Source: an optimization exercise on an open RTL-to-GDS flow (aim: small area, a short achievable clock period and few clock cycles). Production flows keep margins and buffers that such runs may drop.
RTL that was checked went through simulation tests only; none was proved equivalent to the original.
The series may have gaps, and a smaller design here may also do less where the tests do not look.
Function not checked in runs 2, 7 and 10: the RTL went through the layout flow alone.

Run 1, routed metal per tile:
Drawn at 0.5 px/um. 30 x 30 tiles, from dark purple (low) to yellow (high), scaled to the fullest tile. Values are wire area over tile area, all layers added.
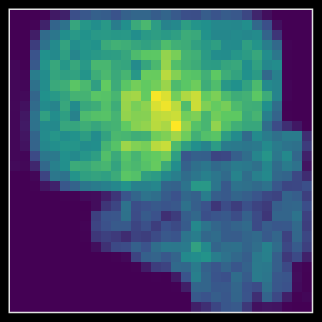
Run 1, clock distribution:
Drawn at 1 px/um.
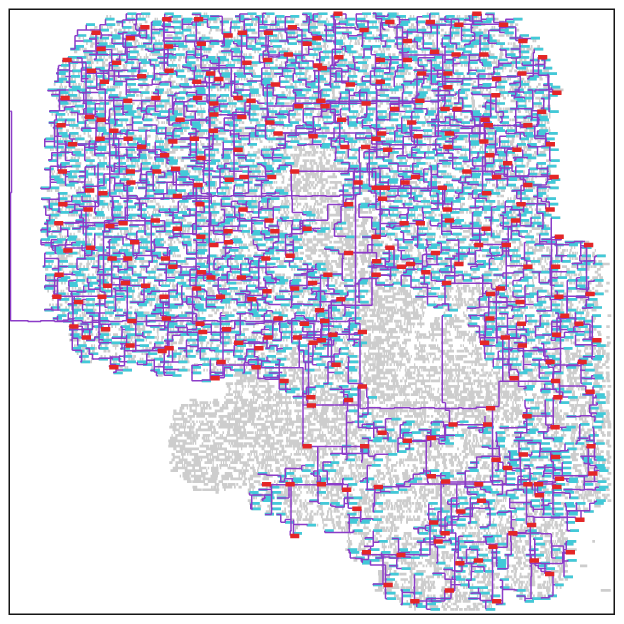
Run 1, a small window of the routed layout:
Region (277, 277) to (327, 327) um. Cells in grey, sequential cells in the stronger grey; small squares are vias.
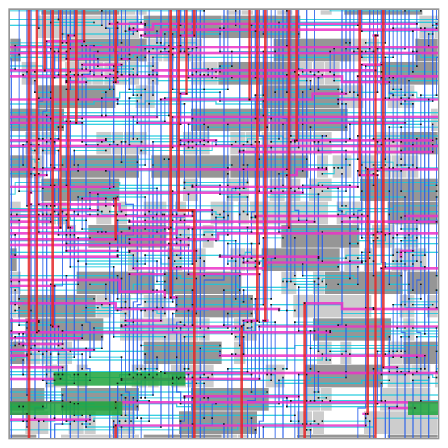
**design.v**
```verilog
`timescale 1ns / 1ps
package hsid_pkg;
  localparam int HSID_WORD_WIDTH = 32;  
  localparam int HSID_DATA_WIDTH = 16;  
  localparam int HSID_DATA_WIDTH_MUL = 32;  
  localparam int HSID_DATA_WIDTH_ACC = 40;  
  localparam int HSID_HSP_BANDS_WIDTH = 7;  
  localparam int HSID_HSP_LIBRARY_WIDTH = 6;  
  localparam int HSID_FIFO_ADDR_WIDTH = 2;  
  localparam int HSID_MEM_ACCESS_WIDTH = HSID_HSP_BANDS_WIDTH + HSID_HSP_LIBRARY_WIDTH;  
  typedef enum logic [3:0] {
    HM_IDLE, HM_CLEAR, HM_CONFIG, HM_ERROR, HM_READ_HSP_CAPTURED,
    HM_COMPUTE_MSE, HM_WAIT_MSE, HM_COMPARE_MSE, HM_DONE
  } hsid_main_state_t;
  typedef enum logic [3:0] {
    HXT_IDLE, HXT_CLEAR, HXT_CONFIG, HXT_START_READ_CAPTURED, HXT_READ_CAPTURED, HXT_START_READ_LIBRARY, HXT_READ_LIBRARY
  } hsid_x_top_t;
  typedef enum logic [2:0] {
    HXOM_IDLE, HXOM_INIT, HXOM_READING, HXOM_DONE, HXOM_CLEAR
  } hsid_x_obi_mem_state_t;
  typedef enum logic [2:0] {
    HID_IDLE, HID_COMPUTE, HID_CHECK, HID_DONE, HID_CLEAR
  } hsid_ite_div_state_t;
endpackage
`timescale 1ns/1ps
import hsid_pkg::*;
module hsid_fifo #(
    parameter WORD_WIDTH = HSID_WORD_WIDTH,
    parameter FIFO_ADDR_WIDTH = HSID_FIFO_ADDR_WIDTH
  ) (
    input logic clk,
    input logic rst_n,
    input logic loop_en,
    input logic wr_en,
    input logic rd_en,
    input logic [WORD_WIDTH-1:0] data_in,
    input logic [FIFO_ADDR_WIDTH:0] almost_full_threshold,
    output logic [WORD_WIDTH-1:0] data_out,
    output logic full,
    output logic almost_full,
    output logic empty,
    input logic clear
  );
  localparam FIFO_DEPTH = 2 ** FIFO_ADDR_WIDTH;  
  logic [WORD_WIDTH-1:0] fifo_mem[0:FIFO_DEPTH-1];
  logic [FIFO_ADDR_WIDTH-1:0] wr_ptr;
  logic [FIFO_ADDR_WIDTH-1:0] rd_ptr;
  logic [FIFO_ADDR_WIDTH:0] fifo_count;  
  logic [1:0] fifo_request;
  assign full  = (fifo_count == FIFO_DEPTH);  
  assign empty = (fifo_count == 0);
  assign almost_full = (fifo_count >= almost_full_threshold);  
  assign fifo_request = {rd_en && !empty, wr_en && !full};  
  always @(posedge clk or negedge rst_n) begin
    if (!rst_n) begin
      clear_fifo();
    end else begin
      if (clear) begin
        clear_fifo();
      end else if (loop_en && !empty) begin
        loop_fifo();   
      end else if (!loop_en) begin
        casez (fifo_request)
          2'b10:   read_fifo();    
          2'b01:   write_input();    
          2'b11:   read_and_write();    
          default: ;   
        endcase
      end
    end
  end
  task loop_fifo();
    data_out <= fifo_mem[rd_ptr];
    fifo_mem[wr_ptr] <= fifo_mem[rd_ptr];
    rd_ptr <= rd_ptr + 1;
    wr_ptr <= wr_ptr + 1;
  endtask
  task read_fifo();
    data_out <= fifo_mem[rd_ptr];
    rd_ptr   <= rd_ptr + 1;
    fifo_count <= fifo_count - 1;
  endtask
  task write_input();
    fifo_mem[wr_ptr] <= data_in;
    wr_ptr <= wr_ptr + 1;
    fifo_count <= fifo_count + 1;
  endtask
  task read_and_write();
    data_out <= fifo_mem[rd_ptr];
    fifo_mem[wr_ptr] <= data_in;
    rd_ptr <= rd_ptr + 1;
    wr_ptr <= wr_ptr + 1;
    fifo_count <= fifo_count;  
  endtask
  task clear_fifo();
    wr_ptr <= 0;
    rd_ptr <= 0;
    fifo_count <= 0;
    for (int i = 0; i < FIFO_DEPTH; i++) begin : fifo_mem_rst
      fifo_mem[i] <= '0;
    end
    data_out <= '0;
  endtask
endmodule
`timescale 1ns / 1ps
import hsid_pkg::*;
module hsid_sq_df_acc #(
    parameter DATA_WIDTH = HSID_DATA_WIDTH,   
    parameter DATA_WIDTH_MUL = HSID_DATA_WIDTH_MUL,  
    parameter DATA_WIDTH_ACC = HSID_DATA_WIDTH_ACC  
  ) (
    input logic clk,
    input logic rst_n,
    input logic clear,
    input logic initial_acc_en,  
    input logic [DATA_WIDTH_ACC-1:0] initial_acc,  
    input logic data_in_valid,  
    input logic [DATA_WIDTH-1:0] data_in_a,  
    input logic [DATA_WIDTH-1:0] data_in_b,  
    input logic data_in_last,
    output logic acc_valid,  
    output logic [DATA_WIDTH_ACC-1:0] acc_value,  
    output logic acc_last,  
    output logic acc_of  
  );
  logic stage_1_en, stage_2_en;  
  logic acc_1_en, acc_2_en;  
  logic [DATA_WIDTH_ACC-1:0] acc_1, acc_2;  
  logic last_1, last_2;  
  logic signed [DATA_WIDTH:0] diff;  
  logic [DATA_WIDTH_MUL-1:0] mult;  
  logic [DATA_WIDTH_ACC:0] acc_w_of;  
  logic acc_reg_of;  
  assign acc_of = acc_reg_of || acc_w_of[DATA_WIDTH_ACC];  
  assign acc_value = acc_w_of[DATA_WIDTH_ACC-1:0];  
  always @(posedge clk or negedge rst_n) begin
    if (!rst_n) begin
      reset_values();
    end else begin
      if (clear) begin
        reset_values();
      end else begin
        if (data_in_valid) begin : diff_stage
          stage_1_en <= 1;
          acc_1_en <= initial_acc_en;  
          acc_1 <= initial_acc;  
          last_1 <= data_in_last;  
          diff <= data_in_a - data_in_b;  
        end else begin
          stage_1_en <= 0;  
        end
        if (stage_1_en) begin : square_diff_stage
          stage_2_en <= 1;
          acc_2_en <= acc_1_en;  
          acc_2 <= acc_1;  
          last_2 <= last_1;  
          mult <= diff * diff;  
        end else begin
          stage_2_en <= 0;  
        end
        if (stage_2_en) begin : accumulate_stage
          acc_valid <= 1;  
          acc_last <= last_2;  
          if(acc_2_en) begin
            acc_reg_of <= 0;
            acc_w_of <= acc_2 + mult;  
          end else begin
            if (acc_w_of[DATA_WIDTH_ACC]) begin
              acc_reg_of <= 1;  
            end
            acc_w_of <= acc_w_of + mult;  
          end
        end else begin
          acc_valid <= 0;  
          acc_last <= 0;  
        end
      end
    end
  end
  task reset_values();
    diff <= 0;  
    mult <= 0;  
    stage_1_en <= 0;  
    stage_2_en <= 0;  
    acc_1 <= 0;  
    acc_2 <= 0;  
    acc_1_en <= 0;  
    acc_2_en <= 0;  
    last_1 <= 0;  
    last_2 <= 0;  
    acc_w_of <= 0;  
    acc_reg_of <= 0;  
    acc_last <= 0;  
    acc_valid <= 0;  
  endtask
endmodule
`timescale 1ns / 1ps
import hsid_pkg::*;
module hsid_divider #(
    parameter HSP_LIBRARY_WIDTH = HSID_HSP_LIBRARY_WIDTH,
    parameter K = 32,  
    localparam DK = 2*K  
  ) (
    input logic clk,
    input logic rst_n,
    input logic clear,
    input logic start,
    input logic [DK-1:0] dividend,
    input logic [K-1:0] divisor,
    input logic of_in,  
    input logic [HSP_LIBRARY_WIDTH-1:0] hsp_ref_in,
    output logic idle,
    output logic done,
    output logic ready,
    output logic [K-1:0] quotient,
    output logic [K-1:0] remainder,
    output logic overflow,
    output logic [HSP_LIBRARY_WIDTH-1:0] hsp_ref_out
  );
  localparam STEP_COUNT_WIDTH = $clog2(K);
  hsid_pkg::hsid_ite_div_state_t state;
  hsid_pkg::hsid_ite_div_state_t next_state;
  logic [K:0] divisor_ext;
  logic [K:0] rem_reg;  
  logic [K-1:0] q_reg;  
  logic qbit_next;
  logic [K:0] rem_shift, rem_next, rem_final;
  logic [STEP_COUNT_WIDTH-1:0] step;  
  assign rem_shift = {rem_reg[K-1:0], q_reg[K-1]};  
  assign rem_next = rem_reg[K] ? (rem_shift + divisor_ext) : (rem_shift - divisor_ext);  
  assign qbit_next = ~rem_next[K];  
  assign rem_final = (state == HID_CHECK) ? (rem_reg[K] ? (rem_reg + divisor_ext) : rem_reg) : '0;
  always @(posedge clk or negedge rst_n) begin
    if (!rst_n) begin
      state <= HID_IDLE;
      reset_dut();
    end else begin
      state <= next_state;
      case (state)
        HID_CLEAR: begin
          reset_dut();
        end
        HID_IDLE: begin
          if (clear) begin
            reset_dut();
          end else if (start) begin
            divisor_ext <= {1'b0, divisor};  
            rem_reg <= {1'b0, dividend[DK-1:K]};  
            q_reg <= dividend[K-1:0];             
            step <= K - 1;
            overflow <= of_in || (dividend >= {{K{1'b0}}, divisor} << K);  
            hsp_ref_out <= hsp_ref_in;  
          end
        end
        HID_COMPUTE: begin
          rem_reg <= rem_next;  
          q_reg <= {q_reg[K-2:0], qbit_next};  
          step <= step - 1;  
        end
        HID_CHECK: begin
          quotient <= q_reg;
          remainder <= rem_final[K-1:0];
        end
      endcase
    end
  end
  always_comb begin
    case (state)
      HID_IDLE: begin
        idle = 1; ready = 1; done = 0;
        next_state = start && !clear ? HID_COMPUTE : HID_IDLE;
      end
      HID_COMPUTE: begin
        idle = 0; ready = 0; done = 0;
        next_state = clear ? HID_CLEAR : (overflow ? HID_DONE : (step == 0 ? HID_CHECK : HID_COMPUTE));
      end
      HID_CHECK: begin
        idle = 0; ready = 0; done = 0;
        next_state = clear ? HID_CLEAR : HID_DONE;
      end
      HID_DONE: begin
        idle = 0; ready = 0; done = 1;
        next_state = HID_IDLE;
      end
      HID_CLEAR: begin
        idle = 0; ready = 0; done = 0;
        next_state = HID_IDLE;
      end
      default: begin
        idle = 1; ready = 0; done = 0;
        next_state = HID_IDLE;
      end
    endcase
  end
  task reset_dut();
    divisor_ext <= 0;
    q_reg <= 0;
    rem_reg <= 0;
    step <= 0;
    overflow <= 0;
    quotient <= 0;
    remainder <= 0;
    hsp_ref_out <= 0;
  endtask
endmodule
`timescale 1ns / 1ps
import hsid_pkg::*;
module hsid_mse #(
    parameter WORD_WIDTH = HSID_WORD_WIDTH,   
    parameter DATA_WIDTH = HSID_DATA_WIDTH,   
    parameter DATA_WIDTH_MUL = HSID_DATA_WIDTH_MUL,   
    parameter DATA_WIDTH_ACC = HSID_DATA_WIDTH_ACC,   
    parameter HSP_BANDS_WIDTH = HSID_HSP_BANDS_WIDTH,   
    parameter HSP_LIBRARY_WIDTH = HSID_HSP_LIBRARY_WIDTH   
  ) (
    input logic clk,
    input logic rst_n,
    input logic clear,
    input logic band_pack_start,
    input logic band_pack_last,
    input logic [HSP_LIBRARY_WIDTH-1:0] hsp_ref,
    input logic [WORD_WIDTH-1:0] band_pack_a,  
    input logic [WORD_WIDTH-1:0] band_pack_b,  
    input logic band_pack_valid,   
    input logic [HSP_BANDS_WIDTH-1:0] hsp_bands,   
    output logic [WORD_WIDTH-1:0] mse_value,   
    output logic [HSP_LIBRARY_WIDTH-1:0] mse_ref,   
    output logic mse_valid,   
    output logic acc_of
  );
  localparam HALF_WORD_WIDTH = WORD_WIDTH / 2;  
  localparam K = WORD_WIDTH;
  localparam DK = 2*K;
  localparam DIVIDEND_ZERO_FILL = {(DK - DATA_WIDTH_ACC){1'b0}};  
  localparam DIVISOR_ZERO_FILL = {(K - HSP_BANDS_WIDTH){1'b0}};  
  logic channel_1_acc_valid, channel_2_acc_valid;
  logic [DATA_WIDTH_ACC-1:0] channel_1_acc_value, channel_2_acc_value;
  logic channel_1_acc_last, channel_2_acc_last;
  logic channel_1_acc_of, channel_2_acc_of;   
  logic compute_acc_sum_en;   
  assign compute_acc_sum_en = channel_1_acc_valid && channel_2_acc_valid
    && (channel_1_acc_last == channel_2_acc_last)
    && (channel_1_acc_last);
  logic compute_mse_en;
  logic [DATA_WIDTH_ACC:0] acc_value;   
  logic [HSP_LIBRARY_WIDTH-1:0] acc_ref;   
  logic [HSP_BANDS_WIDTH-1:0] acc_hsp_bands;  
  logic acc_channel_of;
  always @(posedge clk or negedge rst_n) begin
    if (!rst_n) begin
      reset_values();
    end else begin
      if (clear) begin
        reset_values();
      end else begin
        if (band_pack_valid && band_pack_last) begin: last_band_pack
          acc_ref <= hsp_ref;  
          acc_hsp_bands <= hsp_bands;  
        end
        if (compute_acc_sum_en) begin: compute_acc_sum
          compute_mse_en <= 1;   
          acc_channel_of <= channel_1_acc_of || channel_2_acc_of;   
          acc_value <= channel_1_acc_value + channel_2_acc_value;   
        end else begin
          compute_mse_en <= 0;   
        end
      end
    end
  end
  hsid_sq_df_acc #(
    .DATA_WIDTH(DATA_WIDTH),
    .DATA_WIDTH_MUL(DATA_WIDTH_MUL),
    .DATA_WIDTH_ACC(DATA_WIDTH_ACC)
  ) channel_1 (
    .clk(clk),
    .rst_n(rst_n),
    .data_in_valid(band_pack_valid),   
    .initial_acc_en(band_pack_valid && band_pack_start),   
    .initial_acc('0),
    .data_in_a(band_pack_a[HALF_WORD_WIDTH-1:0]),   
    .data_in_b(band_pack_b[HALF_WORD_WIDTH-1:0]),   
    .data_in_last(band_pack_last),
    .acc_valid(channel_1_acc_valid),
    .acc_value(channel_1_acc_value),
    .acc_last(channel_1_acc_last),
    .clear(clear),   
    .acc_of(channel_1_acc_of)   
  );
  hsid_sq_df_acc #(
    .DATA_WIDTH(DATA_WIDTH),
    .DATA_WIDTH_MUL(DATA_WIDTH_MUL),
    .DATA_WIDTH_ACC(DATA_WIDTH_ACC)
  ) channel_2 (
    .clk(clk),
    .rst_n(rst_n),
    .data_in_valid(band_pack_valid),   
    .initial_acc_en(band_pack_valid && band_pack_start),
    .initial_acc('0),
    .data_in_a(band_pack_a[WORD_WIDTH-1:HALF_WORD_WIDTH]),   
    .data_in_b(band_pack_b[WORD_WIDTH-1:HALF_WORD_WIDTH]),   
    .data_in_last(band_pack_last),
    .acc_valid(channel_2_acc_valid),
    .acc_value(channel_2_acc_value),
    .acc_last(channel_2_acc_last),
    .clear(clear),   
    .acc_of(channel_2_acc_of)   
  );
  hsid_divider #(
    .HSP_LIBRARY_WIDTH(HSP_LIBRARY_WIDTH),
    .K(WORD_WIDTH)
  ) divider (
    .clk(clk),
    .rst_n(rst_n),
    .dividend({DIVIDEND_ZERO_FILL, acc_value}),   
    .divisor({DIVISOR_ZERO_FILL, acc_hsp_bands}),
    .quotient(mse_value),
    .remainder(),
    .of_in(acc_value[DATA_WIDTH_ACC] || acc_channel_of),  
    .hsp_ref_in(acc_ref),
    .overflow(acc_of),
    .start(compute_mse_en),
    .clear(clear),
    .ready(),
    .done(mse_valid),
    .hsp_ref_out(mse_ref),
    .idle()
  );
  task reset_values();
    begin
      acc_channel_of <= 0;   
      acc_hsp_bands <= 0;  
      compute_mse_en <= 0;   
      acc_value <= 0;   
      acc_ref <= 0;   
    end
  endtask
endmodule
`timescale 1ns / 1ps
import hsid_pkg::*;
module hsid_mse_comp #(
    parameter WORD_WIDTH = HSID_WORD_WIDTH,   
    parameter HSP_LIBRARY_WIDTH = HSID_HSP_LIBRARY_WIDTH   
  ) (
    input logic clk,
    input logic rst_n,
    input logic clear,
    input logic mse_in_valid,   
    input logic mse_in_of,
    input logic [WORD_WIDTH-1:0] mse_in_value,   
    input logic [HSP_LIBRARY_WIDTH-1:0] mse_in_ref,
    output logic mse_out_valid,   
    output logic [WORD_WIDTH-1:0] mse_min_value,
    output logic [HSP_LIBRARY_WIDTH-1:0] mse_min_ref,
    output logic mse_min_changed,
    output logic [WORD_WIDTH-1:0] mse_max_value,
    output logic [HSP_LIBRARY_WIDTH-1:0] mse_max_ref,
    output logic mse_max_changed
  );
  always @(posedge clk or negedge rst_n) begin
    if (!rst_n) begin
      mse_clear();   
    end else begin
      if (clear) begin
        mse_clear();   
      end else begin
        if (mse_in_valid) begin
          mse_out_valid <= 1;
          if (!mse_in_of) begin
            if (mse_in_value <= mse_min_value) begin
              mse_min_changed <= 1;   
              mse_min_ref <= mse_in_ref;   
              mse_min_value <= mse_in_value;   
            end else begin
              mse_min_changed <= 0;   
            end
            if (mse_in_value >= mse_max_value) begin
              mse_max_changed <= 1;   
              mse_max_ref <= mse_in_ref;   
              mse_max_value <= mse_in_value;   
            end else begin
              mse_max_changed <= 0;   
            end
          end else begin
            mse_min_changed <= 0;
            mse_max_changed <= 0;
          end
        end else begin
          mse_out_valid <= 0;   
          mse_min_changed <= 0;
          mse_max_changed <= 0;
        end
      end
    end
  end
  task mse_clear();
    begin
      mse_min_value <= 32'hFFFFFFFF;   
      mse_max_value <= '0;   
      mse_out_valid <= 0;   
      mse_min_ref <= '0;   
      mse_max_ref <= '0;   
      mse_min_changed <= 0;   
      mse_max_changed <= 0;   
    end
  endtask
endmodule
`timescale 1ns / 1ps
import hsid_pkg::*;   
module hsid_main_fsm #(
    parameter WORD_WIDTH = HSID_WORD_WIDTH,   
    parameter HSP_BANDS_WIDTH = HSID_HSP_BANDS_WIDTH,   
    parameter HSP_LIBRARY_WIDTH = HSID_HSP_LIBRARY_WIDTH   
  ) (
    input logic clk,
    input logic rst_n,
    input logic clear,
    input logic band_data_in_valid,   
    input logic [WORD_WIDTH-1:0] band_data_in,  
    input logic [HSP_BANDS_WIDTH-1:0] hsp_bands,   
    input logic [HSP_LIBRARY_WIDTH-1:0] hsp_library_size,   
    output logic [HSP_BANDS_WIDTH-1:0] cfg_band_pack_threshold,   
    output logic [HSP_BANDS_WIDTH-1:0] cfg_hsp_bands,   
    input logic fifo_captured_complete,   
    input logic fifo_captured_empty,   
    input logic fifo_ref_empty,   
    input logic fifo_ref_full,   
    output logic [WORD_WIDTH-1:0] fifo_captured_data_in,
    output logic fifo_captured_write_en,
    output logic fifo_ref_write_en,
    input logic mse_valid,
    input logic [HSP_LIBRARY_WIDTH-1:0] mse_ref,
    input logic mse_comparison_valid,
    output logic [HSP_LIBRARY_WIDTH-1:0] hsp_ref_count,
    output logic band_pack_start,   
    output logic band_pack_last,   
    output logic band_pack_valid,   
    output logic fifo_both_read_en,
    output logic initialize,
    input logic start,
    output logic done,
    output logic idle,
    output logic ready,
    output logic error,
    output logic cancelled
  );
  hsid_pkg::hsid_main_state_t current_state;
  hsid_pkg::hsid_main_state_t next_state;
  logic [HSP_LIBRARY_WIDTH-1:0] cfg_hsp_library_size;
  logic cfg_fail;   
  logic [HSP_BANDS_WIDTH-1:0] ref_band_pack_count;
  logic hsp_ref_last;
  assign fifo_both_read_en = (current_state == HM_COMPUTE_MSE && next_state == HM_COMPUTE_MSE && !fifo_ref_empty && !fifo_captured_empty);
  assign hsp_ref_last = (current_state == HM_COMPUTE_MSE && hsp_ref_count == cfg_hsp_library_size - 1);
  assign band_pack_start = (current_state == HM_COMPUTE_MSE && band_pack_valid && ref_band_pack_count == 0);
  assign band_pack_last = (current_state == HM_COMPUTE_MSE && band_pack_valid && ref_band_pack_count == cfg_band_pack_threshold - 1);
  assign cfg_fail = (current_state == HM_CONFIG && hsp_bands < 7 || hsp_library_size == 0);
  assign fifo_captured_write_en = (current_state == HM_READ_HSP_CAPTURED && next_state == HM_READ_HSP_CAPTURED && band_data_in_valid);  
  assign fifo_captured_data_in = current_state == HM_READ_HSP_CAPTURED ? band_data_in : '0;  
  assign fifo_ref_write_en = (current_state == HM_COMPUTE_MSE && next_state == HM_COMPUTE_MSE && band_data_in_valid);
  assign initialize = (current_state == HM_DONE || current_state == HM_ERROR);
  always @(posedge clk or negedge rst_n) begin
    if (!rst_n) begin
      current_state <= HM_IDLE;   
      reset_values();
    end else begin
      current_state <= next_state;   
      if (current_state == HM_CLEAR || current_state == HM_DONE || current_state == HM_ERROR) begin
        reset_values();
      end else if (current_state == HM_CONFIG) begin
        cfg_hsp_bands <= hsp_bands;   
        cfg_hsp_library_size <= hsp_library_size;   
        cfg_band_pack_threshold <= (hsp_bands + 1) / 2;
      end else begin
        band_pack_valid <= fifo_both_read_en;  
        if (band_pack_valid) begin
          if (ref_band_pack_count == cfg_band_pack_threshold - 1) begin
            ref_band_pack_count <= 0;   
          end else begin
            ref_band_pack_count <= ref_band_pack_count + 1;
          end
          if (band_pack_last) begin
            hsp_ref_count <= hsp_ref_count + 1;
          end
        end
      end
    end
  end
  always_comb begin
    case (current_state)
      HM_IDLE: begin
        idle = 1; ready = 0; done = 0; error = 0; cancelled = 0;
        next_state = !clear && start ? HM_CONFIG : HM_IDLE;  
      end
      HM_CLEAR: begin
        idle = 0; ready = 0; done = 0; error = 0; cancelled = 1;
        next_state = HM_IDLE;   
      end
      HM_CONFIG: begin
        idle = 0; ready = 0; done = 0; error = 0; cancelled = 0;
        next_state = clear ? HM_CLEAR : (cfg_fail ? HM_ERROR : HM_READ_HSP_CAPTURED);
      end
      HM_ERROR: begin
        idle = 0; ready = 0; done = 0; error = 1; cancelled = 0;   
        next_state = HM_IDLE;   
      end
      HM_READ_HSP_CAPTURED: begin
        idle = 0; ready = !fifo_captured_complete; done = 0; error = 0; cancelled = 0;
        next_state = clear ? HM_CLEAR : (fifo_captured_complete ? HM_COMPUTE_MSE : HM_READ_HSP_CAPTURED);
      end
      HM_COMPUTE_MSE: begin
        idle = 0; ready = !fifo_ref_full; done = 0; error = 0; cancelled = 0;
        next_state = clear ? HM_CLEAR : (hsp_ref_last & band_pack_last ? HM_WAIT_MSE : HM_COMPUTE_MSE);
      end
      HM_WAIT_MSE: begin
        idle = 0; ready = 0; done = 0; error = 0; cancelled = 0;
        next_state = clear ? HM_CLEAR : (mse_valid && mse_ref == cfg_hsp_library_size - 1 ? HM_COMPARE_MSE : HM_WAIT_MSE);
      end
      HM_COMPARE_MSE: begin
        idle = 0; ready = 0; done = 0; error = 0; cancelled = 0;
        next_state = clear ? HM_CLEAR : (mse_comparison_valid ? HM_DONE : HM_COMPARE_MSE);
      end
      HM_DONE: begin
        idle = 0; ready = 0; done = 1; error = 0; cancelled = 0;
        next_state = HM_IDLE;
      end
      default: begin
        idle = 1; ready = 0; done = 0; error = 0; cancelled = 0;
        next_state = HM_IDLE;
      end
    endcase
  end
  task reset_values();
    begin
      ref_band_pack_count <= 0;
      hsp_ref_count <= 0;
      band_pack_valid <= 0;
      cfg_band_pack_threshold <= {{HSP_BANDS_WIDTH{1'b1}}};   
      cfg_hsp_library_size <= {{HSP_LIBRARY_WIDTH{1'b1}}};  
      cfg_hsp_bands <= {{HSP_BANDS_WIDTH{1'b1}}};  
    end
  endtask
endmodule
`timescale 1ns / 1ps
import hsid_pkg::*;   
module hsid_main #(
    parameter WORD_WIDTH = HSID_WORD_WIDTH,   
    parameter DATA_WIDTH = HSID_DATA_WIDTH,   
    parameter DATA_WIDTH_MUL = HSID_DATA_WIDTH_MUL,   
    parameter DATA_WIDTH_ACC = HSID_DATA_WIDTH_ACC,   
    parameter BUFFER_WIDTH = HSID_FIFO_ADDR_WIDTH,   
    parameter HSP_BANDS_WIDTH = HSID_HSP_BANDS_WIDTH,   
    parameter HSP_LIBRARY_WIDTH = HSID_HSP_LIBRARY_WIDTH   
  ) (
    input logic clk,
    input logic rst_n,
    input logic clear,
    input logic band_data_in_valid,   
    input logic [WORD_WIDTH-1:0] band_data_in,  
    input logic [HSP_LIBRARY_WIDTH-1:0] hsp_library_size_in,   
    input logic [HSP_BANDS_WIDTH-1:0] hsp_bands_in,   
    output logic [HSP_LIBRARY_WIDTH-1:0] mse_min_ref,
    output logic [HSP_LIBRARY_WIDTH-1:0] mse_max_ref,
    output logic [WORD_WIDTH-1:0] mse_min_value,   
    output logic [WORD_WIDTH-1:0] mse_max_value,   
    input logic start,
    output logic done,
    output logic idle,
    output logic ready,
    output logic error,
    output logic cancelled
  );
  wire fifo_captured_complete, fifo_captured_empty;
  wire fifo_ref_full, fifo_ref_empty;
  wire [WORD_WIDTH-1:0] fifo_captured_data_in;
  wire fifo_captured_write_en, fifo_ref_write_en;
  wire fifo_both_read_en;
  wire [WORD_WIDTH-1:0] fifo_captured_data_out, fifo_ref_data_out;
  wire mse_valid;   
  wire acc_of;   
  wire mse_comparison_valid;   
  wire band_pack_start;   
  wire band_pack_last;   
  wire band_pack_valid;  
  wire [HSP_LIBRARY_WIDTH-1:0] hsp_ref;   
  wire [WORD_WIDTH-1:0] mse_out;   
  wire [HSP_LIBRARY_WIDTH-1:0] mse_ref;   
  wire initialize;
  wire [HSP_BANDS_WIDTH-1:0] cfg_band_pack_threshold;
  wire [HSP_BANDS_WIDTH-1:0] cfg_hsp_bands;
  hsid_main_fsm #(
    .HSP_BANDS_WIDTH(HSP_BANDS_WIDTH),
    .HSP_LIBRARY_WIDTH(HSP_LIBRARY_WIDTH)
  ) fsm (
    .clk(clk),
    .rst_n(rst_n),
    .clear(clear),
    .band_data_in_valid(band_data_in_valid),
    .band_data_in(band_data_in),
    .hsp_bands(hsp_bands_in),
    .hsp_library_size(hsp_library_size_in),
    .fifo_captured_complete(fifo_captured_complete),
    .fifo_captured_empty(fifo_captured_empty),
    .fifo_ref_empty(fifo_ref_empty),
    .fifo_ref_full(fifo_ref_full),
    .fifo_captured_data_in(fifo_captured_data_in),
    .fifo_captured_write_en(fifo_captured_write_en),
    .fifo_ref_write_en(fifo_ref_write_en),
    .mse_valid(mse_valid),
    .mse_comparison_valid(mse_comparison_valid),
    .mse_ref(mse_ref),
    .cfg_band_pack_threshold(cfg_band_pack_threshold),
    .cfg_hsp_bands(cfg_hsp_bands),
    .hsp_ref_count(hsp_ref),
    .band_pack_start(band_pack_start),   
    .band_pack_last(band_pack_last),
    .band_pack_valid(band_pack_valid),
    .fifo_both_read_en(fifo_both_read_en),   
    .initialize(initialize),   
    .start(start),
    .done(done),
    .idle(idle),
    .ready(ready),
    .error(error),
    .cancelled(cancelled)
  );
  hsid_mse #(
    .WORD_WIDTH(WORD_WIDTH),
    .DATA_WIDTH(DATA_WIDTH),
    .HSP_BANDS_WIDTH(HSP_BANDS_WIDTH),
    .HSP_LIBRARY_WIDTH(HSP_LIBRARY_WIDTH),
    .DATA_WIDTH_ACC(DATA_WIDTH_ACC),
    .DATA_WIDTH_MUL(DATA_WIDTH_MUL)
  ) mse (
    .clk(clk),
    .rst_n(rst_n),
    .clear(clear || initialize),
    .band_pack_start(band_pack_start),
    .band_pack_last(band_pack_last),
    .hsp_ref(hsp_ref),
    .band_pack_a(fifo_captured_data_out),
    .band_pack_b(fifo_ref_data_out),
    .band_pack_valid(band_pack_valid),
    .hsp_bands(cfg_hsp_bands),
    .mse_value(mse_out),
    .mse_ref(mse_ref),
    .mse_valid(mse_valid),
    .acc_of(acc_of)
  );
  hsid_mse_comp #(
    .WORD_WIDTH(WORD_WIDTH),
    .HSP_LIBRARY_WIDTH(HSP_LIBRARY_WIDTH)
  ) mse_comp (
    .clk(clk),
    .rst_n(rst_n),
    .mse_in_valid(mse_valid),   
    .mse_in_of(acc_of),
    .mse_in_value(mse_out),
    .mse_in_ref(mse_ref),
    .clear(clear || initialize),
    .mse_min_value(mse_min_value),
    .mse_min_ref(mse_min_ref),
    .mse_min_changed(),
    .mse_max_value(mse_max_value),
    .mse_max_ref(mse_max_ref),
    .mse_max_changed(),
    .mse_out_valid(mse_comparison_valid)
  );
  hsid_fifo #(
    .WORD_WIDTH(WORD_WIDTH),
    .FIFO_ADDR_WIDTH(HSP_BANDS_WIDTH - 1)   
  ) fifo_captured (
    .clk(clk),
    .rst_n(rst_n),
    .loop_en(fifo_both_read_en),
    .wr_en(fifo_captured_write_en),
    .rd_en(fifo_both_read_en),
    .data_in(fifo_captured_data_in),
    .almost_full_threshold(cfg_band_pack_threshold),   
    .data_out(fifo_captured_data_out),
    .full(),
    .almost_full(fifo_captured_complete),
    .empty(fifo_captured_empty),
    .clear(clear || initialize)
  );
  hsid_fifo #(
    .WORD_WIDTH(WORD_WIDTH),
    .FIFO_ADDR_WIDTH(BUFFER_WIDTH)   
  ) fifo_ref (
    .clk(clk),
    .rst_n(rst_n),
    .loop_en('0),   
    .wr_en(fifo_ref_write_en),
    .rd_en(fifo_both_read_en),
    .data_in(band_data_in),
    .almost_full_threshold({BUFFER_WIDTH,{1'b1}}),   
    .data_out(fifo_ref_data_out),
    .full(fifo_ref_full),
    .almost_full(),
    .empty(fifo_ref_empty),
    .clear(clear || initialize)
  );
endmodule
```
**run.sh**
```bash
#!/bin/bash
# synth_recipe.tcl (not shown) runs the flow's synth.tcl, then flattens the netlist and writes it again
# the make line also repeats each setting of config.mk as NAME=value (left out here)
make -C /OpenROAD-flow-scripts/flow DESIGN_CONFIG=/design/flow/config.mk WORK_HOME=/design/flow/orfs CLKGATE_MAP_FILE= SYNTH_SCRIPT=/design/flow/synth_recipe.tcl finish
```
**config.mk**
```make
export PLATFORM = sky130hd
export DESIGN_NAME = hsid_main
export DESIGN_NICKNAME = hsid_main
export VERILOG_FILES = /design/flow/design.v
export SDC_FILE = /design/flow/constraint.sdc
export NUM_CORES = 4
export LEC_CHECK = 0
export CAP_MARGIN = 20
export CORE_MARGIN = 2
export CORE_UTILIZATION = 40
export SLEW_MARGIN = 20
```
**constraint.sdc**
```tcl
create_clock -name core_clock -period 10.0 [get_ports {clk}]
set_input_delay 2.0000 -clock core_clock [delete_from_list [all_inputs] [get_ports {clk}]]
set_output_delay 2.0000 -clock core_clock [all_outputs]
set_load 0.01 [all_outputs]
```
==> results.sh, run 1 <==
export IMPL_cp_depth=21
export IMPL_yosysTopAreaCell="dfrtp_1"
export IMPL_max_freq_mhz=128
export IMPL_antenna_found_initial=46
export IMPL_reg2reg_to="mse.channel_1.mult[29]"
export IMPL_synth_cells=15300
export IMPL_outcome="complete, no violations"
export IMPL_rrSetupSlack_ns=2.20
export IMPL_seq_cell_share_pct=42.7
export IMPL_critPathCaptureType="register"
export IMPL_ys_seq_area_share_pct=47.8
export IMPL_synthAdderAreaFrac_pct=11.1
export IMPL_grtUsageMet3_pct=8.47
export IMPL_muxShareOfSynthArea_pct=1.02
export IMPL_drt_pass1_iterations=6
export IMPL_clock_cell_area_share_pct=6.44
export IMPL_fin_hold_ws_ns=0.477
export IMPL_synth_area_leaders="dfrtp_1, nand2_1, o21ai_0"
export IMPL_timing_rr_start="mse.channel_1.diff[12]"
export IMPL_rsz0062_at_grt="no"
export IMPL_crit_required_ns=10.70
export IMPL_fin_crit_ns=7.80
export IMPL_hold_viol=0
export IMPL_tns_ns=0
export IMPL_grt_pass1_wl_mm=806
export IMPL_fp_dieW_um=604
export IMPL_critical_path_top_delay_family="adder cells"
export IMPL_fillers=34500
export IMPL_buf_share_pct=2.62
export IMPL_synth_edf_count=0
export IMPL_diodes=22
export IMPL_clock_sinks=2744
export IMPL_routed_top_layer="met5"
export IMPL_synthArstFlopShare_pct=100
export IMPL_vias_per_cell=5.91
export IMPL_grt_usage_pct=30.2
export IMPL_place_area_um2=151000
export IMPL_gp_congestion=0.912
export IMPL_initial_core_util_pct=40.1
export IMPL_top_register="fifo_captured.fifo_mem"
export IMPL_cts_repair_resize_count=0
export IMPL_grt_pass1_vias=111000
Testbench counts for the RTL of run 1, summed over its fixed seeds: cycles 87,093.
Notes on 'routed metal per tile' above:
densest ninth of the die = top centre
tiles over half the peak = 29%
nearly empty tiles = 24%
mean over tiles = 0.27

Notes on 'clock distribution' above:
cells driving clock nets -> red  # count 307
clock wires -> purple  # length 36.8 mm
flip-flops -> cyan  # count 2744
flops lie = all over the die
routed clock nets = 308
clock skew: 0.142 ns
worst-skew pair later-pin latency: 0.97 ns

Notes on 'a small window of the routed layout' above:
met1 -> cyan
met3 -> magenta
met5 -> green
met2 -> blue
met4 -> red
most frequent = nand2_1 (41), o21ai_0 (35), dfrtp_1 (32)
netlist names of flops here include = `fifo_captured.fifo_mem` (32)
sequential cells in the window = 32
cells with their middle in the window = 146

--- run 2 (changed files replaced; the others as in run 1) ---
==> design.v <==
`timescale 1ns / 1ps
module hsid_main #(
    parameter WORD_WIDTH = 32,
    parameter DATA_WIDTH = 16,
    parameter DATA_WIDTH_MUL = 32,
    parameter DATA_WIDTH_ACC = 40,
    parameter BUFFER_WIDTH = 2,
    parameter HSP_BANDS_WIDTH = 7,
    parameter HSP_LIBRARY_WIDTH = 6
  ) (
    input logic clk,
    input logic rst_n,
    input logic clear,
    input logic band_data_in_valid,
    input logic [WORD_WIDTH-1:0] band_data_in,
    input logic [HSP_LIBRARY_WIDTH-1:0] hsp_library_size_in,
    input logic [HSP_BANDS_WIDTH-1:0] hsp_bands_in,
    output logic [HSP_LIBRARY_WIDTH-1:0] mse_min_ref,
    output logic [HSP_LIBRARY_WIDTH-1:0] mse_max_ref,
    output logic [WORD_WIDTH-1:0] mse_min_value,
    output logic [WORD_WIDTH-1:0] mse_max_value,
    input logic start,
    output logic done,
    output logic idle,
    output logic ready,
    output logic error,
    output logic cancelled
  );
  localparam logic [1:0] F_IDLE = 2'd0, F_DATA = 2'd1, F_ERRW = 2'd2;
  logic [1:0] fr, fr_n;
  logic [6:0] cfg_b;         
  logic [5:0] cfg_l;         
  logic [5:0] pm1;           
  logic [5:0] idx, idx_n;    
  logic [5:0] pix, pix_n;    
  logic [5:0] phn, phn_n;    
  logic [4:0] bcnt, bcnt_n;  
  logic back_busy, back_busy_n;
  logic pc, pc_n;            
  logic ready_n, idle_n, done_n, err_n, canc_n;
  logic start_take, bad_cfg, taken;
  logic idx_last, pix_last, pix_ref;
  logic [5:0] idx_inc, phn_inc;
  logic [1:0] tot;
  assign start_take = start && idle && !clear;
  assign bad_cfg = (hsp_bands_in < 7) || (hsp_library_size_in == 0);
  assign taken = band_data_in_valid && ready && !clear;
  assign idx_last = (idx == pm1);
  assign pix_last = (pix == cfg_l);
  assign pix_ref = (pix != 0);
  assign idx_inc = idx_last ? 6'd0 : idx + 6'd1;
  assign phn_inc = (phn == pm1) ? 6'd0 : phn + 6'd1;
  logic cv;                  
  logic d_jl;                
  always_comb begin
    fr_n = fr;
    idx_n = idx;
    pix_n = pix;
    phn_n = phn_inc;
    err_n = 1'b0;
    done_n = cv && d_jl && !clear;
    back_busy_n = back_busy && !done_n;
    bcnt_n = (bcnt != 0) ? bcnt - 5'd1 : 5'd0;
    if (taken) begin
      idx_n = idx_inc;
      if (idx_last) pix_n = pix + 6'd1;
      if (idx_last && pix_ref) bcnt_n = 5'd22;
      if (idx_last && pix_last) begin
        fr_n = F_IDLE;
        back_busy_n = 1'b1;
      end
    end
    case (fr)
      F_IDLE: if (start_take) begin
        fr_n = bad_cfg ? F_ERRW : F_DATA;
        idx_n = 6'd0;
        pix_n = 6'd0;
        phn_n = 6'd0;
      end
      F_ERRW: if (!back_busy && !clear) begin
        err_n = 1'b1;
        fr_n = F_IDLE;
      end
      default: ;
    endcase
    if (clear) begin
      fr_n = F_IDLE;
      back_busy_n = 1'b0;
      bcnt_n = 5'd0;
    end
    tot = {1'b0, pc} + (clear ? ({1'b0, back_busy} + {1'b0, fr != F_IDLE}) : 2'd0);
    canc_n = (tot != 0);
    pc_n = (tot == 2'd2);
    idle_n = (fr_n == F_IDLE) && !pc_n;
    if (fr_n != F_DATA) ready_n = 1'b0;
    else if (fr == F_IDLE) ready_n = 1'b1;
    else if (taken) ready_n = (phn == idx) && !((idx_inc == pm1) && (pix_ref || idx_last) && (bcnt > 5'd1));
    else ready_n = (phn_inc == idx) && !(idx_last && pix_ref && (bcnt > 5'd1));
  end
  always_ff @(posedge clk or negedge rst_n) begin
    if (!rst_n) begin
      fr <= F_IDLE;
      idx <= '0;
      pix <= '0;
      phn <= '0;
      bcnt <= '0;
      back_busy <= 1'b0;
      pc <= 1'b0;
      ready <= 1'b0;
      idle <= 1'b1;
      done <= 1'b0;
      error <= 1'b0;
      cancelled <= 1'b0;
      cfg_b <= 7'd127;
      cfg_l <= 6'd63;
      pm1 <= 6'd63;
    end else begin
      fr <= fr_n;
      idx <= idx_n;
      pix <= pix_n;
      phn <= phn_n;
      bcnt <= bcnt_n;
      back_busy <= back_busy_n;
      pc <= pc_n;
      ready <= ready_n;
      idle <= idle_n;
      done <= done_n;
      error <= err_n;
      cancelled <= canc_n;
      if (start_take && !bad_cfg) begin
        cfg_b <= hsp_bands_in;
        cfg_l <= hsp_library_size_in;
      end
      pm1 <= cfg_b[6:1] - {5'd0, !cfg_b[0]};
    end
  end
  logic [31:0] in_d;
  logic in_v, in_cap, in_f, in_l, in_jf, in_jl;
  always_ff @(posedge clk) in_d <= band_data_in;
  always_ff @(posedge clk or negedge rst_n) begin
    if (!rst_n) begin
      in_v <= 1'b0;
      in_cap <= 1'b0;
      in_f <= 1'b0;
      in_l <= 1'b0;
      in_jf <= 1'b0;
      in_jl <= 1'b0;
    end else begin
      in_v <= taken;
      in_cap <= !pix_ref;
      in_f <= (idx == 0);
      in_l <= idx_last;
      in_jf <= (pix == 6'd1);
      in_jl <= pix_last;
    end
  end
  logic [31:0] ring_out, feed;
  logic [31:0][31:0] seg5;
  logic [15:0][31:0] seg4;
  logic [7:0][31:0] seg3;
  logic [3:0][31:0] seg2;
  logic [1:0][31:0] seg1;
  logic [31:0] seg0;
  logic [31:0] m5, m4, m3, m2, m1, m0;
  assign feed = (in_v && in_cap) ? in_d : ring_out;
  assign m5 = pm1[5] ? seg5[31] : feed;
  assign m4 = pm1[4] ? seg4[15] : m5;
  assign m3 = pm1[3] ? seg3[7] : m4;
  assign m2 = pm1[2] ? seg2[3] : m3;
  assign m1 = pm1[1] ? seg1[1] : m2;
  assign m0 = pm1[0] ? seg0 : m1;
  always_ff @(posedge clk) begin
    seg5 <= {seg5[30:0], feed};
    seg4 <= {seg4[14:0], m5};
    seg3 <= {seg3[6:0], m4};
    seg2 <= {seg2[2:0], m3};
    seg1 <= {seg1[0], m2};
    seg0 <= m1;
    ring_out <= m0;
  end
  logic [15:0] d0, d1;
  logic s1_v, s1_f, s1_l, s1_jf, s1_jl;
  logic [16:0] df0, df1;
  assign df0 = {1'b0, in_d[15:0]} - {1'b0, ring_out[15:0]};
  assign df1 = {1'b0, in_d[31:16]} - {1'b0, ring_out[31:16]};
  always_ff @(posedge clk) begin
    d0 <= df0[16] ? ring_out[15:0] - in_d[15:0] : df0[15:0];
    d1 <= df1[16] ? ring_out[31:16] - in_d[31:16] : df1[15:0];
    s1_f <= in_f;
    s1_l <= in_l;
    s1_jf <= in_jf;
    s1_jl <= in_jl;
  end
  logic [32:0] sq;
  logic s2_v, s2_f, s2_l, s2_jf, s2_jl;
  always_ff @(posedge clk) begin
    sq <= 33'(d0 * d0) + 33'(d1 * d1);
    s2_f <= s1_f;
    s2_l <= s1_l;
    s2_jf <= s1_jf;
    s2_jl <= s1_jl;
  end
  logic [39:0] acc;
  logic s3_v, s3_jf, s3_jl;
  always_ff @(posedge clk) begin
    if (s2_v) acc <= s2_f ? {7'd0, sq} : acc + {7'd0, sq};
    s3_jf <= s2_jf;
    s3_jl <= s2_jl;
  end
  always_ff @(posedge clk or negedge rst_n) begin
    if (!rst_n) begin
      s1_v <= 1'b0;
      s2_v <= 1'b0;
      s3_v <= 1'b0;
    end else begin
      s1_v <= in_v && !in_cap && !clear;
      s2_v <= s1_v && !clear;
      s3_v <= s2_v && s2_l && !clear;
    end
  end
  logic [6:0] bk_b;           
  logic [6:0] dv_b;
  logic [8:0] dv_b3;
  logic [31:0] dq;
  logic [6:0] drem;
  logic [3:0] dcnt;
  logic dbusy, d_ovf, d_jf;
  logic [6:0] ld_b;
  logic [8:0] t;
  logic [9:0] r1, r2, r3;
  logic [1:0] qd;
  logic [6:0] rem_n;
  assign ld_b = s3_jl ? bk_b : cfg_b;
  assign t = {drem, dq[31:30]};
  assign r1 = {1'b0, t} - {3'd0, dv_b};
  assign r2 = {1'b0, t} - {2'd0, dv_b, 1'b0};
  assign r3 = {1'b0, t} - {1'b0, dv_b3};
  always_comb begin
    if (!r3[9]) begin qd = 2'd3; rem_n = r3[6:0]; end
    else if (!r2[9]) begin qd = 2'd2; rem_n = r2[6:0]; end
    else if (!r1[9]) begin qd = 2'd1; rem_n = r1[6:0]; end
    else begin qd = 2'd0; rem_n = t[6:0]; end
  end
  always_ff @(posedge clk) begin
    if (taken && idx_last && pix_last) bk_b <= cfg_b;
    if (s3_v) begin
      dv_b <= ld_b;
      dv_b3 <= {2'd0, ld_b} + {1'b0, ld_b, 1'b0};
      d_ovf <= (acc[39:32] >= {1'b0, ld_b});
      drem <= acc[38:32];
      dq <= acc[31:0];
      d_jf <= s3_jf;
      d_jl <= s3_jl;
    end else if (dbusy) begin
      dq <= {dq[29:0], qd};
      drem <= rem_n;
    end
  end
  always_ff @(posedge clk or negedge rst_n) begin
    if (!rst_n) begin
      dbusy <= 1'b0;
      dcnt <= '0;
      cv <= 1'b0;
    end else begin
      cv <= dbusy && (dcnt == 0) && !clear;
      if (clear) begin
        dbusy <= 1'b0;
      end else if (s3_v) begin
        dbusy <= 1'b1;
        dcnt <= 4'd15;
      end else if (dbusy) begin
        dcnt <= dcnt - 4'd1;
        if (dcnt == 0) dbusy <= 1'b0;
      end
    end
  end
  logic [5:0] rcnt, cur_r;
  assign cur_r = d_jf ? 6'd0 : rcnt + 6'd1;
  always_ff @(posedge clk) begin
    if (cv) begin
      rcnt <= cur_r;
      if (d_jf) begin
        mse_min_value <= d_ovf ? 32'hFFFF_FFFF : dq;
        mse_max_value <= d_ovf ? 32'h0 : dq;
        mse_min_ref <= 6'd0;
        mse_max_ref <= 6'd0;
      end else if (!d_ovf) begin
        if (dq <= mse_min_value) begin
          mse_min_value <= dq;
          mse_min_ref <= cur_r;
        end
        if (dq >= mse_max_value) begin
          mse_max_value <= dq;
          mse_max_ref <= cur_r;
        end
      end
    end
  end
endmodule
==> config.mk <==
export PLATFORM = sky130hd
export DESIGN_NAME = hsid_main
export DESIGN_NICKNAME = hsid_main
export VERILOG_FILES = /design/flow/design.v
export SDC_FILE = /design/flow/constraint.sdc
export NUM_CORES = 4
export LEC_CHECK = 0
export ABC_CLOCK_PERIOD_IN_PS = 3000
export CAP_MARGIN = 20
export CORE_MARGIN = 2
export CORE_UTILIZATION = 55
export SETUP_SLACK_MARGIN = 5
export SLEW_MARGIN = 20
==> run 2 against run 1 <==
Critical path depth rose by 1; synthesized cell count is 62% lower; cell count shrank 58%; sequential share of layout area up 12 points; design area fell by 43%; still clean on timing, DRC and antenna; highest routed layer is now met4; global-route usage fell by 11 points.
==> results.sh, run 2 <==
export IMPL_met1_usage_pct=26.5
export IMPL_fp_dieW_um=384
export IMPL_timing_rr_start="d0[5]"
export IMPL_fin_hold_ws_ns=0.261
export IMPL_antenna_found_initial=1
export IMPL_synth_area_leaders="dfxtp_1, fa_1, edfxtp_1"
export IMPL_tns_ns=0
export IMPL_clock_sinks=2407
export IMPL_path_max_fanout=6
export IMPL_slew_headroom_pct=22.6
export IMPL_worstHoldPathType="register to register"
export IMPL_synth_edf_count=186
export IMPL_synthArstFlopShare_pct=2.74
export IMPL_clock_cell_area_share_pct=8.22
export IMPL_fin_area_um2=92100
export IMPL_ctsHoldBuffers=0
export IMPL_max_freq_mhz=146
export IMPL_synthAdderAreaFrac_pct=16.4
export IMPL_critPathCaptureType="register"
export IMPL_ys_seq_area_share_pct=63.6
export IMPL_diodes=0
export IMPL_buf_share_pct=2.65
export IMPL_hold_viol=0
export IMPL_crit_required_ns=10.69
export IMPL_critical_path_top_delay_family="adder cells"
export IMPL_rsz0062_at_grt="yes"
export IMPL_reg2reg_to="sq[30]"
export IMPL_grtUsageMet3_pct=3.68
export IMPL_vias_per_cell=4.79
export IMPL_initial_core_util_pct=55.3
export IMPL_cp_depth=22
export IMPL_fin_crit_ns=6.87
export IMPL_gp_congestion=0.891
export IMPL_muxShareOfSynthArea_pct=4.63
export IMPL_place_area_um2=83000
export IMPL_grt_pass1_wl_mm=222
export IMPL_outcome="complete, no violations"
export IMPL_cts_repair_resize_count=85
export IMPL_synth_cells=5890
export IMPL_drt_pass1_iterations=5
export IMPL_yosysMostFrequentCell="dfxtp_1"
export IMPL_grt_pass1_vias=41400
export IMPL_top_register="seg5"
export IMPL_rrSetupSlack_ns=3.13
export IMPL_yosysTopAreaCell="dfxtp_1"
export IMPL_routed_top_layer="met4"
export IMPL_seq_cell_share_pct=54.9
Run 2, routed metal per tile:
Drawn at 1 px/um. 38 x 38 tiles, from dark purple (low) to yellow (high), scaled to the fullest tile. Values are wire area over tile area, all layers added.
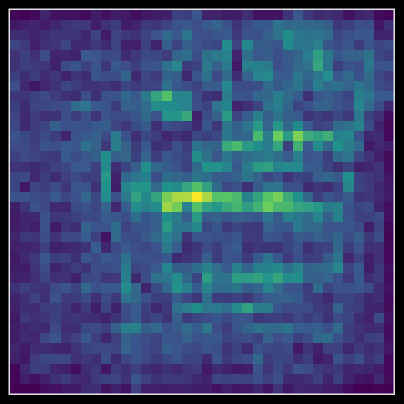
densest ninth of the die = centre
nearly empty tiles = 1.0%
tiles over half the peak = 5.1%
Total Wirelength: 137 mm
via count: 40.0k
Total GRT Usage: 19.1%
per-cell routed wire length: 16.5 um

Run 2, clock distribution:
Drawn at 1 px/um.
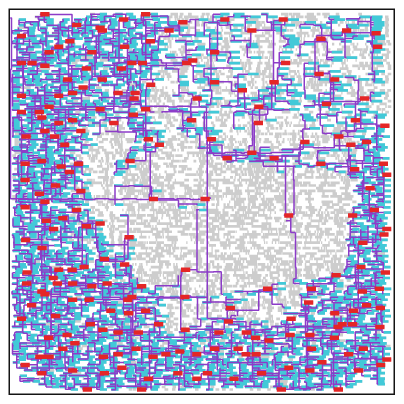
flip-flops -> cyan  # count 2407
clock wires -> purple  # length 23.9 mm
cells driving clock nets -> red  # count 215
routed clock nets = 216
flops lie = all over the die
worst-skew pair later-pin latency: 0.85 ns
clock skew: 0.0935 ns

Run 2, placement view:
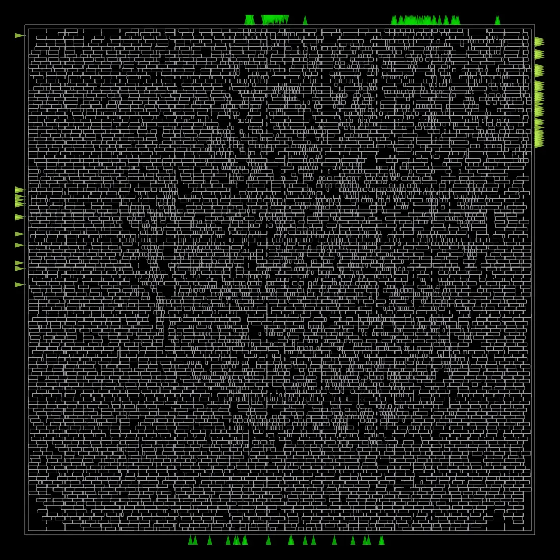
row cnt: 139
Tapcell Cnt: 1903
Fill cells: 11.0k
Core ar.: 143000 um^2
Layout Cells excl Fill: 8336

==> run 3: too many edits to list; what changed since run 2 <==
design.v: 299 -> 1486 lines; modules unchanged: 0
  hsid_sqsum: new, 865 lines
  hsid_accsum: new, 300 lines
  hsid_main: edited, 298 -> 319 lines
==> module hsid_accsum as of run 3 <==
module hsid_accsum (
    input logic [98:0] rows,
    input logic [39:0] acc_s,
    input logic [39:0] acc_c,
    output logic [79:0] sum
  );
  wire w1 = rows[0] ^ rows[33];
  wire w2 = rows[0] & rows[33];
  wire w3 = rows[1] ^ rows[34] ^ rows[67];
  wire w4 = (rows[1] & rows[34]) | (rows[1] & rows[67]) | (rows[34] & rows[67]);
  wire w5 = rows[2] ^ rows[35] ^ rows[68];
  wire w6 = (rows[2] & rows[35]) | (rows[2] & rows[68]) | (rows[35] & rows[68]);
  wire w7 = rows[3] ^ rows[36] ^ rows[69];
  wire w8 = (rows[3] & rows[36]) | (rows[3] & rows[69]) | (rows[36] & rows[69]);
  wire w9 = rows[4] ^ rows[37] ^ rows[70];
  wire w10 = (rows[4] & rows[37]) | (rows[4] & rows[70]) | (rows[37] & rows[70]);
  wire w11 = rows[5] ^ rows[38] ^ rows[71];
  wire w12 = (rows[5] & rows[38]) | (rows[5] & rows[71]) | (rows[38] & rows[71]);
  wire w13 = rows[6] ^ rows[39] ^ rows[72];
  wire w14 = (rows[6] & rows[39]) | (rows[6] & rows[72]) | (rows[39] & rows[72]);
  wire w15 = rows[7] ^ rows[40] ^ rows[73];
  wire w16 = (rows[7] & rows[40]) | (rows[7] & rows[73]) | (rows[40] & rows[73]);
  wire w17 = rows[8] ^ rows[41] ^ rows[74];
  wire w18 = (rows[8] & rows[41]) | (rows[8] & rows[74]) | (rows[41] & rows[74]);
  wire w19 = rows[9] ^ rows[42] ^ rows[75];
  wire w20 = (rows[9] & rows[42]) | (rows[9] & rows[75]) | (rows[42] & rows[75]);
  wire w21 = rows[10] ^ rows[43] ^ rows[76];
  wire w22 = (rows[10] & rows[43]) | (rows[10] & rows[76]) | (rows[43] & rows[76]);
  wire w23 = rows[11] ^ rows[44] ^ rows[77];
  wire w24 = (rows[11] & rows[44]) | (rows[11] & rows[77]) | (rows[44] & rows[77]);
  wire w25 = rows[12] ^ rows[45] ^ rows[78];
  wire w26 = (rows[12] & rows[45]) | (rows[12] & rows[78]) | (rows[45] & rows[78]);
  wire w27 = rows[13] ^ rows[46] ^ rows[79];
  wire w28 = (rows[13] & rows[46]) | (rows[13] & rows[79]) | (rows[46] & rows[79]);
  wire w29 = rows[14] ^ rows[47] ^ rows[80];
  wire w30 = (rows[14] & rows[47]) | (rows[14] & rows[80]) | (rows[47] & rows[80]);
  wire w31 = rows[15] ^ rows[48] ^ rows[81];
  wire w32 = (rows[15] & rows[48]) | (rows[15] & rows[81]) | (rows[48] & rows[81]);
  wire w33 = rows[16] ^ rows[49] ^ rows[82];
  wire w34 = (rows[16] & rows[49]) | (rows[16] & rows[82]) | (rows[49] & rows[82]);
  wire w35 = rows[17] ^ rows[50] ^ rows[83];
  wire w36 = (rows[17] & rows[50]) | (rows[17] & rows[83]) | (rows[50] & rows[83]);
  wire w37 = rows[18] ^ rows[51] ^ rows[84];
  wire w38 = (rows[18] & rows[51]) | (rows[18] & rows[84]) | (rows[51] & rows[84]);
  wire w39 = rows[19] ^ rows[52] ^ rows[85];
  wire w40 = (rows[19] & rows[52]) | (rows[19] & rows[85]) | (rows[52] & rows[85]);
  wire w41 = rows[20] ^ rows[53] ^ rows[86];
  wire w42 = (rows[20] & rows[53]) | (rows[20] & rows[86]) | (rows[53] & rows[86]);
  wire w43 = rows[21] ^ rows[54] ^ rows[87];
  wire w44 = (rows[21] & rows[54]) | (rows[21] & rows[87]) | (rows[54] & rows[87]);
  wire w45 = rows[22] ^ rows[55] ^ rows[88];
  wire w46 = (rows[22] & rows[55]) | (rows[22] & rows[88]) | (rows[55] & rows[88]);
  wire w47 = rows[23] ^ rows[56] ^ rows[89];
  wire w48 = (rows[23] & rows[56]) | (rows[23] & rows[89]) | (rows[56] & rows[89]);
  wire w49 = rows[24] ^ rows[57] ^ rows[90];
  wire w50 = (rows[24] & rows[57]) | (rows[24] & rows[90]) | (rows[57] & rows[90]);
  wire w51 = rows[25] ^ rows[58] ^ rows[91];
  wire w52 = (rows[25] & rows[58]) | (rows[25] & rows[91]) | (rows[58] & rows[91]);
  wire w53 = rows[26] ^ rows[59] ^ rows[92];
  wire w54 = (rows[26] & rows[59]) | (rows[26] & rows[92]) | (rows[59] & rows[92]);
  wire w55 = rows[27] ^ rows[60] ^ rows[93];
  wire w56 = (rows[27] & rows[60]) | (rows[27] & rows[93]) | (rows[60] & rows[93]);
  wire w57 = rows[28] ^ rows[61] ^ rows[94];
  wire w58 = (rows[28] & rows[61]) | (rows[28] & rows[94]) | (rows[61] & rows[94]);
  wire w59 = rows[29] ^ rows[62] ^ rows[95];
  wire w60 = (rows[29] & rows[62]) | (rows[29] & rows[95]) | (rows[62] & rows[95]);
  wire w61 = rows[30] ^ rows[63] ^ rows[96];
  wire w62 = (rows[30] & rows[63]) | (rows[30] & rows[96]) | (rows[63] & rows[96]);
  wire w63 = rows[31] ^ rows[64] ^ rows[97];
  wire w64 = (rows[31] & rows[64]) | (rows[31] & rows[97]) | (rows[64] & rows[97]);
  wire w65 = rows[32] ^ rows[65] ^ rows[98];
  wire w66 = (rows[32] & rows[65]) | (rows[32] & rows[98]) | (rows[65] & rows[98]);
  wire w67 = rows[66] ^ acc_s[0];
  wire w68 = rows[66] & acc_s[0];
  wire w69 = acc_s[1] ^ acc_c[1] ^ w3;
  wire w70 = (acc_s[1] & acc_c[1]) | (acc_s[1] & w3) | (acc_c[1] & w3);
  wire w71 = acc_s[2] ^ acc_c[2] ^ w5;
  wire w72 = (acc_s[2] & acc_c[2]) | (acc_s[2] & w5) | (acc_c[2] & w5);
  wire w73 = acc_s[3] ^ acc_c[3] ^ w7;
  wire w74 = (acc_s[3] & acc_c[3]) | (acc_s[3] & w7) | (acc_c[3] & w7);
  wire w75 = acc_s[4] ^ acc_c[4] ^ w9;
  wire w76 = (acc_s[4] & acc_c[4]) | (acc_s[4] & w9) | (acc_c[4] & w9);
  wire w77 = acc_s[5] ^ acc_c[5] ^ w11;
  wire w78 = (acc_s[5] & acc_c[5]) | (acc_s[5] & w11) | (acc_c[5] & w11);
  wire w79 = acc_s[6] ^ acc_c[6] ^ w13;
  wire w80 = (acc_s[6] & acc_c[6]) | (acc_s[6] & w13) | (acc_c[6] & w13);
  wire w81 = acc_s[7] ^ acc_c[7] ^ w15;
  wire w82 = (acc_s[7] & acc_c[7]) | (acc_s[7] & w15) | (acc_c[7] & w15);
  wire w83 = acc_s[8] ^ acc_c[8] ^ w17;
  wire w84 = (acc_s[8] & acc_c[8]) | (acc_s[8] & w17) | (acc_c[8] & w17);
  wire w85 = acc_s[9] ^ acc_c[9] ^ w19;
  wire w86 = (acc_s[9] & acc_c[9]) | (acc_s[9] & w19) | (acc_c[9] & w19);
  wire w87 = acc_s[10] ^ acc_c[10] ^ w21;
  wire w88 = (acc_s[10] & acc_c[10]) | (acc_s[10] & w21) | (acc_c[10] & w21);
  wire w89 = acc_s[11] ^ acc_c[11] ^ w23;
  wire w90 = (acc_s[11] & acc_c[11]) | (acc_s[11] & w23) | (acc_c[11] & w23);
  wire w91 = acc_s[12] ^ acc_c[12] ^ w25;
  wire w92 = (acc_s[12] & acc_c[12]) | (acc_s[12] & w25) | (acc_c[12] & w25);
  wire w93 = acc_s[13] ^ acc_c[13] ^ w27;
  wire w94 = (acc_s[13] & acc_c[13]) | (acc_s[13] & w27) | (acc_c[13] & w27);
  wire w95 = acc_s[14] ^ acc_c[14] ^ w29;
  wire w96 = (acc_s[14] & acc_c[14]) | (acc_s[14] & w29) | (acc_c[14] & w29);
  wire w97 = acc_s[15] ^ acc_c[15] ^ w31;
  wire w98 = (acc_s[15] & acc_c[15]) | (acc_s[15] & w31) | (acc_c[15] & w31);
  wire w99 = acc_s[16] ^ acc_c[16] ^ w33;
  wire w100 = (acc_s[16] & acc_c[16]) | (acc_s[16] & w33) | (acc_c[16] & w33);
  wire w101 = acc_s[17] ^ acc_c[17] ^ w35;
  wire w102 = (acc_s[17] & acc_c[17]) | (acc_s[17] & w35) | (acc_c[17] & w35);
  wire w103 = acc_s[18] ^ acc_c[18] ^ w37;
  wire w104 = (acc_s[18] & acc_c[18]) | (acc_s[18] & w37) | (acc_c[18] & w37);
  wire w105 = acc_s[19] ^ acc_c[19] ^ w39;
  wire w106 = (acc_s[19] & acc_c[19]) | (acc_s[19] & w39) | (acc_c[19] & w39);
  wire w107 = acc_s[20] ^ acc_c[20] ^ w41;
  wire w108 = (acc_s[20] & acc_c[20]) | (acc_s[20] & w41) | (acc_c[20] & w41);
  wire w109 = acc_s[21] ^ acc_c[21] ^ w43;
  wire w110 = (acc_s[21] & acc_c[21]) | (acc_s[21] & w43) | (acc_c[21] & w43);
  wire w111 = acc_s[22] ^ acc_c[22] ^ w45;
  wire w112 = (acc_s[22] & acc_c[22]) | (acc_s[22] & w45) | (acc_c[22] & w45);
  wire w113 = acc_s[23] ^ acc_c[23] ^ w47;
  wire w114 = (acc_s[23] & acc_c[23]) | (acc_s[23] & w47) | (acc_c[23] & w47);
  wire w115 = acc_s[24] ^ acc_c[24] ^ w49;
  wire w116 = (acc_s[24] & acc_c[24]) | (acc_s[24] & w49) | (acc_c[24] & w49);
  wire w117 = acc_s[25] ^ acc_c[25] ^ w51;
  wire w118 = (acc_s[25] & acc_c[25]) | (acc_s[25] & w51) | (acc_c[25] & w51);
  wire w119 = acc_s[26] ^ acc_c[26] ^ w53;
  wire w120 = (acc_s[26] & acc_c[26]) | (acc_s[26] & w53) | (acc_c[26] & w53);
  wire w121 = acc_s[27] ^ acc_c[27] ^ w55;
  wire w122 = (acc_s[27] & acc_c[27]) | (acc_s[27] & w55) | (acc_c[27] & w55);
  wire w123 = acc_s[28] ^ acc_c[28] ^ w57;
  wire w124 = (acc_s[28] & acc_c[28]) | (acc_s[28] & w57) | (acc_c[28] & w57);
  wire w125 = acc_s[29] ^ acc_c[29] ^ w59;
  wire w126 = (acc_s[29] & acc_c[29]) | (acc_s[29] & w59) | (acc_c[29] & w59);
  wire w127 = acc_s[30] ^ acc_c[30] ^ w61;
  wire w128 = (acc_s[30] & acc_c[30]) | (acc_s[30] & w61) | (acc_c[30] & w61);
  wire w129 = acc_s[31] ^ acc_c[31] ^ w63;
  wire w130 = (acc_s[31] & acc_c[31]) | (acc_s[31] & w63) | (acc_c[31] & w63);
  wire w131 = acc_s[32] ^ acc_c[32] ^ w65;
  wire w132 = (acc_s[32] & acc_c[32]) | (acc_s[32] & w65) | (acc_c[32] & w65);
  wire w133 = acc_s[33] ^ acc_c[33];
  wire w134 = acc_s[33] & acc_c[33];
  wire w135 = acc_c[0] ^ w1;
  wire w136 = acc_c[0] & w1;
  wire w137 = w2 ^ w69 ^ w68;
  wire w138 = (w2 & w69) | (w2 & w68) | (w69 & w68);
  wire w139 = w4 ^ w71 ^ w70;
  wire w140 = (w4 & w71) | (w4 & w70) | (w71 & w70);
  wire w141 = w6 ^ w73 ^ w72;
  wire w142 = (w6 & w73) | (w6 & w72) | (w73 & w72);
  wire w143 = w8 ^ w75 ^ w74;
  wire w144 = (w8 & w75) | (w8 & w74) | (w75 & w74);
  wire w145 = w10 ^ w77 ^ w76;
  wire w146 = (w10 & w77) | (w10 & w76) | (w77 & w76);
  wire w147 = w12 ^ w79 ^ w78;
  wire w148 = (w12 & w79) | (w12 & w78) | (w79 & w78);
  wire w149 = w14 ^ w81 ^ w80;
  wire w150 = (w14 & w81) | (w14 & w80) | (w81 & w80);
  wire w151 = w16 ^ w83 ^ w82;
  wire w152 = (w16 & w83) | (w16 & w82) | (w83 & w82);
  wire w153 = w18 ^ w85 ^ w84;
  wire w154 = (w18 & w85) | (w18 & w84) | (w85 & w84);
  wire w155 = w20 ^ w87 ^ w86;
  wire w156 = (w20 & w87) | (w20 & w86) | (w87 & w86);
  wire w157 = w22 ^ w89 ^ w88;
  wire w158 = (w22 & w89) | (w22 & w88) | (w89 & w88);
  wire w159 = w24 ^ w91 ^ w90;
  wire w160 = (w24 & w91) | (w24 & w90) | (w91 & w90);
  wire w161 = w26 ^ w93 ^ w92;
  wire w162 = (w26 & w93) | (w26 & w92) | (w93 & w92);
  wire w163 = w28 ^ w95 ^ w94;
  wire w164 = (w28 & w95) | (w28 & w94) | (w95 & w94);
  wire w165 = w30 ^ w97 ^ w96;
  wire w166 = (w30 & w97) | (w30 & w96) | (w97 & w96);
  wire w167 = w32 ^ w99 ^ w98;
  wire w168 = (w32 & w99) | (w32 & w98) | (w99 & w98);
  wire w169 = w34 ^ w101 ^ w100;
  wire w170 = (w34 & w101) | (w34 & w100) | (w101 & w100);
  wire w171 = w36 ^ w103 ^ w102;
  wire w172 = (w36 & w103) | (w36 & w102) | (w103 & w102);
  wire w173 = w38 ^ w105 ^ w104;
  wire w174 = (w38 & w105) | (w38 & w104) | (w105 & w104);
  wire w175 = w40 ^ w107 ^ w106;
  wire w176 = (w40 & w107) | (w40 & w106) | (w107 & w106);
  wire w177 = w42 ^ w109 ^ w108;
  wire w178 = (w42 & w109) | (w42 & w108) | (w109 & w108);
  wire w179 = w44 ^ w111 ^ w110;
  wire w180 = (w44 & w111) | (w44 & w110) | (w111 & w110);
  wire w181 = w46 ^ w113 ^ w112;
  wire w182 = (w46 & w113) | (w46 & w112) | (w113 & w112);
  wire w183 = w48 ^ w115 ^ w114;
  wire w184 = (w48 & w115) | (w48 & w114) | (w115 & w114);
  wire w185 = w50 ^ w117 ^ w116;
  wire w186 = (w50 & w117) | (w50 & w116) | (w117 & w116);
  wire w187 = w52 ^ w119 ^ w118;
  wire w188 = (w52 & w119) | (w52 & w118) | (w119 & w118);
  wire w189 = w54 ^ w121 ^ w120;
  wire w190 = (w54 & w121) | (w54 & w120) | (w121 & w120);
  wire w191 = w56 ^ w123 ^ w122;
  wire w192 = (w56 & w123) | (w56 & w122) | (w123 & w122);
  wire w193 = w58 ^ w125 ^ w124;
  wire w194 = (w58 & w125) | (w58 & w124) | (w125 & w124);
  wire w195 = w60 ^ w127 ^ w126;
  wire w196 = (w60 & w127) | (w60 & w126) | (w127 & w126);
  wire w197 = w62 ^ w129 ^ w128;
  wire w198 = (w62 & w129) | (w62 & w128) | (w129 & w128);
  wire w199 = w64 ^ w131 ^ w130;
  wire w200 = (w64 & w131) | (w64 & w130) | (w131 & w130);
  wire w201 = w66 ^ w133 ^ w132;
  wire w202 = (w66 & w133) | (w66 & w132) | (w133 & w132);
  wire w203 = acc_s[34] ^ acc_c[34] ^ w134;
  wire w204 = (acc_s[34] & acc_c[34]) | (acc_s[34] & w134) | (acc_c[34] & w134);
  wire w205 = acc_s[35] ^ acc_c[35];
  wire w206 = acc_s[35] & acc_c[35];
  wire w207 = acc_s[36] ^ acc_c[36];
  wire w208 = acc_s[36] & acc_c[36];
  wire w209 = acc_s[37] ^ acc_c[37];
  wire w210 = acc_s[37] & acc_c[37];
  wire w211 = acc_s[38] ^ acc_c[38];
  wire w212 = acc_s[38] & acc_c[38];
  wire w213 = acc_s[39] ^ acc_c[39];
  assign sum[0] = w67;
  assign sum[1] = w137;
  assign sum[2] = w139;
  assign sum[3] = w141;
  assign sum[4] = w143;
  assign sum[5] = w145;
  assign sum[6] = w147;
  assign sum[7] = w149;
  assign sum[8] = w151;
  assign sum[9] = w153;
  assign sum[10] = w155;
  assign sum[11] = w157;
  assign sum[12] = w159;
  assign sum[13] = w161;
  assign sum[14] = w163;
  assign sum[15] = w165;
  assign sum[16] = w167;
  assign sum[17] = w169;
  assign sum[18] = w171;
  assign sum[19] = w173;
  assign sum[20] = w175;
  assign sum[21] = w177;
  assign sum[22] = w179;
  assign sum[23] = w181;
  assign sum[24] = w183;
  assign sum[25] = w185;
  assign sum[26] = w187;
  assign sum[27] = w189;
  assign sum[28] = w191;
  assign sum[29] = w193;
  assign sum[30] = w195;
  assign sum[31] = w197;
  assign sum[32] = w199;
  assign sum[33] = w201;
  assign sum[34] = w203;
  assign sum[35] = w205;
  assign sum[36] = w207;
  assign sum[37] = w209;
  assign sum[38] = w211;
  assign sum[39] = w213;
  assign sum[40] = w135;
  assign sum[41] = w136;
  assign sum[42] = w138;
  assign sum[43] = w140;
  assign sum[44] = w142;
  assign sum[45] = w144;
  assign sum[46] = w146;
  assign sum[47] = w148;
  assign sum[48] = w150;
  assign sum[49] = w152;
  assign sum[50] = w154;
  assign sum[51] = w156;
  assign sum[52] = w158;
  assign sum[53] = w160;
  assign sum[54] = w162;
  assign sum[55] = w164;
  assign sum[56] = w166;
  assign sum[57] = w168;
  assign sum[58] = w170;
  assign sum[59] = w172;
  assign sum[60] = w174;
  assign sum[61] = w176;
  assign sum[62] = w178;
  assign sum[63] = w180;
  assign sum[64] = w182;
  assign sum[65] = w184;
  assign sum[66] = w186;
  assign sum[67] = w188;
  assign sum[68] = w190;
  assign sum[69] = w192;
  assign sum[70] = w194;
  assign sum[71] = w196;
  assign sum[72] = w198;
  assign sum[73] = w200;
  assign sum[74] = w202;
  assign sum[75] = w204;
  assign sum[76] = w206;
  assign sum[77] = w208;
  assign sum[78] = w210;
  assign sum[79] = w212;
endmodule
--- a/config.mk
+++ b/config.mk
@@ -6,8 +6,9 @@
 export NUM_CORES = 4
 export LEC_CHECK = 0
-export ABC_CLOCK_PERIOD_IN_PS = 3000
+export ABC_CLOCK_PERIOD_IN_PS = 2500
 export CAP_MARGIN = 20
 export CORE_MARGIN = 2
-export CORE_UTILIZATION = 55
+export CORE_UTILIZATION = 60
+export CTS_BUF_LIST = sky130_fd_sc_hd__clkbuf_4 sky130_fd_sc_hd__clkbuf_8
 export SETUP_SLACK_MARGIN = 5
 export SLEW_MARGIN = 20
==> run 3 against run 2 <==
Global-route usage increased by 0.94 points; maximum frequency grew 51%; flip-flop and latch count grew 107; cell count is 7.3% lower; register-to-register slack gained 2.3 ns; utilization is 5.1 points higher; largest cell class unchanged.
==> results.sh, run 3 <==
export IMPL_max_freq_mhz=220
export IMPL_cts_tree="done"
export IMPL_ys_flop_type="dfxtp_1"
export IMPL_met1_usage_pct=27.7
export IMPL_reg2reg_to="d_ovf"
export IMPL_grt_pass1_vias=38700
export IMPL_fin_area_um2=85800
export IMPL_synth_area_leaders="dfxtp_1, fa_1, ha_1"
export IMPL_gp_congestion=0.874
export IMPL_diodes=6
export IMPL_cts_repair_resize_count=0
export IMPL_numPortBuffers=130
export IMPL_slew_viol_final=0
export IMPL_fin_crit_ns=4.54
export IMPL_synth_cells=5408
export IMPL_multi_input_area_share_pct=24.2
export IMPL_hold_depth=0
export IMPL_hold_viol=0
export IMPL_cp_start_kind="register"
export IMPL_routed_top_layer="met4"
export IMPL_wl_met2_mm=56.4
export IMPL_ctsHoldBuffers=0
export IMPL_endpoint="d_ovf"
export IMPL_yosysTopAreaCell="dfxtp_1"
export IMPL_clock_sinks=2514
export IMPL_fp_dieW_um=357
export IMPL_yosysTopAreaCellShare_pct=63.0
export IMPL_tns_ns=0
export IMPL_antenna_found_initial=3
export IMPL_drt_pass1_iterations=19
export IMPL_timing_rr_start="acc_s[1]"
export IMPL_place_area_um2=77900
export IMPL_grt_max_degree=80
export IMPL_rrSetupSlack_ns=5.46
export IMPL_n_tap_cell=1637
export IMPL_buf_share_pct=1.69
export IMPL_core_um2=124000
export IMPL_clk_latency_ns=0.97
export IMPL_register_area_um2=51600
export IMPL_vias_per_cell=4.77
export IMPL_rsz0062_at_grt="no"
export IMPL_grt_pass1_wl_mm=202
export IMPL_seq_cells=2514
export IMPL_synthAdderAreaFrac_pct=12.1
export IMPL_num_rows=129
export IMPL_outcome="complete, no violations"
export IMPL_path_max_fanout=7
export IMPL_worstHoldPathType="register to register"
export IMPL_critical_path_top_delay_family="compound AO/OA/AOI/OAI gates"
export IMPL_muxShareOfSynthArea_pct=4.31
export IMPL_top_register="seg5"
export IMPL_fin_hold_ws_ns=0.298
export IMPL_yosysMostFrequentCell="dfxtp_1"
export IMPL_cp_depth=19
export IMPL_initial_core_util_pct=60.5
export IMPL_grtUsageMet3_pct=3.97
export IMPL_clock_cell_area_share_pct=9.20
export IMPL_crit_required_ns=10.68
export IMPL_clkbuf_count=584
export IMPL_synthArstFlopShare_pct=2.63
export IMPL_multi_input_comb_cells=2225
export IMPL_stdcell_count=7729
export IMPL_critPathCaptureType="register"
export IMPL_slew_headroom_pct=34.2
export IMPL_numCtsBuffers=374
export IMPL_ys_seq_area_share_pct=68.9
export IMPL_synth_edf_count=92
export IMPL_dieArea_um2=128000
export IMPL_cp_common_cell="a21o_1"
Testbench counts for the RTL of run 3, summed over its fixed seeds: cycles 85,157.
Run 3, placement view:
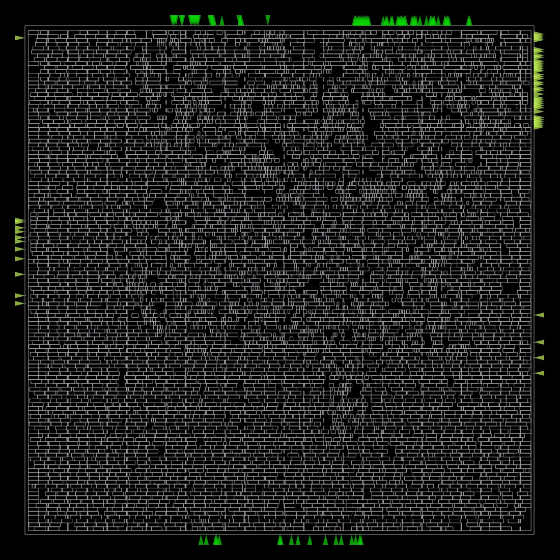
Fill cells: 8724
register fraction of the total cell area: 60.1%
final core occ: 69.3%

Run 3, clock distribution:
Drawn at 1 px/um.
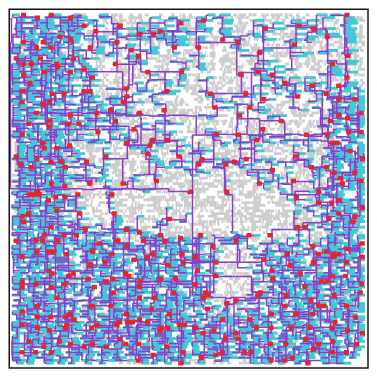
flip-flops -> cyan  # count 2514
clock wires -> purple  # length 26.4 mm
cells driving clock nets -> red  # count 374
routed clock nets = 375
clock skew: 0.0929 ns

Run 3, routed metal per tile:
Drawn at 1 px/um. 36 x 36 tiles, from dark purple (low) to yellow (high), scaled to the fullest tile. Values are wire area over tile area, all layers added.
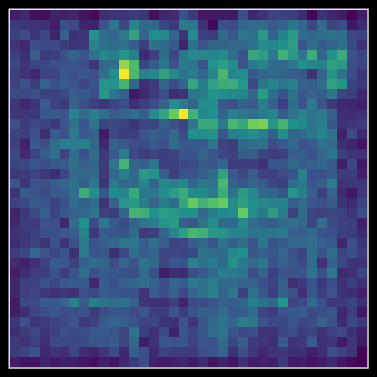
nearly empty tiles = 0.30%
mean over tiles = 0.15
fullest tile = 0.53
tiles over half the peak = 6.7%
densest ninth of the die = centre
Total GRT Usage: 20.0%
Total Wirelength: 124 mm
via count: 36.8k
per-cell routed wire length: 16.0 um

==> inputs of run 4 (changes only) <==
--- a/config.mk
+++ b/config.mk
@@ -9,6 +9,5 @@
 export CAP_MARGIN = 20
 export CORE_MARGIN = 2
 export CORE_UTILIZATION = 60
-export CTS_BUF_LIST = sky130_fd_sc_hd__clkbuf_4 sky130_fd_sc_hd__clkbuf_8
 export SETUP_SLACK_MARGIN = 5
 export SLEW_MARGIN = 20
==> run 4 against run 3 <==
Worst setup slack improved by 0.075 ns; design area decreased by 0.25%; hold slack got worse by 0.030 ns; area after synthesis unchanged.
==> results.sh, run 4 <==
export IMPL_outcome="complete, no violations"
export IMPL_slew_headroom_pct=35.1
export IMPL_critPathCaptureType="register"
export IMPL_cts_tree="done"
export IMPL_critical_path_top_delay_family="simple AND/OR/NAND/NOR gates"
export IMPL_crit_slowest_cell="nor4_1"
export IMPL_muxShareOfSynthArea_pct=4.31
export IMPL_slowest_delay_ns=0.53
export IMPL_fin_crit_ns=4.46
export IMPL_rrSetupSlack_ns=5.54
export IMPL_reg2reg_to="d_ovf"
export IMPL_clkbuf_count=314
export IMPL_synth_compound_area_share_pct=3.01
export IMPL_synth_distinct_cells=76
export IMPL_worstHoldPathType="register to register"
export IMPL_setup_violations_final=0
export IMPL_tns_ns=0
export IMPL_synth_simple_area_share_pct=6.31
export IMPL_buf_share_pct=1.70
export IMPL_path_max_fanout=8
export IMPL_grt_max_degree=80
export IMPL_yosys_warnings=1
export IMPL_synth_cells=5408
export IMPL_clk_latency_ns=0.85
export IMPL_stdcell_count=7488
export IMPL_cp_start_kind="register"
export IMPL_slew_viol_final=0
export IMPL_met1_usage_pct=28.1
export IMPL_core_um2=124000
export IMPL_synth_area_leaders="dfxtp_1, fa_1, ha_1"
export IMPL_gp_congestion=0.874
export IMPL_top_register="seg5"
export IMPL_yosysTopAreaCell="dfxtp_1"
export IMPL_vias_per_cell=4.80
export IMPL_synth_edf_count=92
export IMPL_min_to="seg3[43]"
export IMPL_ys_seq_area_share_pct=68.9
export IMPL_fin_area_um2=85600
export IMPL_ys_flop_type="dfxtp_1"
export IMPL_initial_core_util_pct=60.5
export IMPL_drt_pass1_iterations=19
export IMPL_multi_input_area_share_pct=24.2
export IMPL_grt_pass1_wl_mm=200
export IMPL_fin_hold_ws_ns=0.268
export IMPL_vias=36000
export IMPL_finish_utilization_pct=69.2
export IMPL_max_freq_mhz=224
export IMPL_n_tap_cell=1637
export IMPL_grtUsageMet3_pct=3.57
export IMPL_diodes=0
export IMPL_dieArea_um2=128000
export IMPL_num_rows=129
export IMPL_synthAdderAreaFrac_pct=12.1
export IMPL_largest_class="sequential cells"
export IMPL_fillers=8643
export IMPL_yosysMostFrequentCell="dfxtp_1"
export IMPL_clock_cell_area_share_pct=8.99
export IMPL_place_ws_ns=5.26
export IMPL_wl_met1_mm=59.9
export IMPL_fin_skew_ns=0.0604
export IMPL_yosys_top_cells_count="dfxtp_1, inv_1, fa_1"
export IMPL_ctsHoldBuffers=0
export IMPL_hold_depth=0
export IMPL_multi_input_comb_cells=2225
export IMPL_timing_rr_start="acc_s[19]"
export IMPL_numCtsBuffers=219
export IMPL_place_area_um2=77900
export IMPL_multi_input_area_um2=20700
export IMPL_rsz0062_at_grt="no"
export IMPL_endpoint="d_ovf"
export IMPL_yosysTopAreaCellShare_pct=63.0
export IMPL_seq_cells=2514
export IMPL_antenna_found_initial=0
export IMPL_seq_cell_share_pct=60.3
export IMPL_clock_sinks=2514
export IMPL_fp_dieW_um=357
export IMPL_register_area_um2=51600
export IMPL_tightest_slew_ns=0.973
export IMPL_grt_pass1_vias=37500
export IMPL_grt_remaining_overflow=0
export IMPL_drc=0
export IMPL_synthArstFlopShare_pct=2.63
export IMPL_numPortBuffers=130
export IMPL_hold_viol=0
export IMPL_cts_repair_resize_count=0
export IMPL_cp_depth=19
export IMPL_wl_met2_mm=56.7
export IMPL_routed_top_layer="met4"
export IMPL_crit_type="register to register"
export IMPL_crit_required_ns=10.54
Run 4, signal wires on met2:
Drawn at 1.5 px/um.
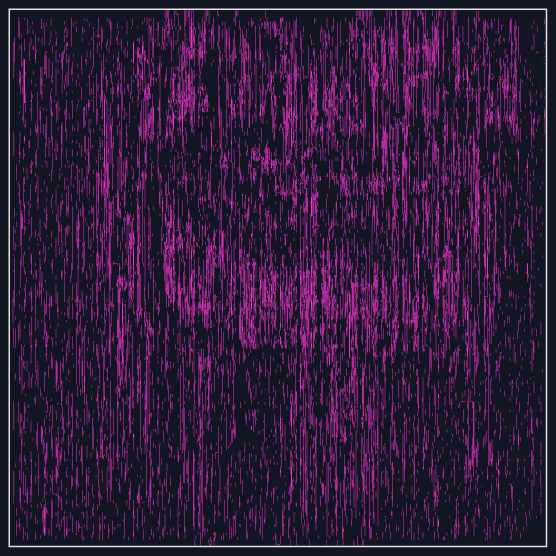
nets with wire on the layer = 5429
share of all routed wire = 46%

Run 4, routed metal per tile:
Drawn at 1 px/um. 36 x 36 tiles, from dark purple (low) to yellow (high), scaled to the fullest tile. Values are wire area over tile area, all layers added.
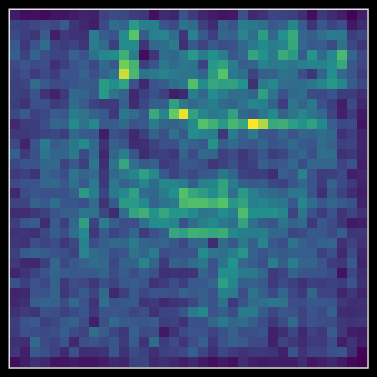
Total GRT Usage: 20.0%
per-cell routed wire length: 16.5 um
Total Wirelength: 124 mm

Run 4, a small window of the routed layout:
Region (154, 154) to (204, 204) um. Cells in grey, sequential cells in the stronger grey; small squares are vias.
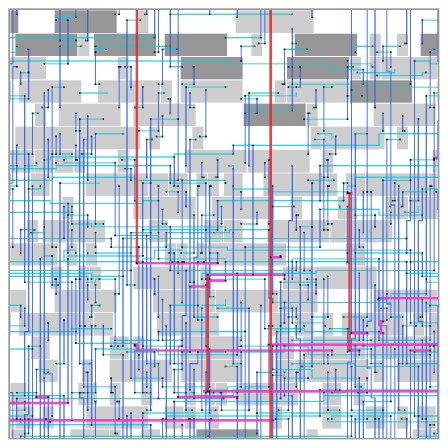
met1 -> cyan
met4 -> red
met2 -> blue
met3 -> magenta
netlist names of flops here include = `accsum.rows` (9)
cells with their middle in the window = 140
most frequent = inv_1 (47), fa_1 (41), and2_1 (26)
sequential cells in the window = 9

==> inputs of run 5 (changes only) <==
==> flow/run.sh (new file) <==
#!/bin/bash
# The standard layout, with timing repair aimed at a shorter period than the
# 10 ns constraint (setup margin), faster port buffers, and free gate sizing.
set -o pipefail
bash standard.sh SETUP_SLACK_MARGIN=6.5 MATCH_CELL_FOOTPRINT=0 \
  "BUFFER_PORTS_ARGS=-buffer_cell sky130_fd_sc_hd__buf_4" finish > flow.log 2>&1
==> standard.sh (new file) <==
#!/bin/bash
# synth_recipe.tcl (not shown) runs the flow's synth.tcl, then flattens the netlist and writes it again
# the make line also repeats each setting of config.mk as NAME=value (left out here)
make -C /OpenROAD-flow-scripts/flow DESIGN_CONFIG=/design/flow/config.mk WORK_HOME=/design/flow/orfs CLKGATE_MAP_FILE= SYNTH_SCRIPT=/design/flow/synth_recipe.tcl "${@:-finish}"
--- a/config.mk
+++ b/config.mk
@@ -9,5 +9,4 @@
 export CAP_MARGIN = 20
 export CORE_MARGIN = 2
 export CORE_UTILIZATION = 60
-export SETUP_SLACK_MARGIN = 5
 export SLEW_MARGIN = 20
removed: run.sh
==> run 5 against run 4 <==
Hold slack improved by 0.028 ns; clock skew is 0.019 ns higher.
==> results.sh, run 5 <==
export IMPL_setup_violations_final=0
export IMPL_vias_per_cell=4.80
export IMPL_slew_viol_final=0
export IMPL_initial_core_util_pct=60.5
export IMPL_max_freq_mhz=256
export IMPL_synth_edf_count=92
export IMPL_yosysMostFrequentCell="dfxtp_1"
export IMPL_min_to="seg5[271]"
export IMPL_stdcell_count=7537
export IMPL_ctsHoldBuffers=0
export IMPL_hold_depth=0
export IMPL_synthAdderAreaFrac_pct=12.1
export IMPL_gp_congestion=0.857
export IMPL_wl_met2_mm=55.5
export IMPL_synth_simple_area_share_pct=6.31
export IMPL_multi_input_comb_cells=2225
export IMPL_ys_flop_type="dfxtp_1"
export IMPL_slew_headroom_pct=38.1
export IMPL_wl_met1_mm=62.0
export IMPL_fin_crit_ns=3.91
export IMPL_tightest_slew_ns=0.928
export IMPL_yosys_warnings=1
export IMPL_critPathCaptureType="register"
export IMPL_top_register="seg5"
export IMPL_cts_tree="done"
export IMPL_numPortBuffers=130
export IMPL_crit_slowest_cell="a221o_1"
export IMPL_place_area_um2=77600
export IMPL_largest_class="sequential cells"
export IMPL_synth_cells=5408
export IMPL_grt_pass1_vias=36800
export IMPL_synth_compound_area_share_pct=3.01
export IMPL_num_rows=129
export IMPL_synthArstFlopShare_pct=2.63
export IMPL_layout_commonest_cell="dfxtp_1"
export IMPL_endpoint="d_ovf"
export IMPL_drc=0
export IMPL_place_ws_ns=5.67
export IMPL_grt_remaining_overflow=0
export IMPL_routed_top_layer="met4"
export IMPL_clkbuf_count=315
export IMPL_multi_input_area_share_pct=24.4
export IMPL_clock_cell_area_share_pct=8.82
export IMPL_n_tap_cell=1637
export IMPL_rsz0062_at_grt="yes"
export IMPL_cp_depth=21
export IMPL_multi_input_area_um2=21000
export IMPL_yosysTopAreaCellShare_pct=63.0
export IMPL_register_area_um2=51700
export IMPL_drt_pass1_iterations=27
export IMPL_clock_sinks=2514
export IMPL_yosys_top_cells_count="dfxtp_1, inv_1, fa_1"
export IMPL_fillers=8622
export IMPL_timing_rr_start="acc_s[0]"
export IMPL_core_um2=124000
export IMPL_reg2reg_to="d_ovf"
export IMPL_hold_path_startpoint="seg5[239]"
export IMPL_cp_common_cell="a21o_1"
export IMPL_numCtsBuffers=218
export IMPL_met1_usage_pct=29.4
export IMPL_worstHoldPathType="register to register"
export IMPL_fp_dieW_um=357
export IMPL_fin_hold_ws_ns=0.296
export IMPL_muxShareOfSynthArea_pct=4.31
export IMPL_cts_repair_resize_count=58
export IMPL_rrSetupSlack_ns=6.09
export IMPL_grt_max_degree=80
export IMPL_slowest_delay_ns=0.37
export IMPL_crit_required_ns=10.53
export IMPL_critical_path_top_delay_family="compound AO/OA/AOI/OAI gates"
export IMPL_cp_start_kind="register"
export IMPL_seq_cells=2514
export IMPL_synth_distinct_cells=76
export IMPL_fin_area_um2=86000
export IMPL_antenna_found_initial=7
export IMPL_outcome="complete, no violations"
export IMPL_yosysTopAreaCell="dfxtp_1"
export IMPL_grt_pass1_wl_mm=201
Run 5, routed metal per tile:
Drawn at 1 px/um. 36 x 36 tiles, from dark purple (low) to yellow (high), scaled to the fullest tile. Values are wire area over tile area, all layers added.
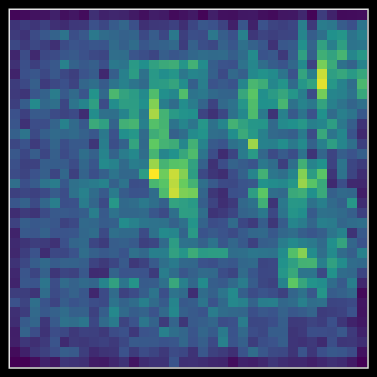
via count: 36.1k
Total Wirelength: 126 mm
per-cell routed wire length: 16.7 um
Total GRT Usage: 20.2%

Run 5, placement view:
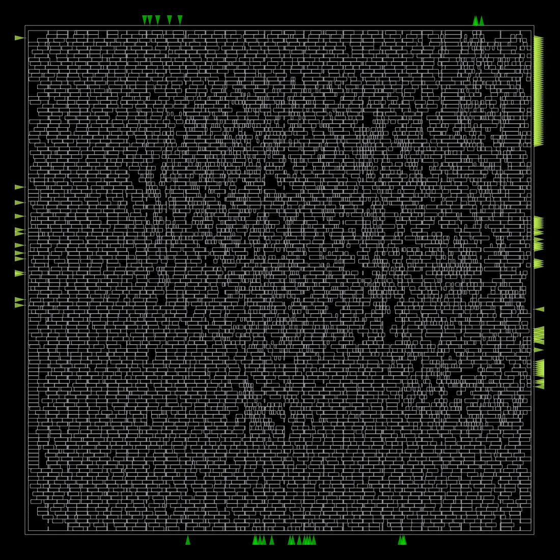
final core occ: 69.5%
register fraction of the total cell area: 60.1%

Run 5, clock distribution:
Drawn at 1 px/um.
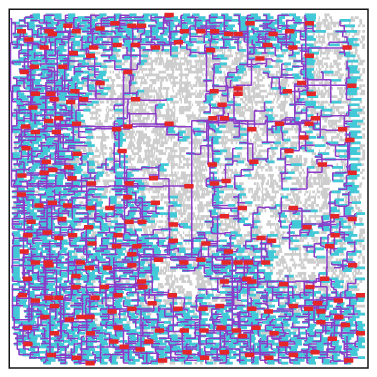
cells driving clock nets -> red  # count 218
clock wires -> purple  # length 24.1 mm
flip-flops -> cyan  # count 2514
routed clock nets = 219
worst-skew pair later-pin latency: 0.84 ns
clock skew: 0.0799 ns

==> inputs of run 6 (changes only) <==
==> flow/run.sh (replaced) <==
#!/bin/bash
# The standard layout, with timing repair aimed at a shorter period than the
# 10 ns constraint (setup margin), faster port buffers, and free gate sizing.
set -o pipefail
bash standard.sh SETUP_SLACK_MARGIN=6.0 MATCH_CELL_FOOTPRINT=0 \
  "BUFFER_PORTS_ARGS=-buffer_cell sky130_fd_sc_hd__buf_4" finish > flow.log 2>&1
==> run 6 against run 5 <==
Still clean; register-to-register slack barely moved; critical path depth fell by 2; hold slack got worse by 0.0056 ns; global-route usage fell by 0.40 points; flip-flop and latch count did not move; cell count fell by 0.61%; clock-buffer cell count fell by 11; clock skew fell by 0.023 ns; routed wire length fell by 3.1%; first-iteration DRC count rose by 2.7%; critical endpoint unchanged.
==> results.sh, run 6 <==
export IMPL_buf_share_pct=1.49
export IMPL_vias_per_cell=4.77
export IMPL_max_freq_mhz=255
export IMPL_tightest_slew_ns=0.942
export IMPL_numCtsBuffers=219
export IMPL_grtUsageMet3_pct=3.56
export IMPL_yosysMostFrequentCell="dfxtp_1"
export IMPL_antenna_found_initial=2
export IMPL_diodes=0
export IMPL_met1_usage_pct=28.5
export IMPL_ctsHoldBuffers=0
export IMPL_core_um2=124000
export IMPL_cp_start_kind="register"
export IMPL_grt_pass1_vias=37100
export IMPL_register_area_um2=51600
export IMPL_crit_slowest_cell="dfxtp_2"
export IMPL_numPortBuffers=130
export IMPL_synth_cells=5408
export IMPL_reg2reg_to="d_ovf"
export IMPL_path_max_fanout=4
export IMPL_critPathCaptureType="register"
export IMPL_synth_distinct_cells=76
export IMPL_gp_congestion=0.863
export IMPL_worstHoldPathType="register to register"
export IMPL_yosysTopAreaCell="dfxtp_1"
export IMPL_fin_crit_ns=3.93
export IMPL_slew_viol_final=0
export IMPL_fin_skew_ns=0.0570
export IMPL_ys_seq_area_share_pct=68.9
export IMPL_wl_met1_mm=60.1
export IMPL_wire_per_inst_um=16.3
export IMPL_multi_input_area_share_pct=24.5
export IMPL_stdcell_count=7491
export IMPL_synth_simple_area_share_pct=6.31
export IMPL_synthAdderAreaFrac_pct=12.1
export IMPL_yosysTopAreaCellShare_pct=63.0
export IMPL_place_area_um2=77600
export IMPL_hold_viol=0
export IMPL_outcome="complete, no violations"
export IMPL_synthArstFlopShare_pct=2.63
export IMPL_cts_tree="done"
Run 6, placement view:
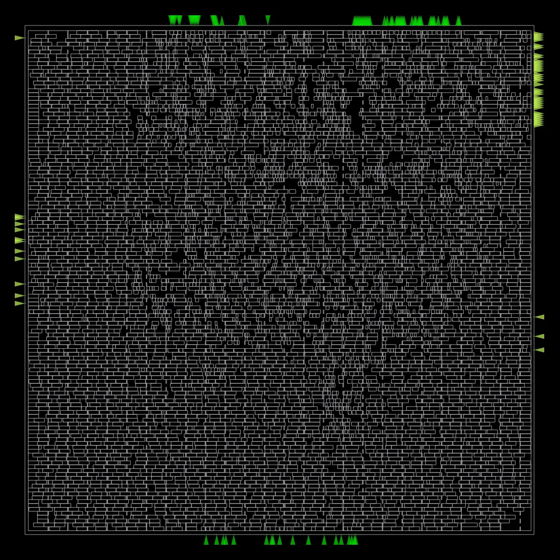
seq_cells: 2514
row cnt: 129

Run 6, clock distribution:
Drawn at 1 px/um.
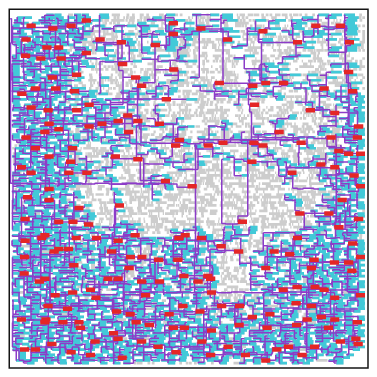
worst-skew pair later-pin latency: 0.81 ns

Run 6, a small window of the routed layout:
Region (154, 154) to (204, 204) um. Cells in grey, sequential cells in the stronger grey; small squares are vias.
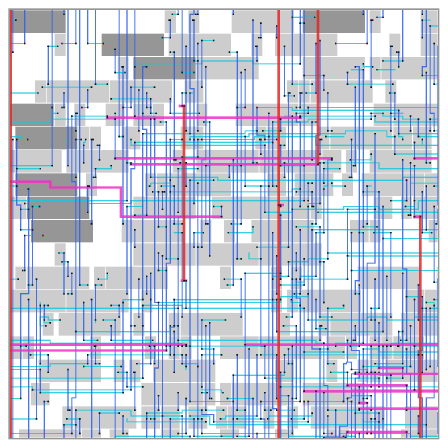
met4 -> red
met2 -> blue
met3 -> magenta
met1 -> cyan
sequential cells in the window = 9
cells with their middle in the window = 151
most frequent = inv_1 (54), fa_1 (44), and2_1 (21)
netlist names of flops here include = `accsum.rows` (9)

## Run 7: large edit since run 6, in outline
design.v: 1486 -> 1522 lines; modules unchanged: 0
  hsid_sqsum: edited, 865 -> 838 lines
  hsid_accsum: edited, 300 -> 364 lines
  hsid_main: edited, 319 -> 318 lines
==> run 7 against run 6 <==
Clock skew grew 0.010 ns; highest routed layer is now met5; first-iteration DRC count up 3.0%; clock-buffer cell count up 9; critical path type is now input pin to register; still clean; worst setup slack improved by 0.071 ns.
==> results.sh, run 7 <==
export IMPL_dieArea_um2=127000
export IMPL_min_to="seg5[492]"
export IMPL_numPortBuffers=130
export IMPL_yosys_top_cells_count="dfxtp_1, inv_1, fa_1"
export IMPL_synthArstFlopShare_pct=2.60
export IMPL_fp_dieW_um=356
export IMPL_buf_share_pct=1.30
export IMPL_slowest_delay_ns=0.71
export IMPL_critPathCaptureType="register"
export IMPL_yosysTopAreaCellShare_pct=63.6
export IMPL_synth_simple_area_share_pct=6.50
export IMPL_yosys_warnings=1
export IMPL_tns_ns=0
export IMPL_max_freq_mhz=259
export IMPL_clock_cell_area_share_pct=9.26
export IMPL_place_ws_ns=5.26
export IMPL_setup_violations_final=0
export IMPL_drt_pass1_iterations=5
export IMPL_antenna_found_initial=6
export IMPL_ctsHoldBuffers=0
export IMPL_vias_per_cell=4.82
export IMPL_rrSetupSlack_ns=6.43
export IMPL_layout_commonest_cell="dfxtp_1"
export IMPL_fin_crit_ns=3.85
export IMPL_multi_input_comb_cells=2172
export IMPL_outcome="complete, no violations"
export IMPL_ys_seq_area_share_pct=70.2
export IMPL_cp_start_kind="input pin"
export IMPL_clock_sinks=2540
export IMPL_grt_usage_pct=20.8
export IMPL_timing_rr_start="m0[9]"
export IMPL_routed_top_layer="met5"
export IMPL_cts_repair_resize_count=0
export IMPL_synth_area_leaders="dfxtp_1, fa_1, edfxtp_1"
export IMPL_slew_viol_final=0
export IMPL_synth_compound_area_share_pct=3.35
export IMPL_wire_per_inst_um=17.3
export IMPL_n_tap_cell=1637
export IMPL_rsz0062_at_grt="no"
export IMPL_worstHoldPathType="register to register"
export IMPL_yosysMostFrequentCell="dfxtp_1"
export IMPL_grt_pass1_wl_mm=205
export IMPL_diodes=1
export IMPL_cts_tree="done"
export IMPL_hold_viol=0
export IMPL_crit_slowest_cell="nand2_1"
export IMPL_register_area_um2=52300
Run 7, signal wires on met2:
Drawn at 1.5 px/um.
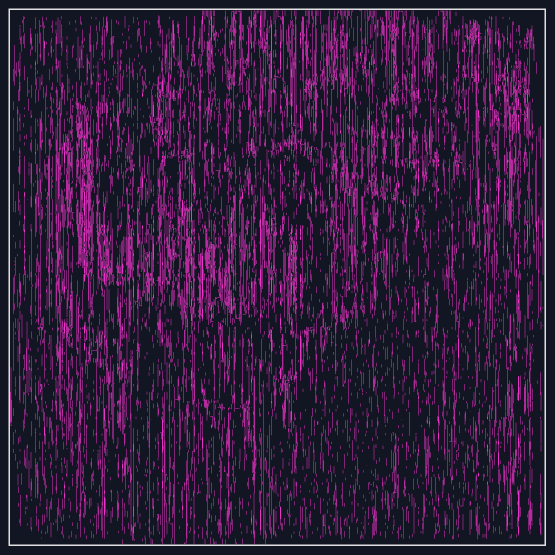
via count: 35.7k
M2 GR Usage: 32.9%
Total Wirelength: 128 mm

Run 7, a small window of the routed layout:
Region (153, 153) to (203, 203) um. Cells in grey, sequential cells in the stronger grey; small squares are vias.
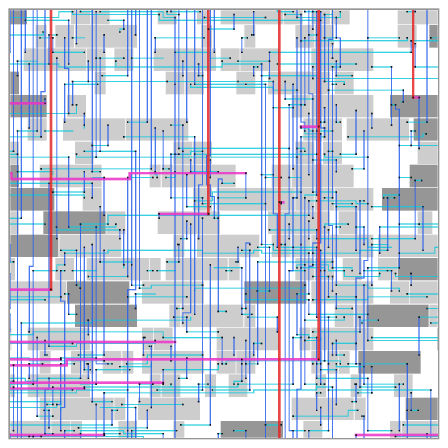
met3 -> magenta
met2 -> blue
met4 -> red
met1 -> cyan
sequential cells in the window = 14
netlist names of flops here include = `accsum.rows` (13), `m0` (1)
most frequent = and2_1 (45), fa_1 (34), inv_1 (26)
cells with their middle in the window = 139

Run 7, placement view:
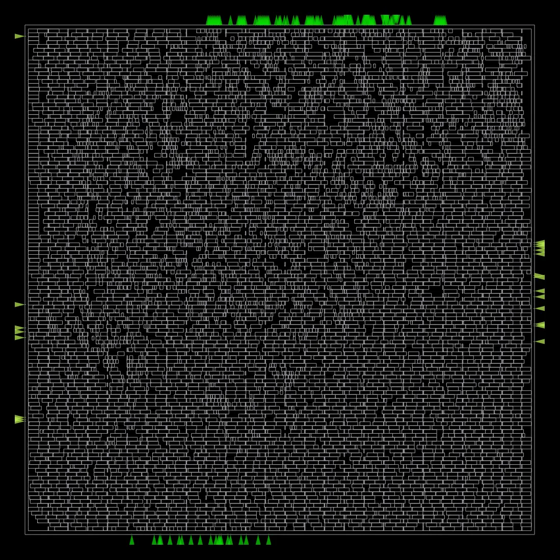
Layout Cells excl Fill: 7408
Core ar.: 123000 um^2
final core occ: 68.9%
Fill cells: 8683
seq_cells: 2540

==> inputs of run 8 (changes only) <==
--- a/design.v
+++ b/design.v
@@ -1242,6 +1242,8 @@
   logic pc, pc_n;            
   logic ready_n, idle_n, done_n, err_n, canc_n;
   logic start_take, bad_cfg, taken;
+  logic bad_q;               
+  logic fst;                 
   logic idx_last, pix_last, pix_ref;
   logic [5:0] idx_inc, phn_inc;
   logic [1:0] tot;
@@ -1275,11 +1277,12 @@
     end
     case (fr)
       F_IDLE: if (start_take) begin
-        fr_n = bad_cfg ? F_ERRW : F_DATA;
+        fr_n = F_DATA;
         idx_n = 6'd0;
         pix_n = 6'd0;
         phn_n = 6'd0;
       end
+      F_DATA: if (fst && bad_q) fr_n = F_ERRW;
       F_ERRW: if (!back_busy) begin
         err_n = 1'b1;
         fr_n = F_IDLE;
@@ -1318,6 +1321,8 @@
       cfg_b <= 7'd127;
       cfg_l <= 6'd63;
       pm1 <= 6'd63;
+      bad_q <= 1'b0;
+      fst <= 1'b0;
     end else begin
       fr <= fr_n;
       idx <= idx_n;
@@ -1331,11 +1336,13 @@
       done <= done_n;
       error <= err_n;
       cancelled <= canc_n;
-      if (start_take && !bad_cfg) begin
+      if (fr == F_IDLE) begin
         cfg_b <= hsp_bands_in;
         cfg_l <= hsp_library_size_in;
+        bad_q <= bad_cfg;
       end
-      pm1 <= cfg_b[6:1] - {5'd0, !cfg_b[0]};
+      fst <= start_take;
+      pm1 <= {1'b1, 5'(cfg_b[6:1] - {5'd0, !cfg_b[0]})};
     end
   end
   logic [31:0] in_d;
==> flow/run.sh (replaced) <==
#!/bin/bash
# The standard layout, with timing repair aimed at a shorter period than the
# 10 ns constraint (setup margin), faster port buffers, and free gate sizing.
set -o pipefail
bash standard.sh SETUP_SLACK_MARGIN=6.6 MATCH_CELL_FOOTPRINT=0 \
  "BUFFER_PORTS_ARGS=-buffer_cell sky130_fd_sc_hd__buf_4" finish > flow.log 2>&1
==> run 8 against run 7 <==
Worst setup slack better by 0.34 ns; largest cell class unchanged; still clean on timing, DRC and antenna; critical path depth down 6; register-to-register slack better by 0.30 ns; design area up 0.17%; critical endpoint is now idle.
==> results.sh, run 8 <==
export IMPL_outcome="complete, no violations"
export IMPL_diodes=2
export IMPL_vias_per_cell=4.77
export IMPL_gp_congestion=0.801
export IMPL_clkbuf_count=312
export IMPL_grtUsageMet3_pct=4.03
export IMPL_yosysTopAreaCellShare_pct=63.6
export IMPL_initial_core_util_pct=60.3
export IMPL_layout_commonest_cell="dfxtp_1"
export IMPL_muxShareOfSynthArea_pct=3.26
export IMPL_grt_remaining_overflow=0
export IMPL_ctsHoldBuffers=0
export IMPL_yosysTopAreaCell="dfxtp_1"
export IMPL_synth_edf_count=108
export IMPL_cts_repair_resize_count=35
export IMPL_crit_slowest_cell="dfstp_2"
export IMPL_place_area_um2=77200
export IMPL_yosysMostFrequentCell="dfxtp_1"
export IMPL_grt_max_degree=80
export IMPL_reg2reg_to="accsum.rows[15]"
export IMPL_fin_hold_ws_ns=0.301
export IMPL_cp_depth=1
export IMPL_tns_ns=0
export IMPL_crit_required_ns=8.00
export IMPL_hold_viol=0
export IMPL_clock_cell_area_share_pct=9.06
export IMPL_ys_seq_area_share_pct=70.3
export IMPL_setup_violations_final=0
export IMPL_slew_headroom_pct=32.3
export IMPL_timing_rr_start="m0[1]"
export IMPL_wire_per_inst_um=16.8
export IMPL_multi_input_comb_cells=2128
export IMPL_cts_tree="done"
export IMPL_synth_compound_area_share_pct=3.31
export IMPL_vias=35200
export IMPL_numCtsBuffers=219
export IMPL_multi_input_area_share_pct=23.3
export IMPL_synthArstFlopShare_pct=2.64
Testbench counts for the RTL of run 8, summed over its fixed seeds: cycles 85,157.
Run 8, a small window of the routed layout:
Region (153, 153) to (203, 203) um. Cells in grey, sequential cells in the stronger grey; small squares are vias.
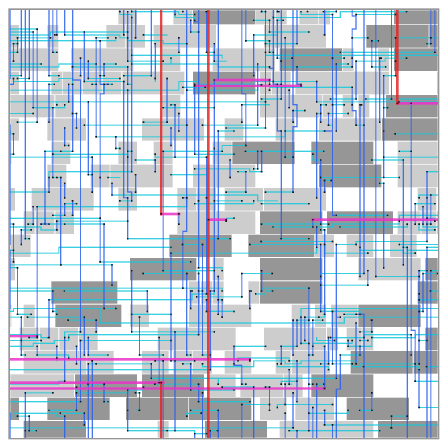
met1 -> cyan
met2 -> blue
met3 -> magenta
met4 -> red
netlist names of flops here include = `accsum.rows` (11), `m0` (8), `seg4` (7)
cells with their middle in the window = 131
most frequent = and2_1 (29), dfxtp_1 (25), fa_1 (17)
sequential cells in the window = 32

Run 8, placement view:
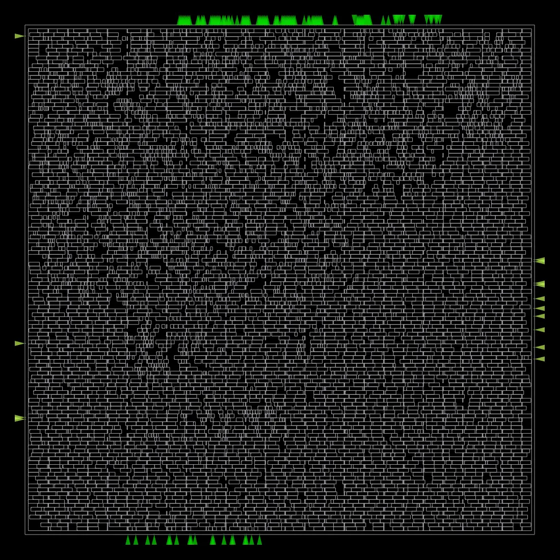
register fraction of the total cell area: 61.4%
Fill cells: 8685
Layout Cells excl Fill: 7385
seq_cells: 2541
Tapcell Cnt: 1637

Run 8, clock distribution:
Drawn at 1 px/um.
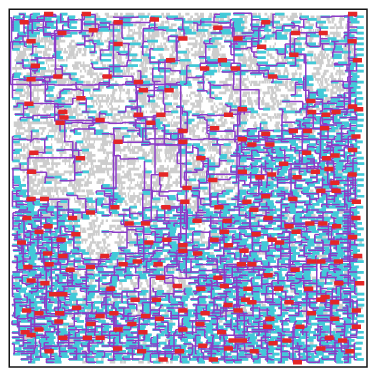
worst-skew pair later-pin latency: 0.82 ns

==> inputs of run 9 (changes only) <==
--- a/config.mk
+++ b/config.mk
@@ -9,4 +9,6 @@
 export CAP_MARGIN = 20
 export CORE_MARGIN = 2
 export CORE_UTILIZATION = 60
+export CTS_CLUSTER_DIAMETER = 100
+export CTS_CLUSTER_SIZE = 30
 export SLEW_MARGIN = 20
==> run 9 against run 8 <==
Highest routed layer unchanged; cell count decreased by 4.1%; area after synthesis unchanged; flip-flop and latch count unchanged; utilization decreased by 4.3 points; die area unchanged; largest cell class unchanged; via count decreased by 3.4%; hold slack improved by 0.018 ns; clock skew decreased by 0.020 ns.
==> results.sh, run 9 <==
export IMPL_ys_seq_area_share_pct=70.3
export IMPL_cp_depth=1
export IMPL_met1_usage_pct=28.6
export IMPL_grt_remaining_overflow=0
export IMPL_critical_path_top_delay_family="flip-flops"
export IMPL_top_register="seg5"
export IMPL_max_freq_mhz=290
export IMPL_timing_final_ws_setup_ns=6.56
export IMPL_multi_input_area_share_pct=24.8
export IMPL_grt_usage_pct=19.2
export IMPL_drc=0
export IMPL_fin_nets=6006
export IMPL_diodes=1
export IMPL_synth_compound_area_share_pct=3.31
export IMPL_largest_class="sequential cells"
export IMPL_synth_edf_count=108
export IMPL_fp_dieW_um=356
export IMPL_layout_commonest_cell="dfxtp_1"
export IMPL_synth_cells=5282
export IMPL_seq_cells=2541
export IMPL_tns_ns=0
export IMPL_num_rows=129
export IMPL_synthArstFlopShare_pct=2.64
export IMPL_yosysMostFrequentCell="dfxtp_1"
export IMPL_vias=34100
export IMPL_rsz0062_at_grt="yes"
export IMPL_rrSetupSlack_ns=6.69
export IMPL_grtUsageMet3_pct=2.89
export IMPL_vias_per_cell=4.81
export IMPL_crit_type="register to output port"
export IMPL_timing_rr_start="m1[12]"
export IMPL_clock_sinks=2541
export IMPL_syn_avg_cell_area_um2=14.1
export IMPL_tightest_slew_ns=1.03
export IMPL_slowest_delay_ns=0.60
export IMPL_slew_headroom_pct=31.1
export IMPL_synth_area_leaders="dfxtp_1, fa_1, edfxtp_1"
export IMPL_path_max_fanout=2
export IMPL_dieArea_um2=127000
export IMPL_worstHoldPathType="register to register"
export IMPL_cts_tree="done"
export IMPL_buf_share_pct=1.56
export IMPL_fin_crit_ns=3.44
export IMPL_numPortBuffers=130
export IMPL_antenna_found_initial=11
export IMPL_yosysTopAreaCell="dfxtp_1"
export IMPL_finalWirelength_mm=119
export IMPL_gp_congestion=0.801
export IMPL_multi_input_area_um2=19800
export IMPL_hold_viol=0
export IMPL_numCtsBuffers=95
export IMPL_n_tap_cell=1637
export IMPL_setup_violations_final=0
export IMPL_routed_top_layer="met5"
export IMPL_synth_distinct_cells=90
export IMPL_yosys_top_cells_count="dfxtp_1, inv_1, fa_1"
export IMPL_use_met2_pct=29.7
export IMPL_cts_repair_resize_count=23
export IMPL_dp_cells=6959
export IMPL_synthAdderAreaFrac_pct=12.0
export IMPL_cp_start_kind="register"
export IMPL_core_um2=123000
export IMPL_critPathCaptureType="output port"
export IMPL_crit_required_ns=8.00
export IMPL_cts_root_buf="clkbuf_16"
export IMPL_slew_viol_final=0
export IMPL_outcome="complete, no violations"
export IMPL_fin_hold_ws_ns=0.319
export IMPL_wire_per_inst_um=16.8
export IMPL_yosys_warnings=1
export IMPL_fin_area_um2=80000
export IMPL_place_ws_ns=6.40
export IMPL_reg2reg_to="accsum.rows[17]"
export IMPL_hold_path_startpoint="seg3[137]"
export IMPL_ctsHoldBuffers=0
export IMPL_hold_depth=0
export IMPL_endpoint="idle"
export IMPL_clock_cell_area_share_pct=3.26
export IMPL_initial_core_util_pct=60.3
export IMPL_fin_skew_ns=0.0392
export IMPL_yosysTopAreaCellShare_pct=63.6
export IMPL_synth_simple_area_share_pct=6.32
export IMPL_drt_pass1_iterations=5
export IMPL_wl_met1_mm=59.0
export IMPL_grt_pass1_vias=34600
export IMPL_place_area_um2=77200
export IMPL_crit_slowest_cell="dfstp_2"
export IMPL_clkbuf_count=104
export IMPL_min_to="seg3[169]"
Run 9, placement view:
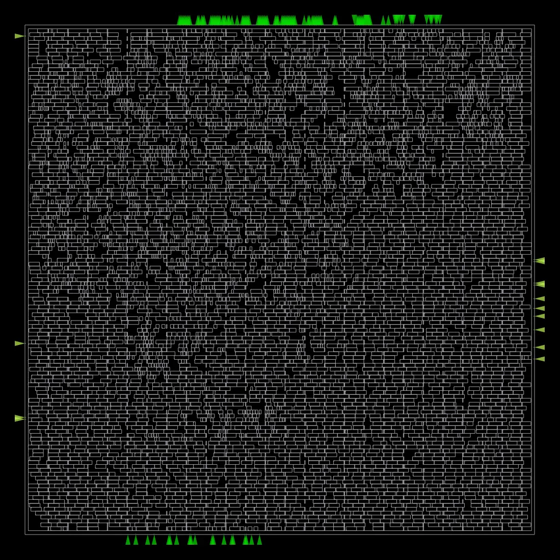
Fill cells: 9316
Layout Cells excl Fill: 7085
final core occ: 64.8%
register fraction of the total cell area: 65.4%

Run 9, routed metal per tile:
Drawn at 1 px/um. 36 x 36 tiles, from dark purple (low) to yellow (high), scaled to the fullest tile. Values are wire area over tile area, all layers added.
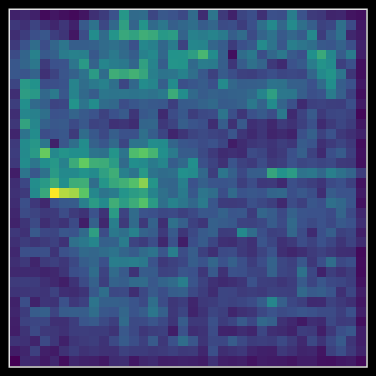
nearly empty tiles = 0.10%
densest ninth of the die = middle left
tiles over half the peak = 6.3%
mean over tiles = 0.15

Run 9, clock distribution:
Drawn at 1 px/um.
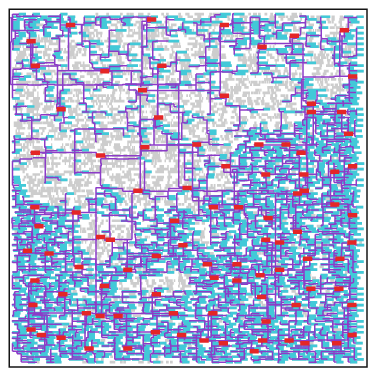
clock wires -> purple  # length 21.8 mm
flip-flops -> cyan  # count 2541
cells driving clock nets -> red  # count 95
flops lie = all over the die

==> inputs of run 10 (changes only) <==
--- a/design.v
+++ b/design.v
@@ -1241,6 +1241,8 @@
   logic back_busy, back_busy_n;
   logic pc, pc_n;            
   logic ready_n, idle_n, done_n, err_n, canc_n;
+  logic busy_q;              
+  assign idle = !busy_q;
   logic start_take, bad_cfg, taken;
   logic bad_q;               
   logic fst;                 
@@ -1314,7 +1316,7 @@
       back_busy <= 1'b0;
       pc <= 1'b0;
       ready <= 1'b0;
-      idle <= 1'b1;
+      busy_q <= 1'b0;
       done <= 1'b0;
       error <= 1'b0;
       cancelled <= 1'b0;
@@ -1332,7 +1334,7 @@
       back_busy <= back_busy_n;
       pc <= pc_n;
       ready <= ready_n;
-      idle <= idle_n;
+      busy_q <= !idle_n;
       done <= done_n;
       error <= err_n;
       cancelled <= canc_n;
@@ -1347,24 +1349,13 @@
   end
   logic [31:0] in_d;
   logic in_capv, in_refv, in_f, in_l, in_jf, in_jl;
-  always_ff @(posedge clk) in_d <= band_data_in;
-  always_ff @(posedge clk or negedge rst_n) begin
-    if (!rst_n) begin
-      in_capv <= 1'b0;
-      in_refv <= 1'b0;
-      in_f <= 1'b0;
-      in_l <= 1'b0;
-      in_jf <= 1'b0;
-      in_jl <= 1'b0;
-    end else begin
-      in_capv <= taken && !clear && !pix_ref;
-      in_refv <= taken && !clear && pix_ref;
-      in_f <= (idx == 0);
-      in_l <= idx_last;
-      in_jf <= (pix == 6'd1);
-      in_jl <= pix_last;
-    end
-  end
+  assign in_d = band_data_in;
+  assign in_capv = taken && !clear && !pix_ref;
+  assign in_refv = taken && !clear && pix_ref;
+  assign in_f = (idx == 0);
+  assign in_l = idx_last;
+  assign in_jf = (pix == 6'd1);
+  assign in_jl = pix_last;
   logic [31:0] ring_out, feed;
   logic [31:0][31:0] seg5;
   logic [15:0][31:0] seg4;
@@ -1438,7 +1429,7 @@
       s2_v <= 1'b0;
       s3_v <= 1'b0;
     end else begin
-      s1_v <= in_refv && !clear;
+      s1_v <= in_refv;
       s2_v <= s1_v && !clear;
       s3_v <= s2_v && s2_l && !clear;
     end
==> flow/run.sh (replaced) <==
#!/bin/bash
# The standard layout, with timing repair aimed at a shorter period than the
# 10 ns constraint (setup margin), faster port buffers, and free gate sizing.
set -o pipefail
bash standard.sh SETUP_SLACK_MARGIN=6.8 MATCH_CELL_FOOTPRINT=0 \
  "BUFFER_PORTS_ARGS=-buffer_cell sky130_fd_sc_hd__buf_4" finish > flow.log 2>&1
--- a/config.mk
+++ b/config.mk
@@ -10,5 +10,5 @@
 export CORE_MARGIN = 2
 export CORE_UTILIZATION = 60
 export CTS_CLUSTER_DIAMETER = 100
-export CTS_CLUSTER_SIZE = 30
+export CTS_CLUSTER_SIZE = 24
 export SLEW_MARGIN = 20
==> run 10 against run 9 <==
Still clean on timing, DRC and antenna; cell count grew 0.42%; global-route usage grew 0.98 points; die area shrank 0.99%; clock skew up 0.019 ns; via count rose by 1.3%; hold slack got worse by 0.021 ns; design area rose by 1.4%; area after synthesis down 1.0%; critical path type is now input pin to register; highest routed layer unchanged.
==> results.sh, run 10 <==
export IMPL_synth_cells=5229
export IMPL_wire_per_inst_um=17.5
export IMPL_clock_sinks=2503
export IMPL_antenna_found_initial=3
export IMPL_muxShareOfSynthArea_pct=3.56
export IMPL_core_um2=122000
export IMPL_finish_utilization_pct=66.5
export IMPL_fin_crit_ns=3.85
export IMPL_timing_final_ws_setup_ns=6.15
export IMPL_worstHoldPathType="register to register"
export IMPL_grt_remaining_overflow=0
export IMPL_routed_top_layer="met5"
export IMPL_num_rows=128
export IMPL_yosys_top_cells_count="dfxtp_1, inv_1, fa_1"
export IMPL_slew_headroom_pct=25.1
export IMPL_cp_depth=15
export IMPL_wl_met2_mm=56.7
export IMPL_synthAdderAreaFrac_pct=12.1
export IMPL_register_area_um2=51600
export IMPL_wl_met1_mm=60.6
export IMPL_yosysMostFrequentCell="dfxtp_1"
export IMPL_grt_usage_pct=20.2
export IMPL_vias_per_cell=4.85
export IMPL_reg2reg_to="accsum.rows[14]"
export IMPL_clkbuf_count=129
export IMPL_fp_dieW_um=355
export IMPL_synth_distinct_cells=84
export IMPL_fin_area_um2=81100
export IMPL_vias=34500
export IMPL_grt_pass1_wl_mm=198
export IMPL_seq_cells=2503
export IMPL_drc=0
export IMPL_yosysTopAreaCellShare_pct=63.4
export IMPL_cp_start_kind="input pin"
export IMPL_yosysTopAreaCell="dfxtp_1"
export IMPL_ys_flop_type="dfxtp_1"
export IMPL_crit_required_ns=10.64
export IMPL_max_freq_mhz=260
export IMPL_timing_rr_start="m0[4]"
export IMPL_critPathCaptureType="register"
export IMPL_path_max_fanout=8
export IMPL_layout_commonest_cell="dfxtp_1"
export IMPL_dieArea_um2=126000
export IMPL_slew_viol_final=0
export IMPL_grtUsageMet3_pct=3.02
export IMPL_top_register="seg5"
export IMPL_largest_class="sequential cells"
export IMPL_synth_area_leaders="dfxtp_1, fa_1, edfxtp_1"
export IMPL_hold_viol=0
export IMPL_tightest_slew_ns=1.12
export IMPL_multi_input_area_share_pct=25.0
export IMPL_diodes=1
export IMPL_hold_path_startpoint="seg5[74]"
export IMPL_clock_cell_area_share_pct=3.81
export IMPL_dp_cells=6904
export IMPL_outcome="complete, no violations"
export IMPL_fin_hold_ws_ns=0.298
export IMPL_ys_seq_area_share_pct=69.9
export IMPL_crit_slowest_cell="fa_2"
export IMPL_cts_tree="done"
export IMPL_ctsHoldBuffers=0
export IMPL_gp_congestion=0.818
export IMPL_min_to="seg5[106]"
export IMPL_buf_share_pct=2.68
export IMPL_hold_depth=0
export IMPL_setup_violations_final=0
export IMPL_critical_path_top_delay_family="compound AO/OA/AOI/OAI gates"
export IMPL_initial_core_util_pct=60.5
Run 10, placement view:
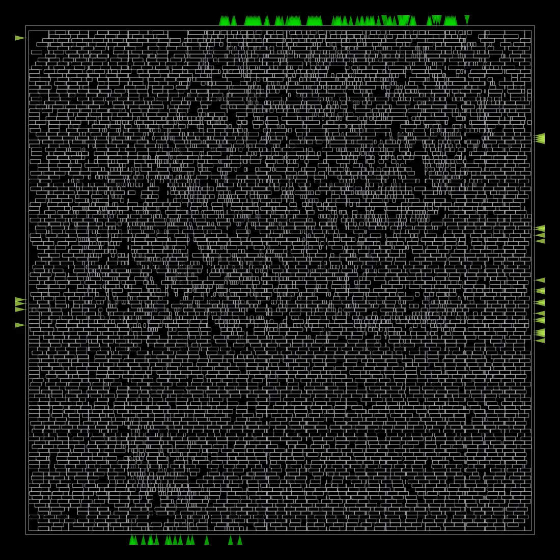
Fill cells: 8969
Tapcell Cnt: 1625
register fraction of the total cell area: 63.6%
Layout Cells excl Fill: 7115

Run 10, signal wires on met2:
Drawn at 1.5 px/um.
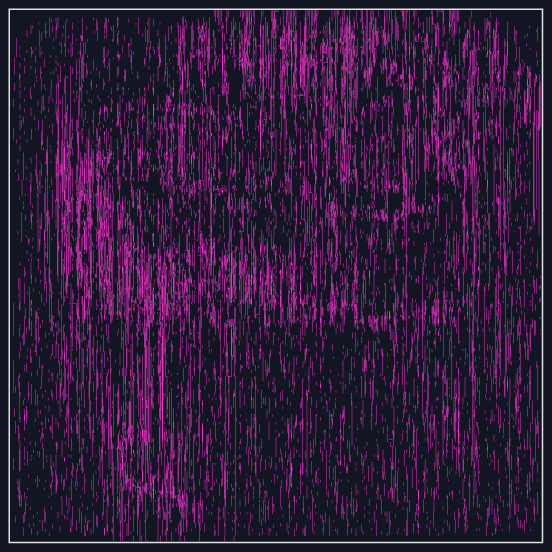
share of all routed wire = 46%
main direction = vertical
wire length on this layer = 56.7 mm
nets with wire on the layer = 5272
longest straight run = 106 um

Run 10, clock distribution:
Drawn at 1 px/um.
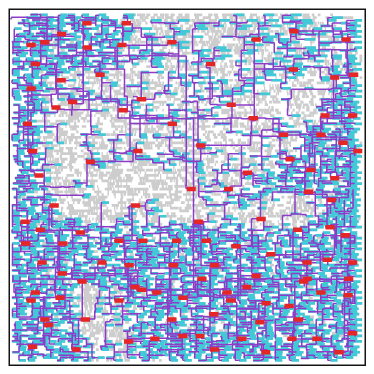
flip-flops -> cyan  # count 2503
clock wires -> purple  # length 22.0 mm
cells driving clock nets -> red  # count 114
flops lie = all over the die
routed clock nets = 115
clock skew: 0.0579 ns
worst-skew pair later-pin latency: 0.77 ns


## Gallery

A small window of the routed layout.
Plate I
Region (167, 167) to (217, 217) um. Cells in grey, sequential cells in the stronger grey; small squares are vias.
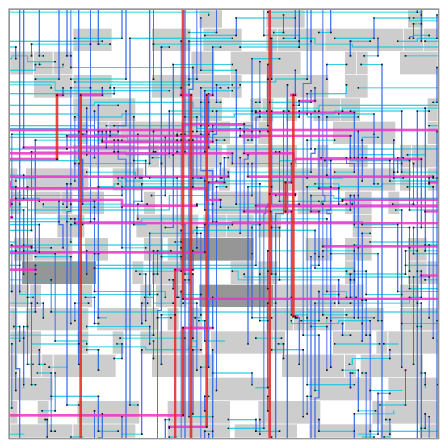
Plate II
Region (153, 153) to (203, 203) um. Cells in grey, sequential cells in the stronger grey; small squares are vias.
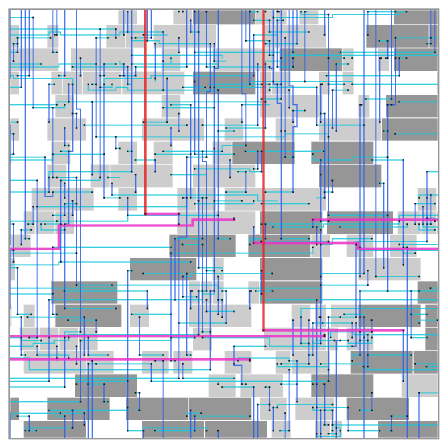
Plate III
Region (154, 154) to (204, 204) um. Cells in grey, sequential cells in the stronger grey; small squares are vias.
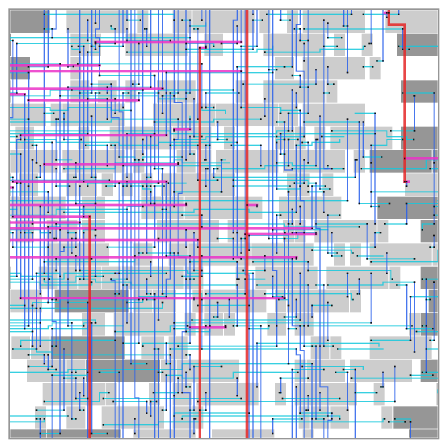
Plate IV
Region (152, 152) to (202, 202) um. Cells in grey, sequential cells in the stronger grey; small squares are vias.
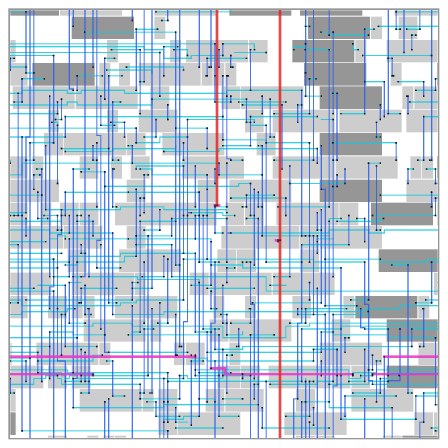
Plate V
Region (154, 154) to (204, 204) um. Cells in grey, sequential cells in the stronger grey; small squares are vias.
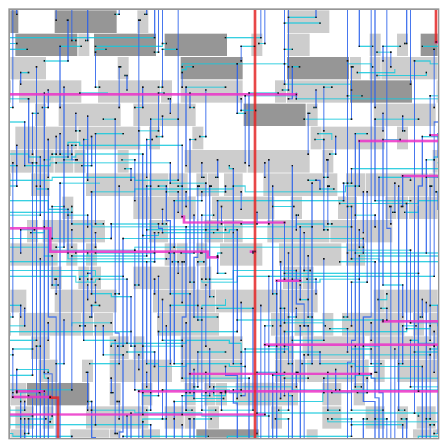
Plate II -> run 9
Plate III -> run 5
Plate I -> run 2
Plate V -> run 3
Plate IV -> run 10

Key to Plate IV:
met4 -> red
met2 -> blue
met1 -> cyan
met3 -> magenta
netlist names of flops here include = `accsum.rows` (13)
cells with their middle in the window = 128
most frequent = fa_1 (37), and2_1 (35), inv_1 (30)
sequential cells in the window = 13

separate check: timing with driven ports:
In the flow no input, the clock included, has a driving cell. The finished layouts below were timed again as built, in two steps. Step 1 assumes that a clkbuf_16 drives the clock port and a buf_2 every other input. Step 2 moves the port delays by t, midway between the first and last clock arrival at a register: inputs arrive t later, outputs are due t later. That takes back most of the time a late clock gives input paths. Slacks: no drivers / after step 1 / after step 2; pairs: no drivers / after step 1.
run	t, ns	slack for setup (ns)	hold slack, ns
run 1	0.995	2.197 / 2.197 / 2.197	0.477 / 0.477 / 0.477
run 2	0.877	3.132 / 3.132 / 3.132	0.261 / 0.261 / 0.261
run 3	1.002	5.460 / 5.460 / 5.289	0.298 / 0.298 / 0.298
run 4	0.883	5.535 / 5.535 / 5.241	0.268 / 0.268 / 0.268
run 5	0.869	6.087 / 6.087 / 5.838	0.296 / 0.296 / 0.296
run 6	0.854	6.074 / 6.074 / 5.602	0.291 / 0.291 / 0.291
run 7	0.877	6.145 / 6.186 / 5.310	0.287 / 0.287 / 0.287
run 8	0.864	6.485 / 6.410 / 6.359	0.301 / 0.301 / 0.301
run 9	0.798	6.556 / 6.482 / 6.354	0.319 / 0.319 / 0.319
run 10	0.815	6.155 / 6.182 / 5.367	0.298 / 0.298 / 0.298
After both steps every run listed still meets setup and hold. For run 7, which loses most, drivers alone change the setup slack by +0.041 ns; drivers and shift together by -0.835 ns.
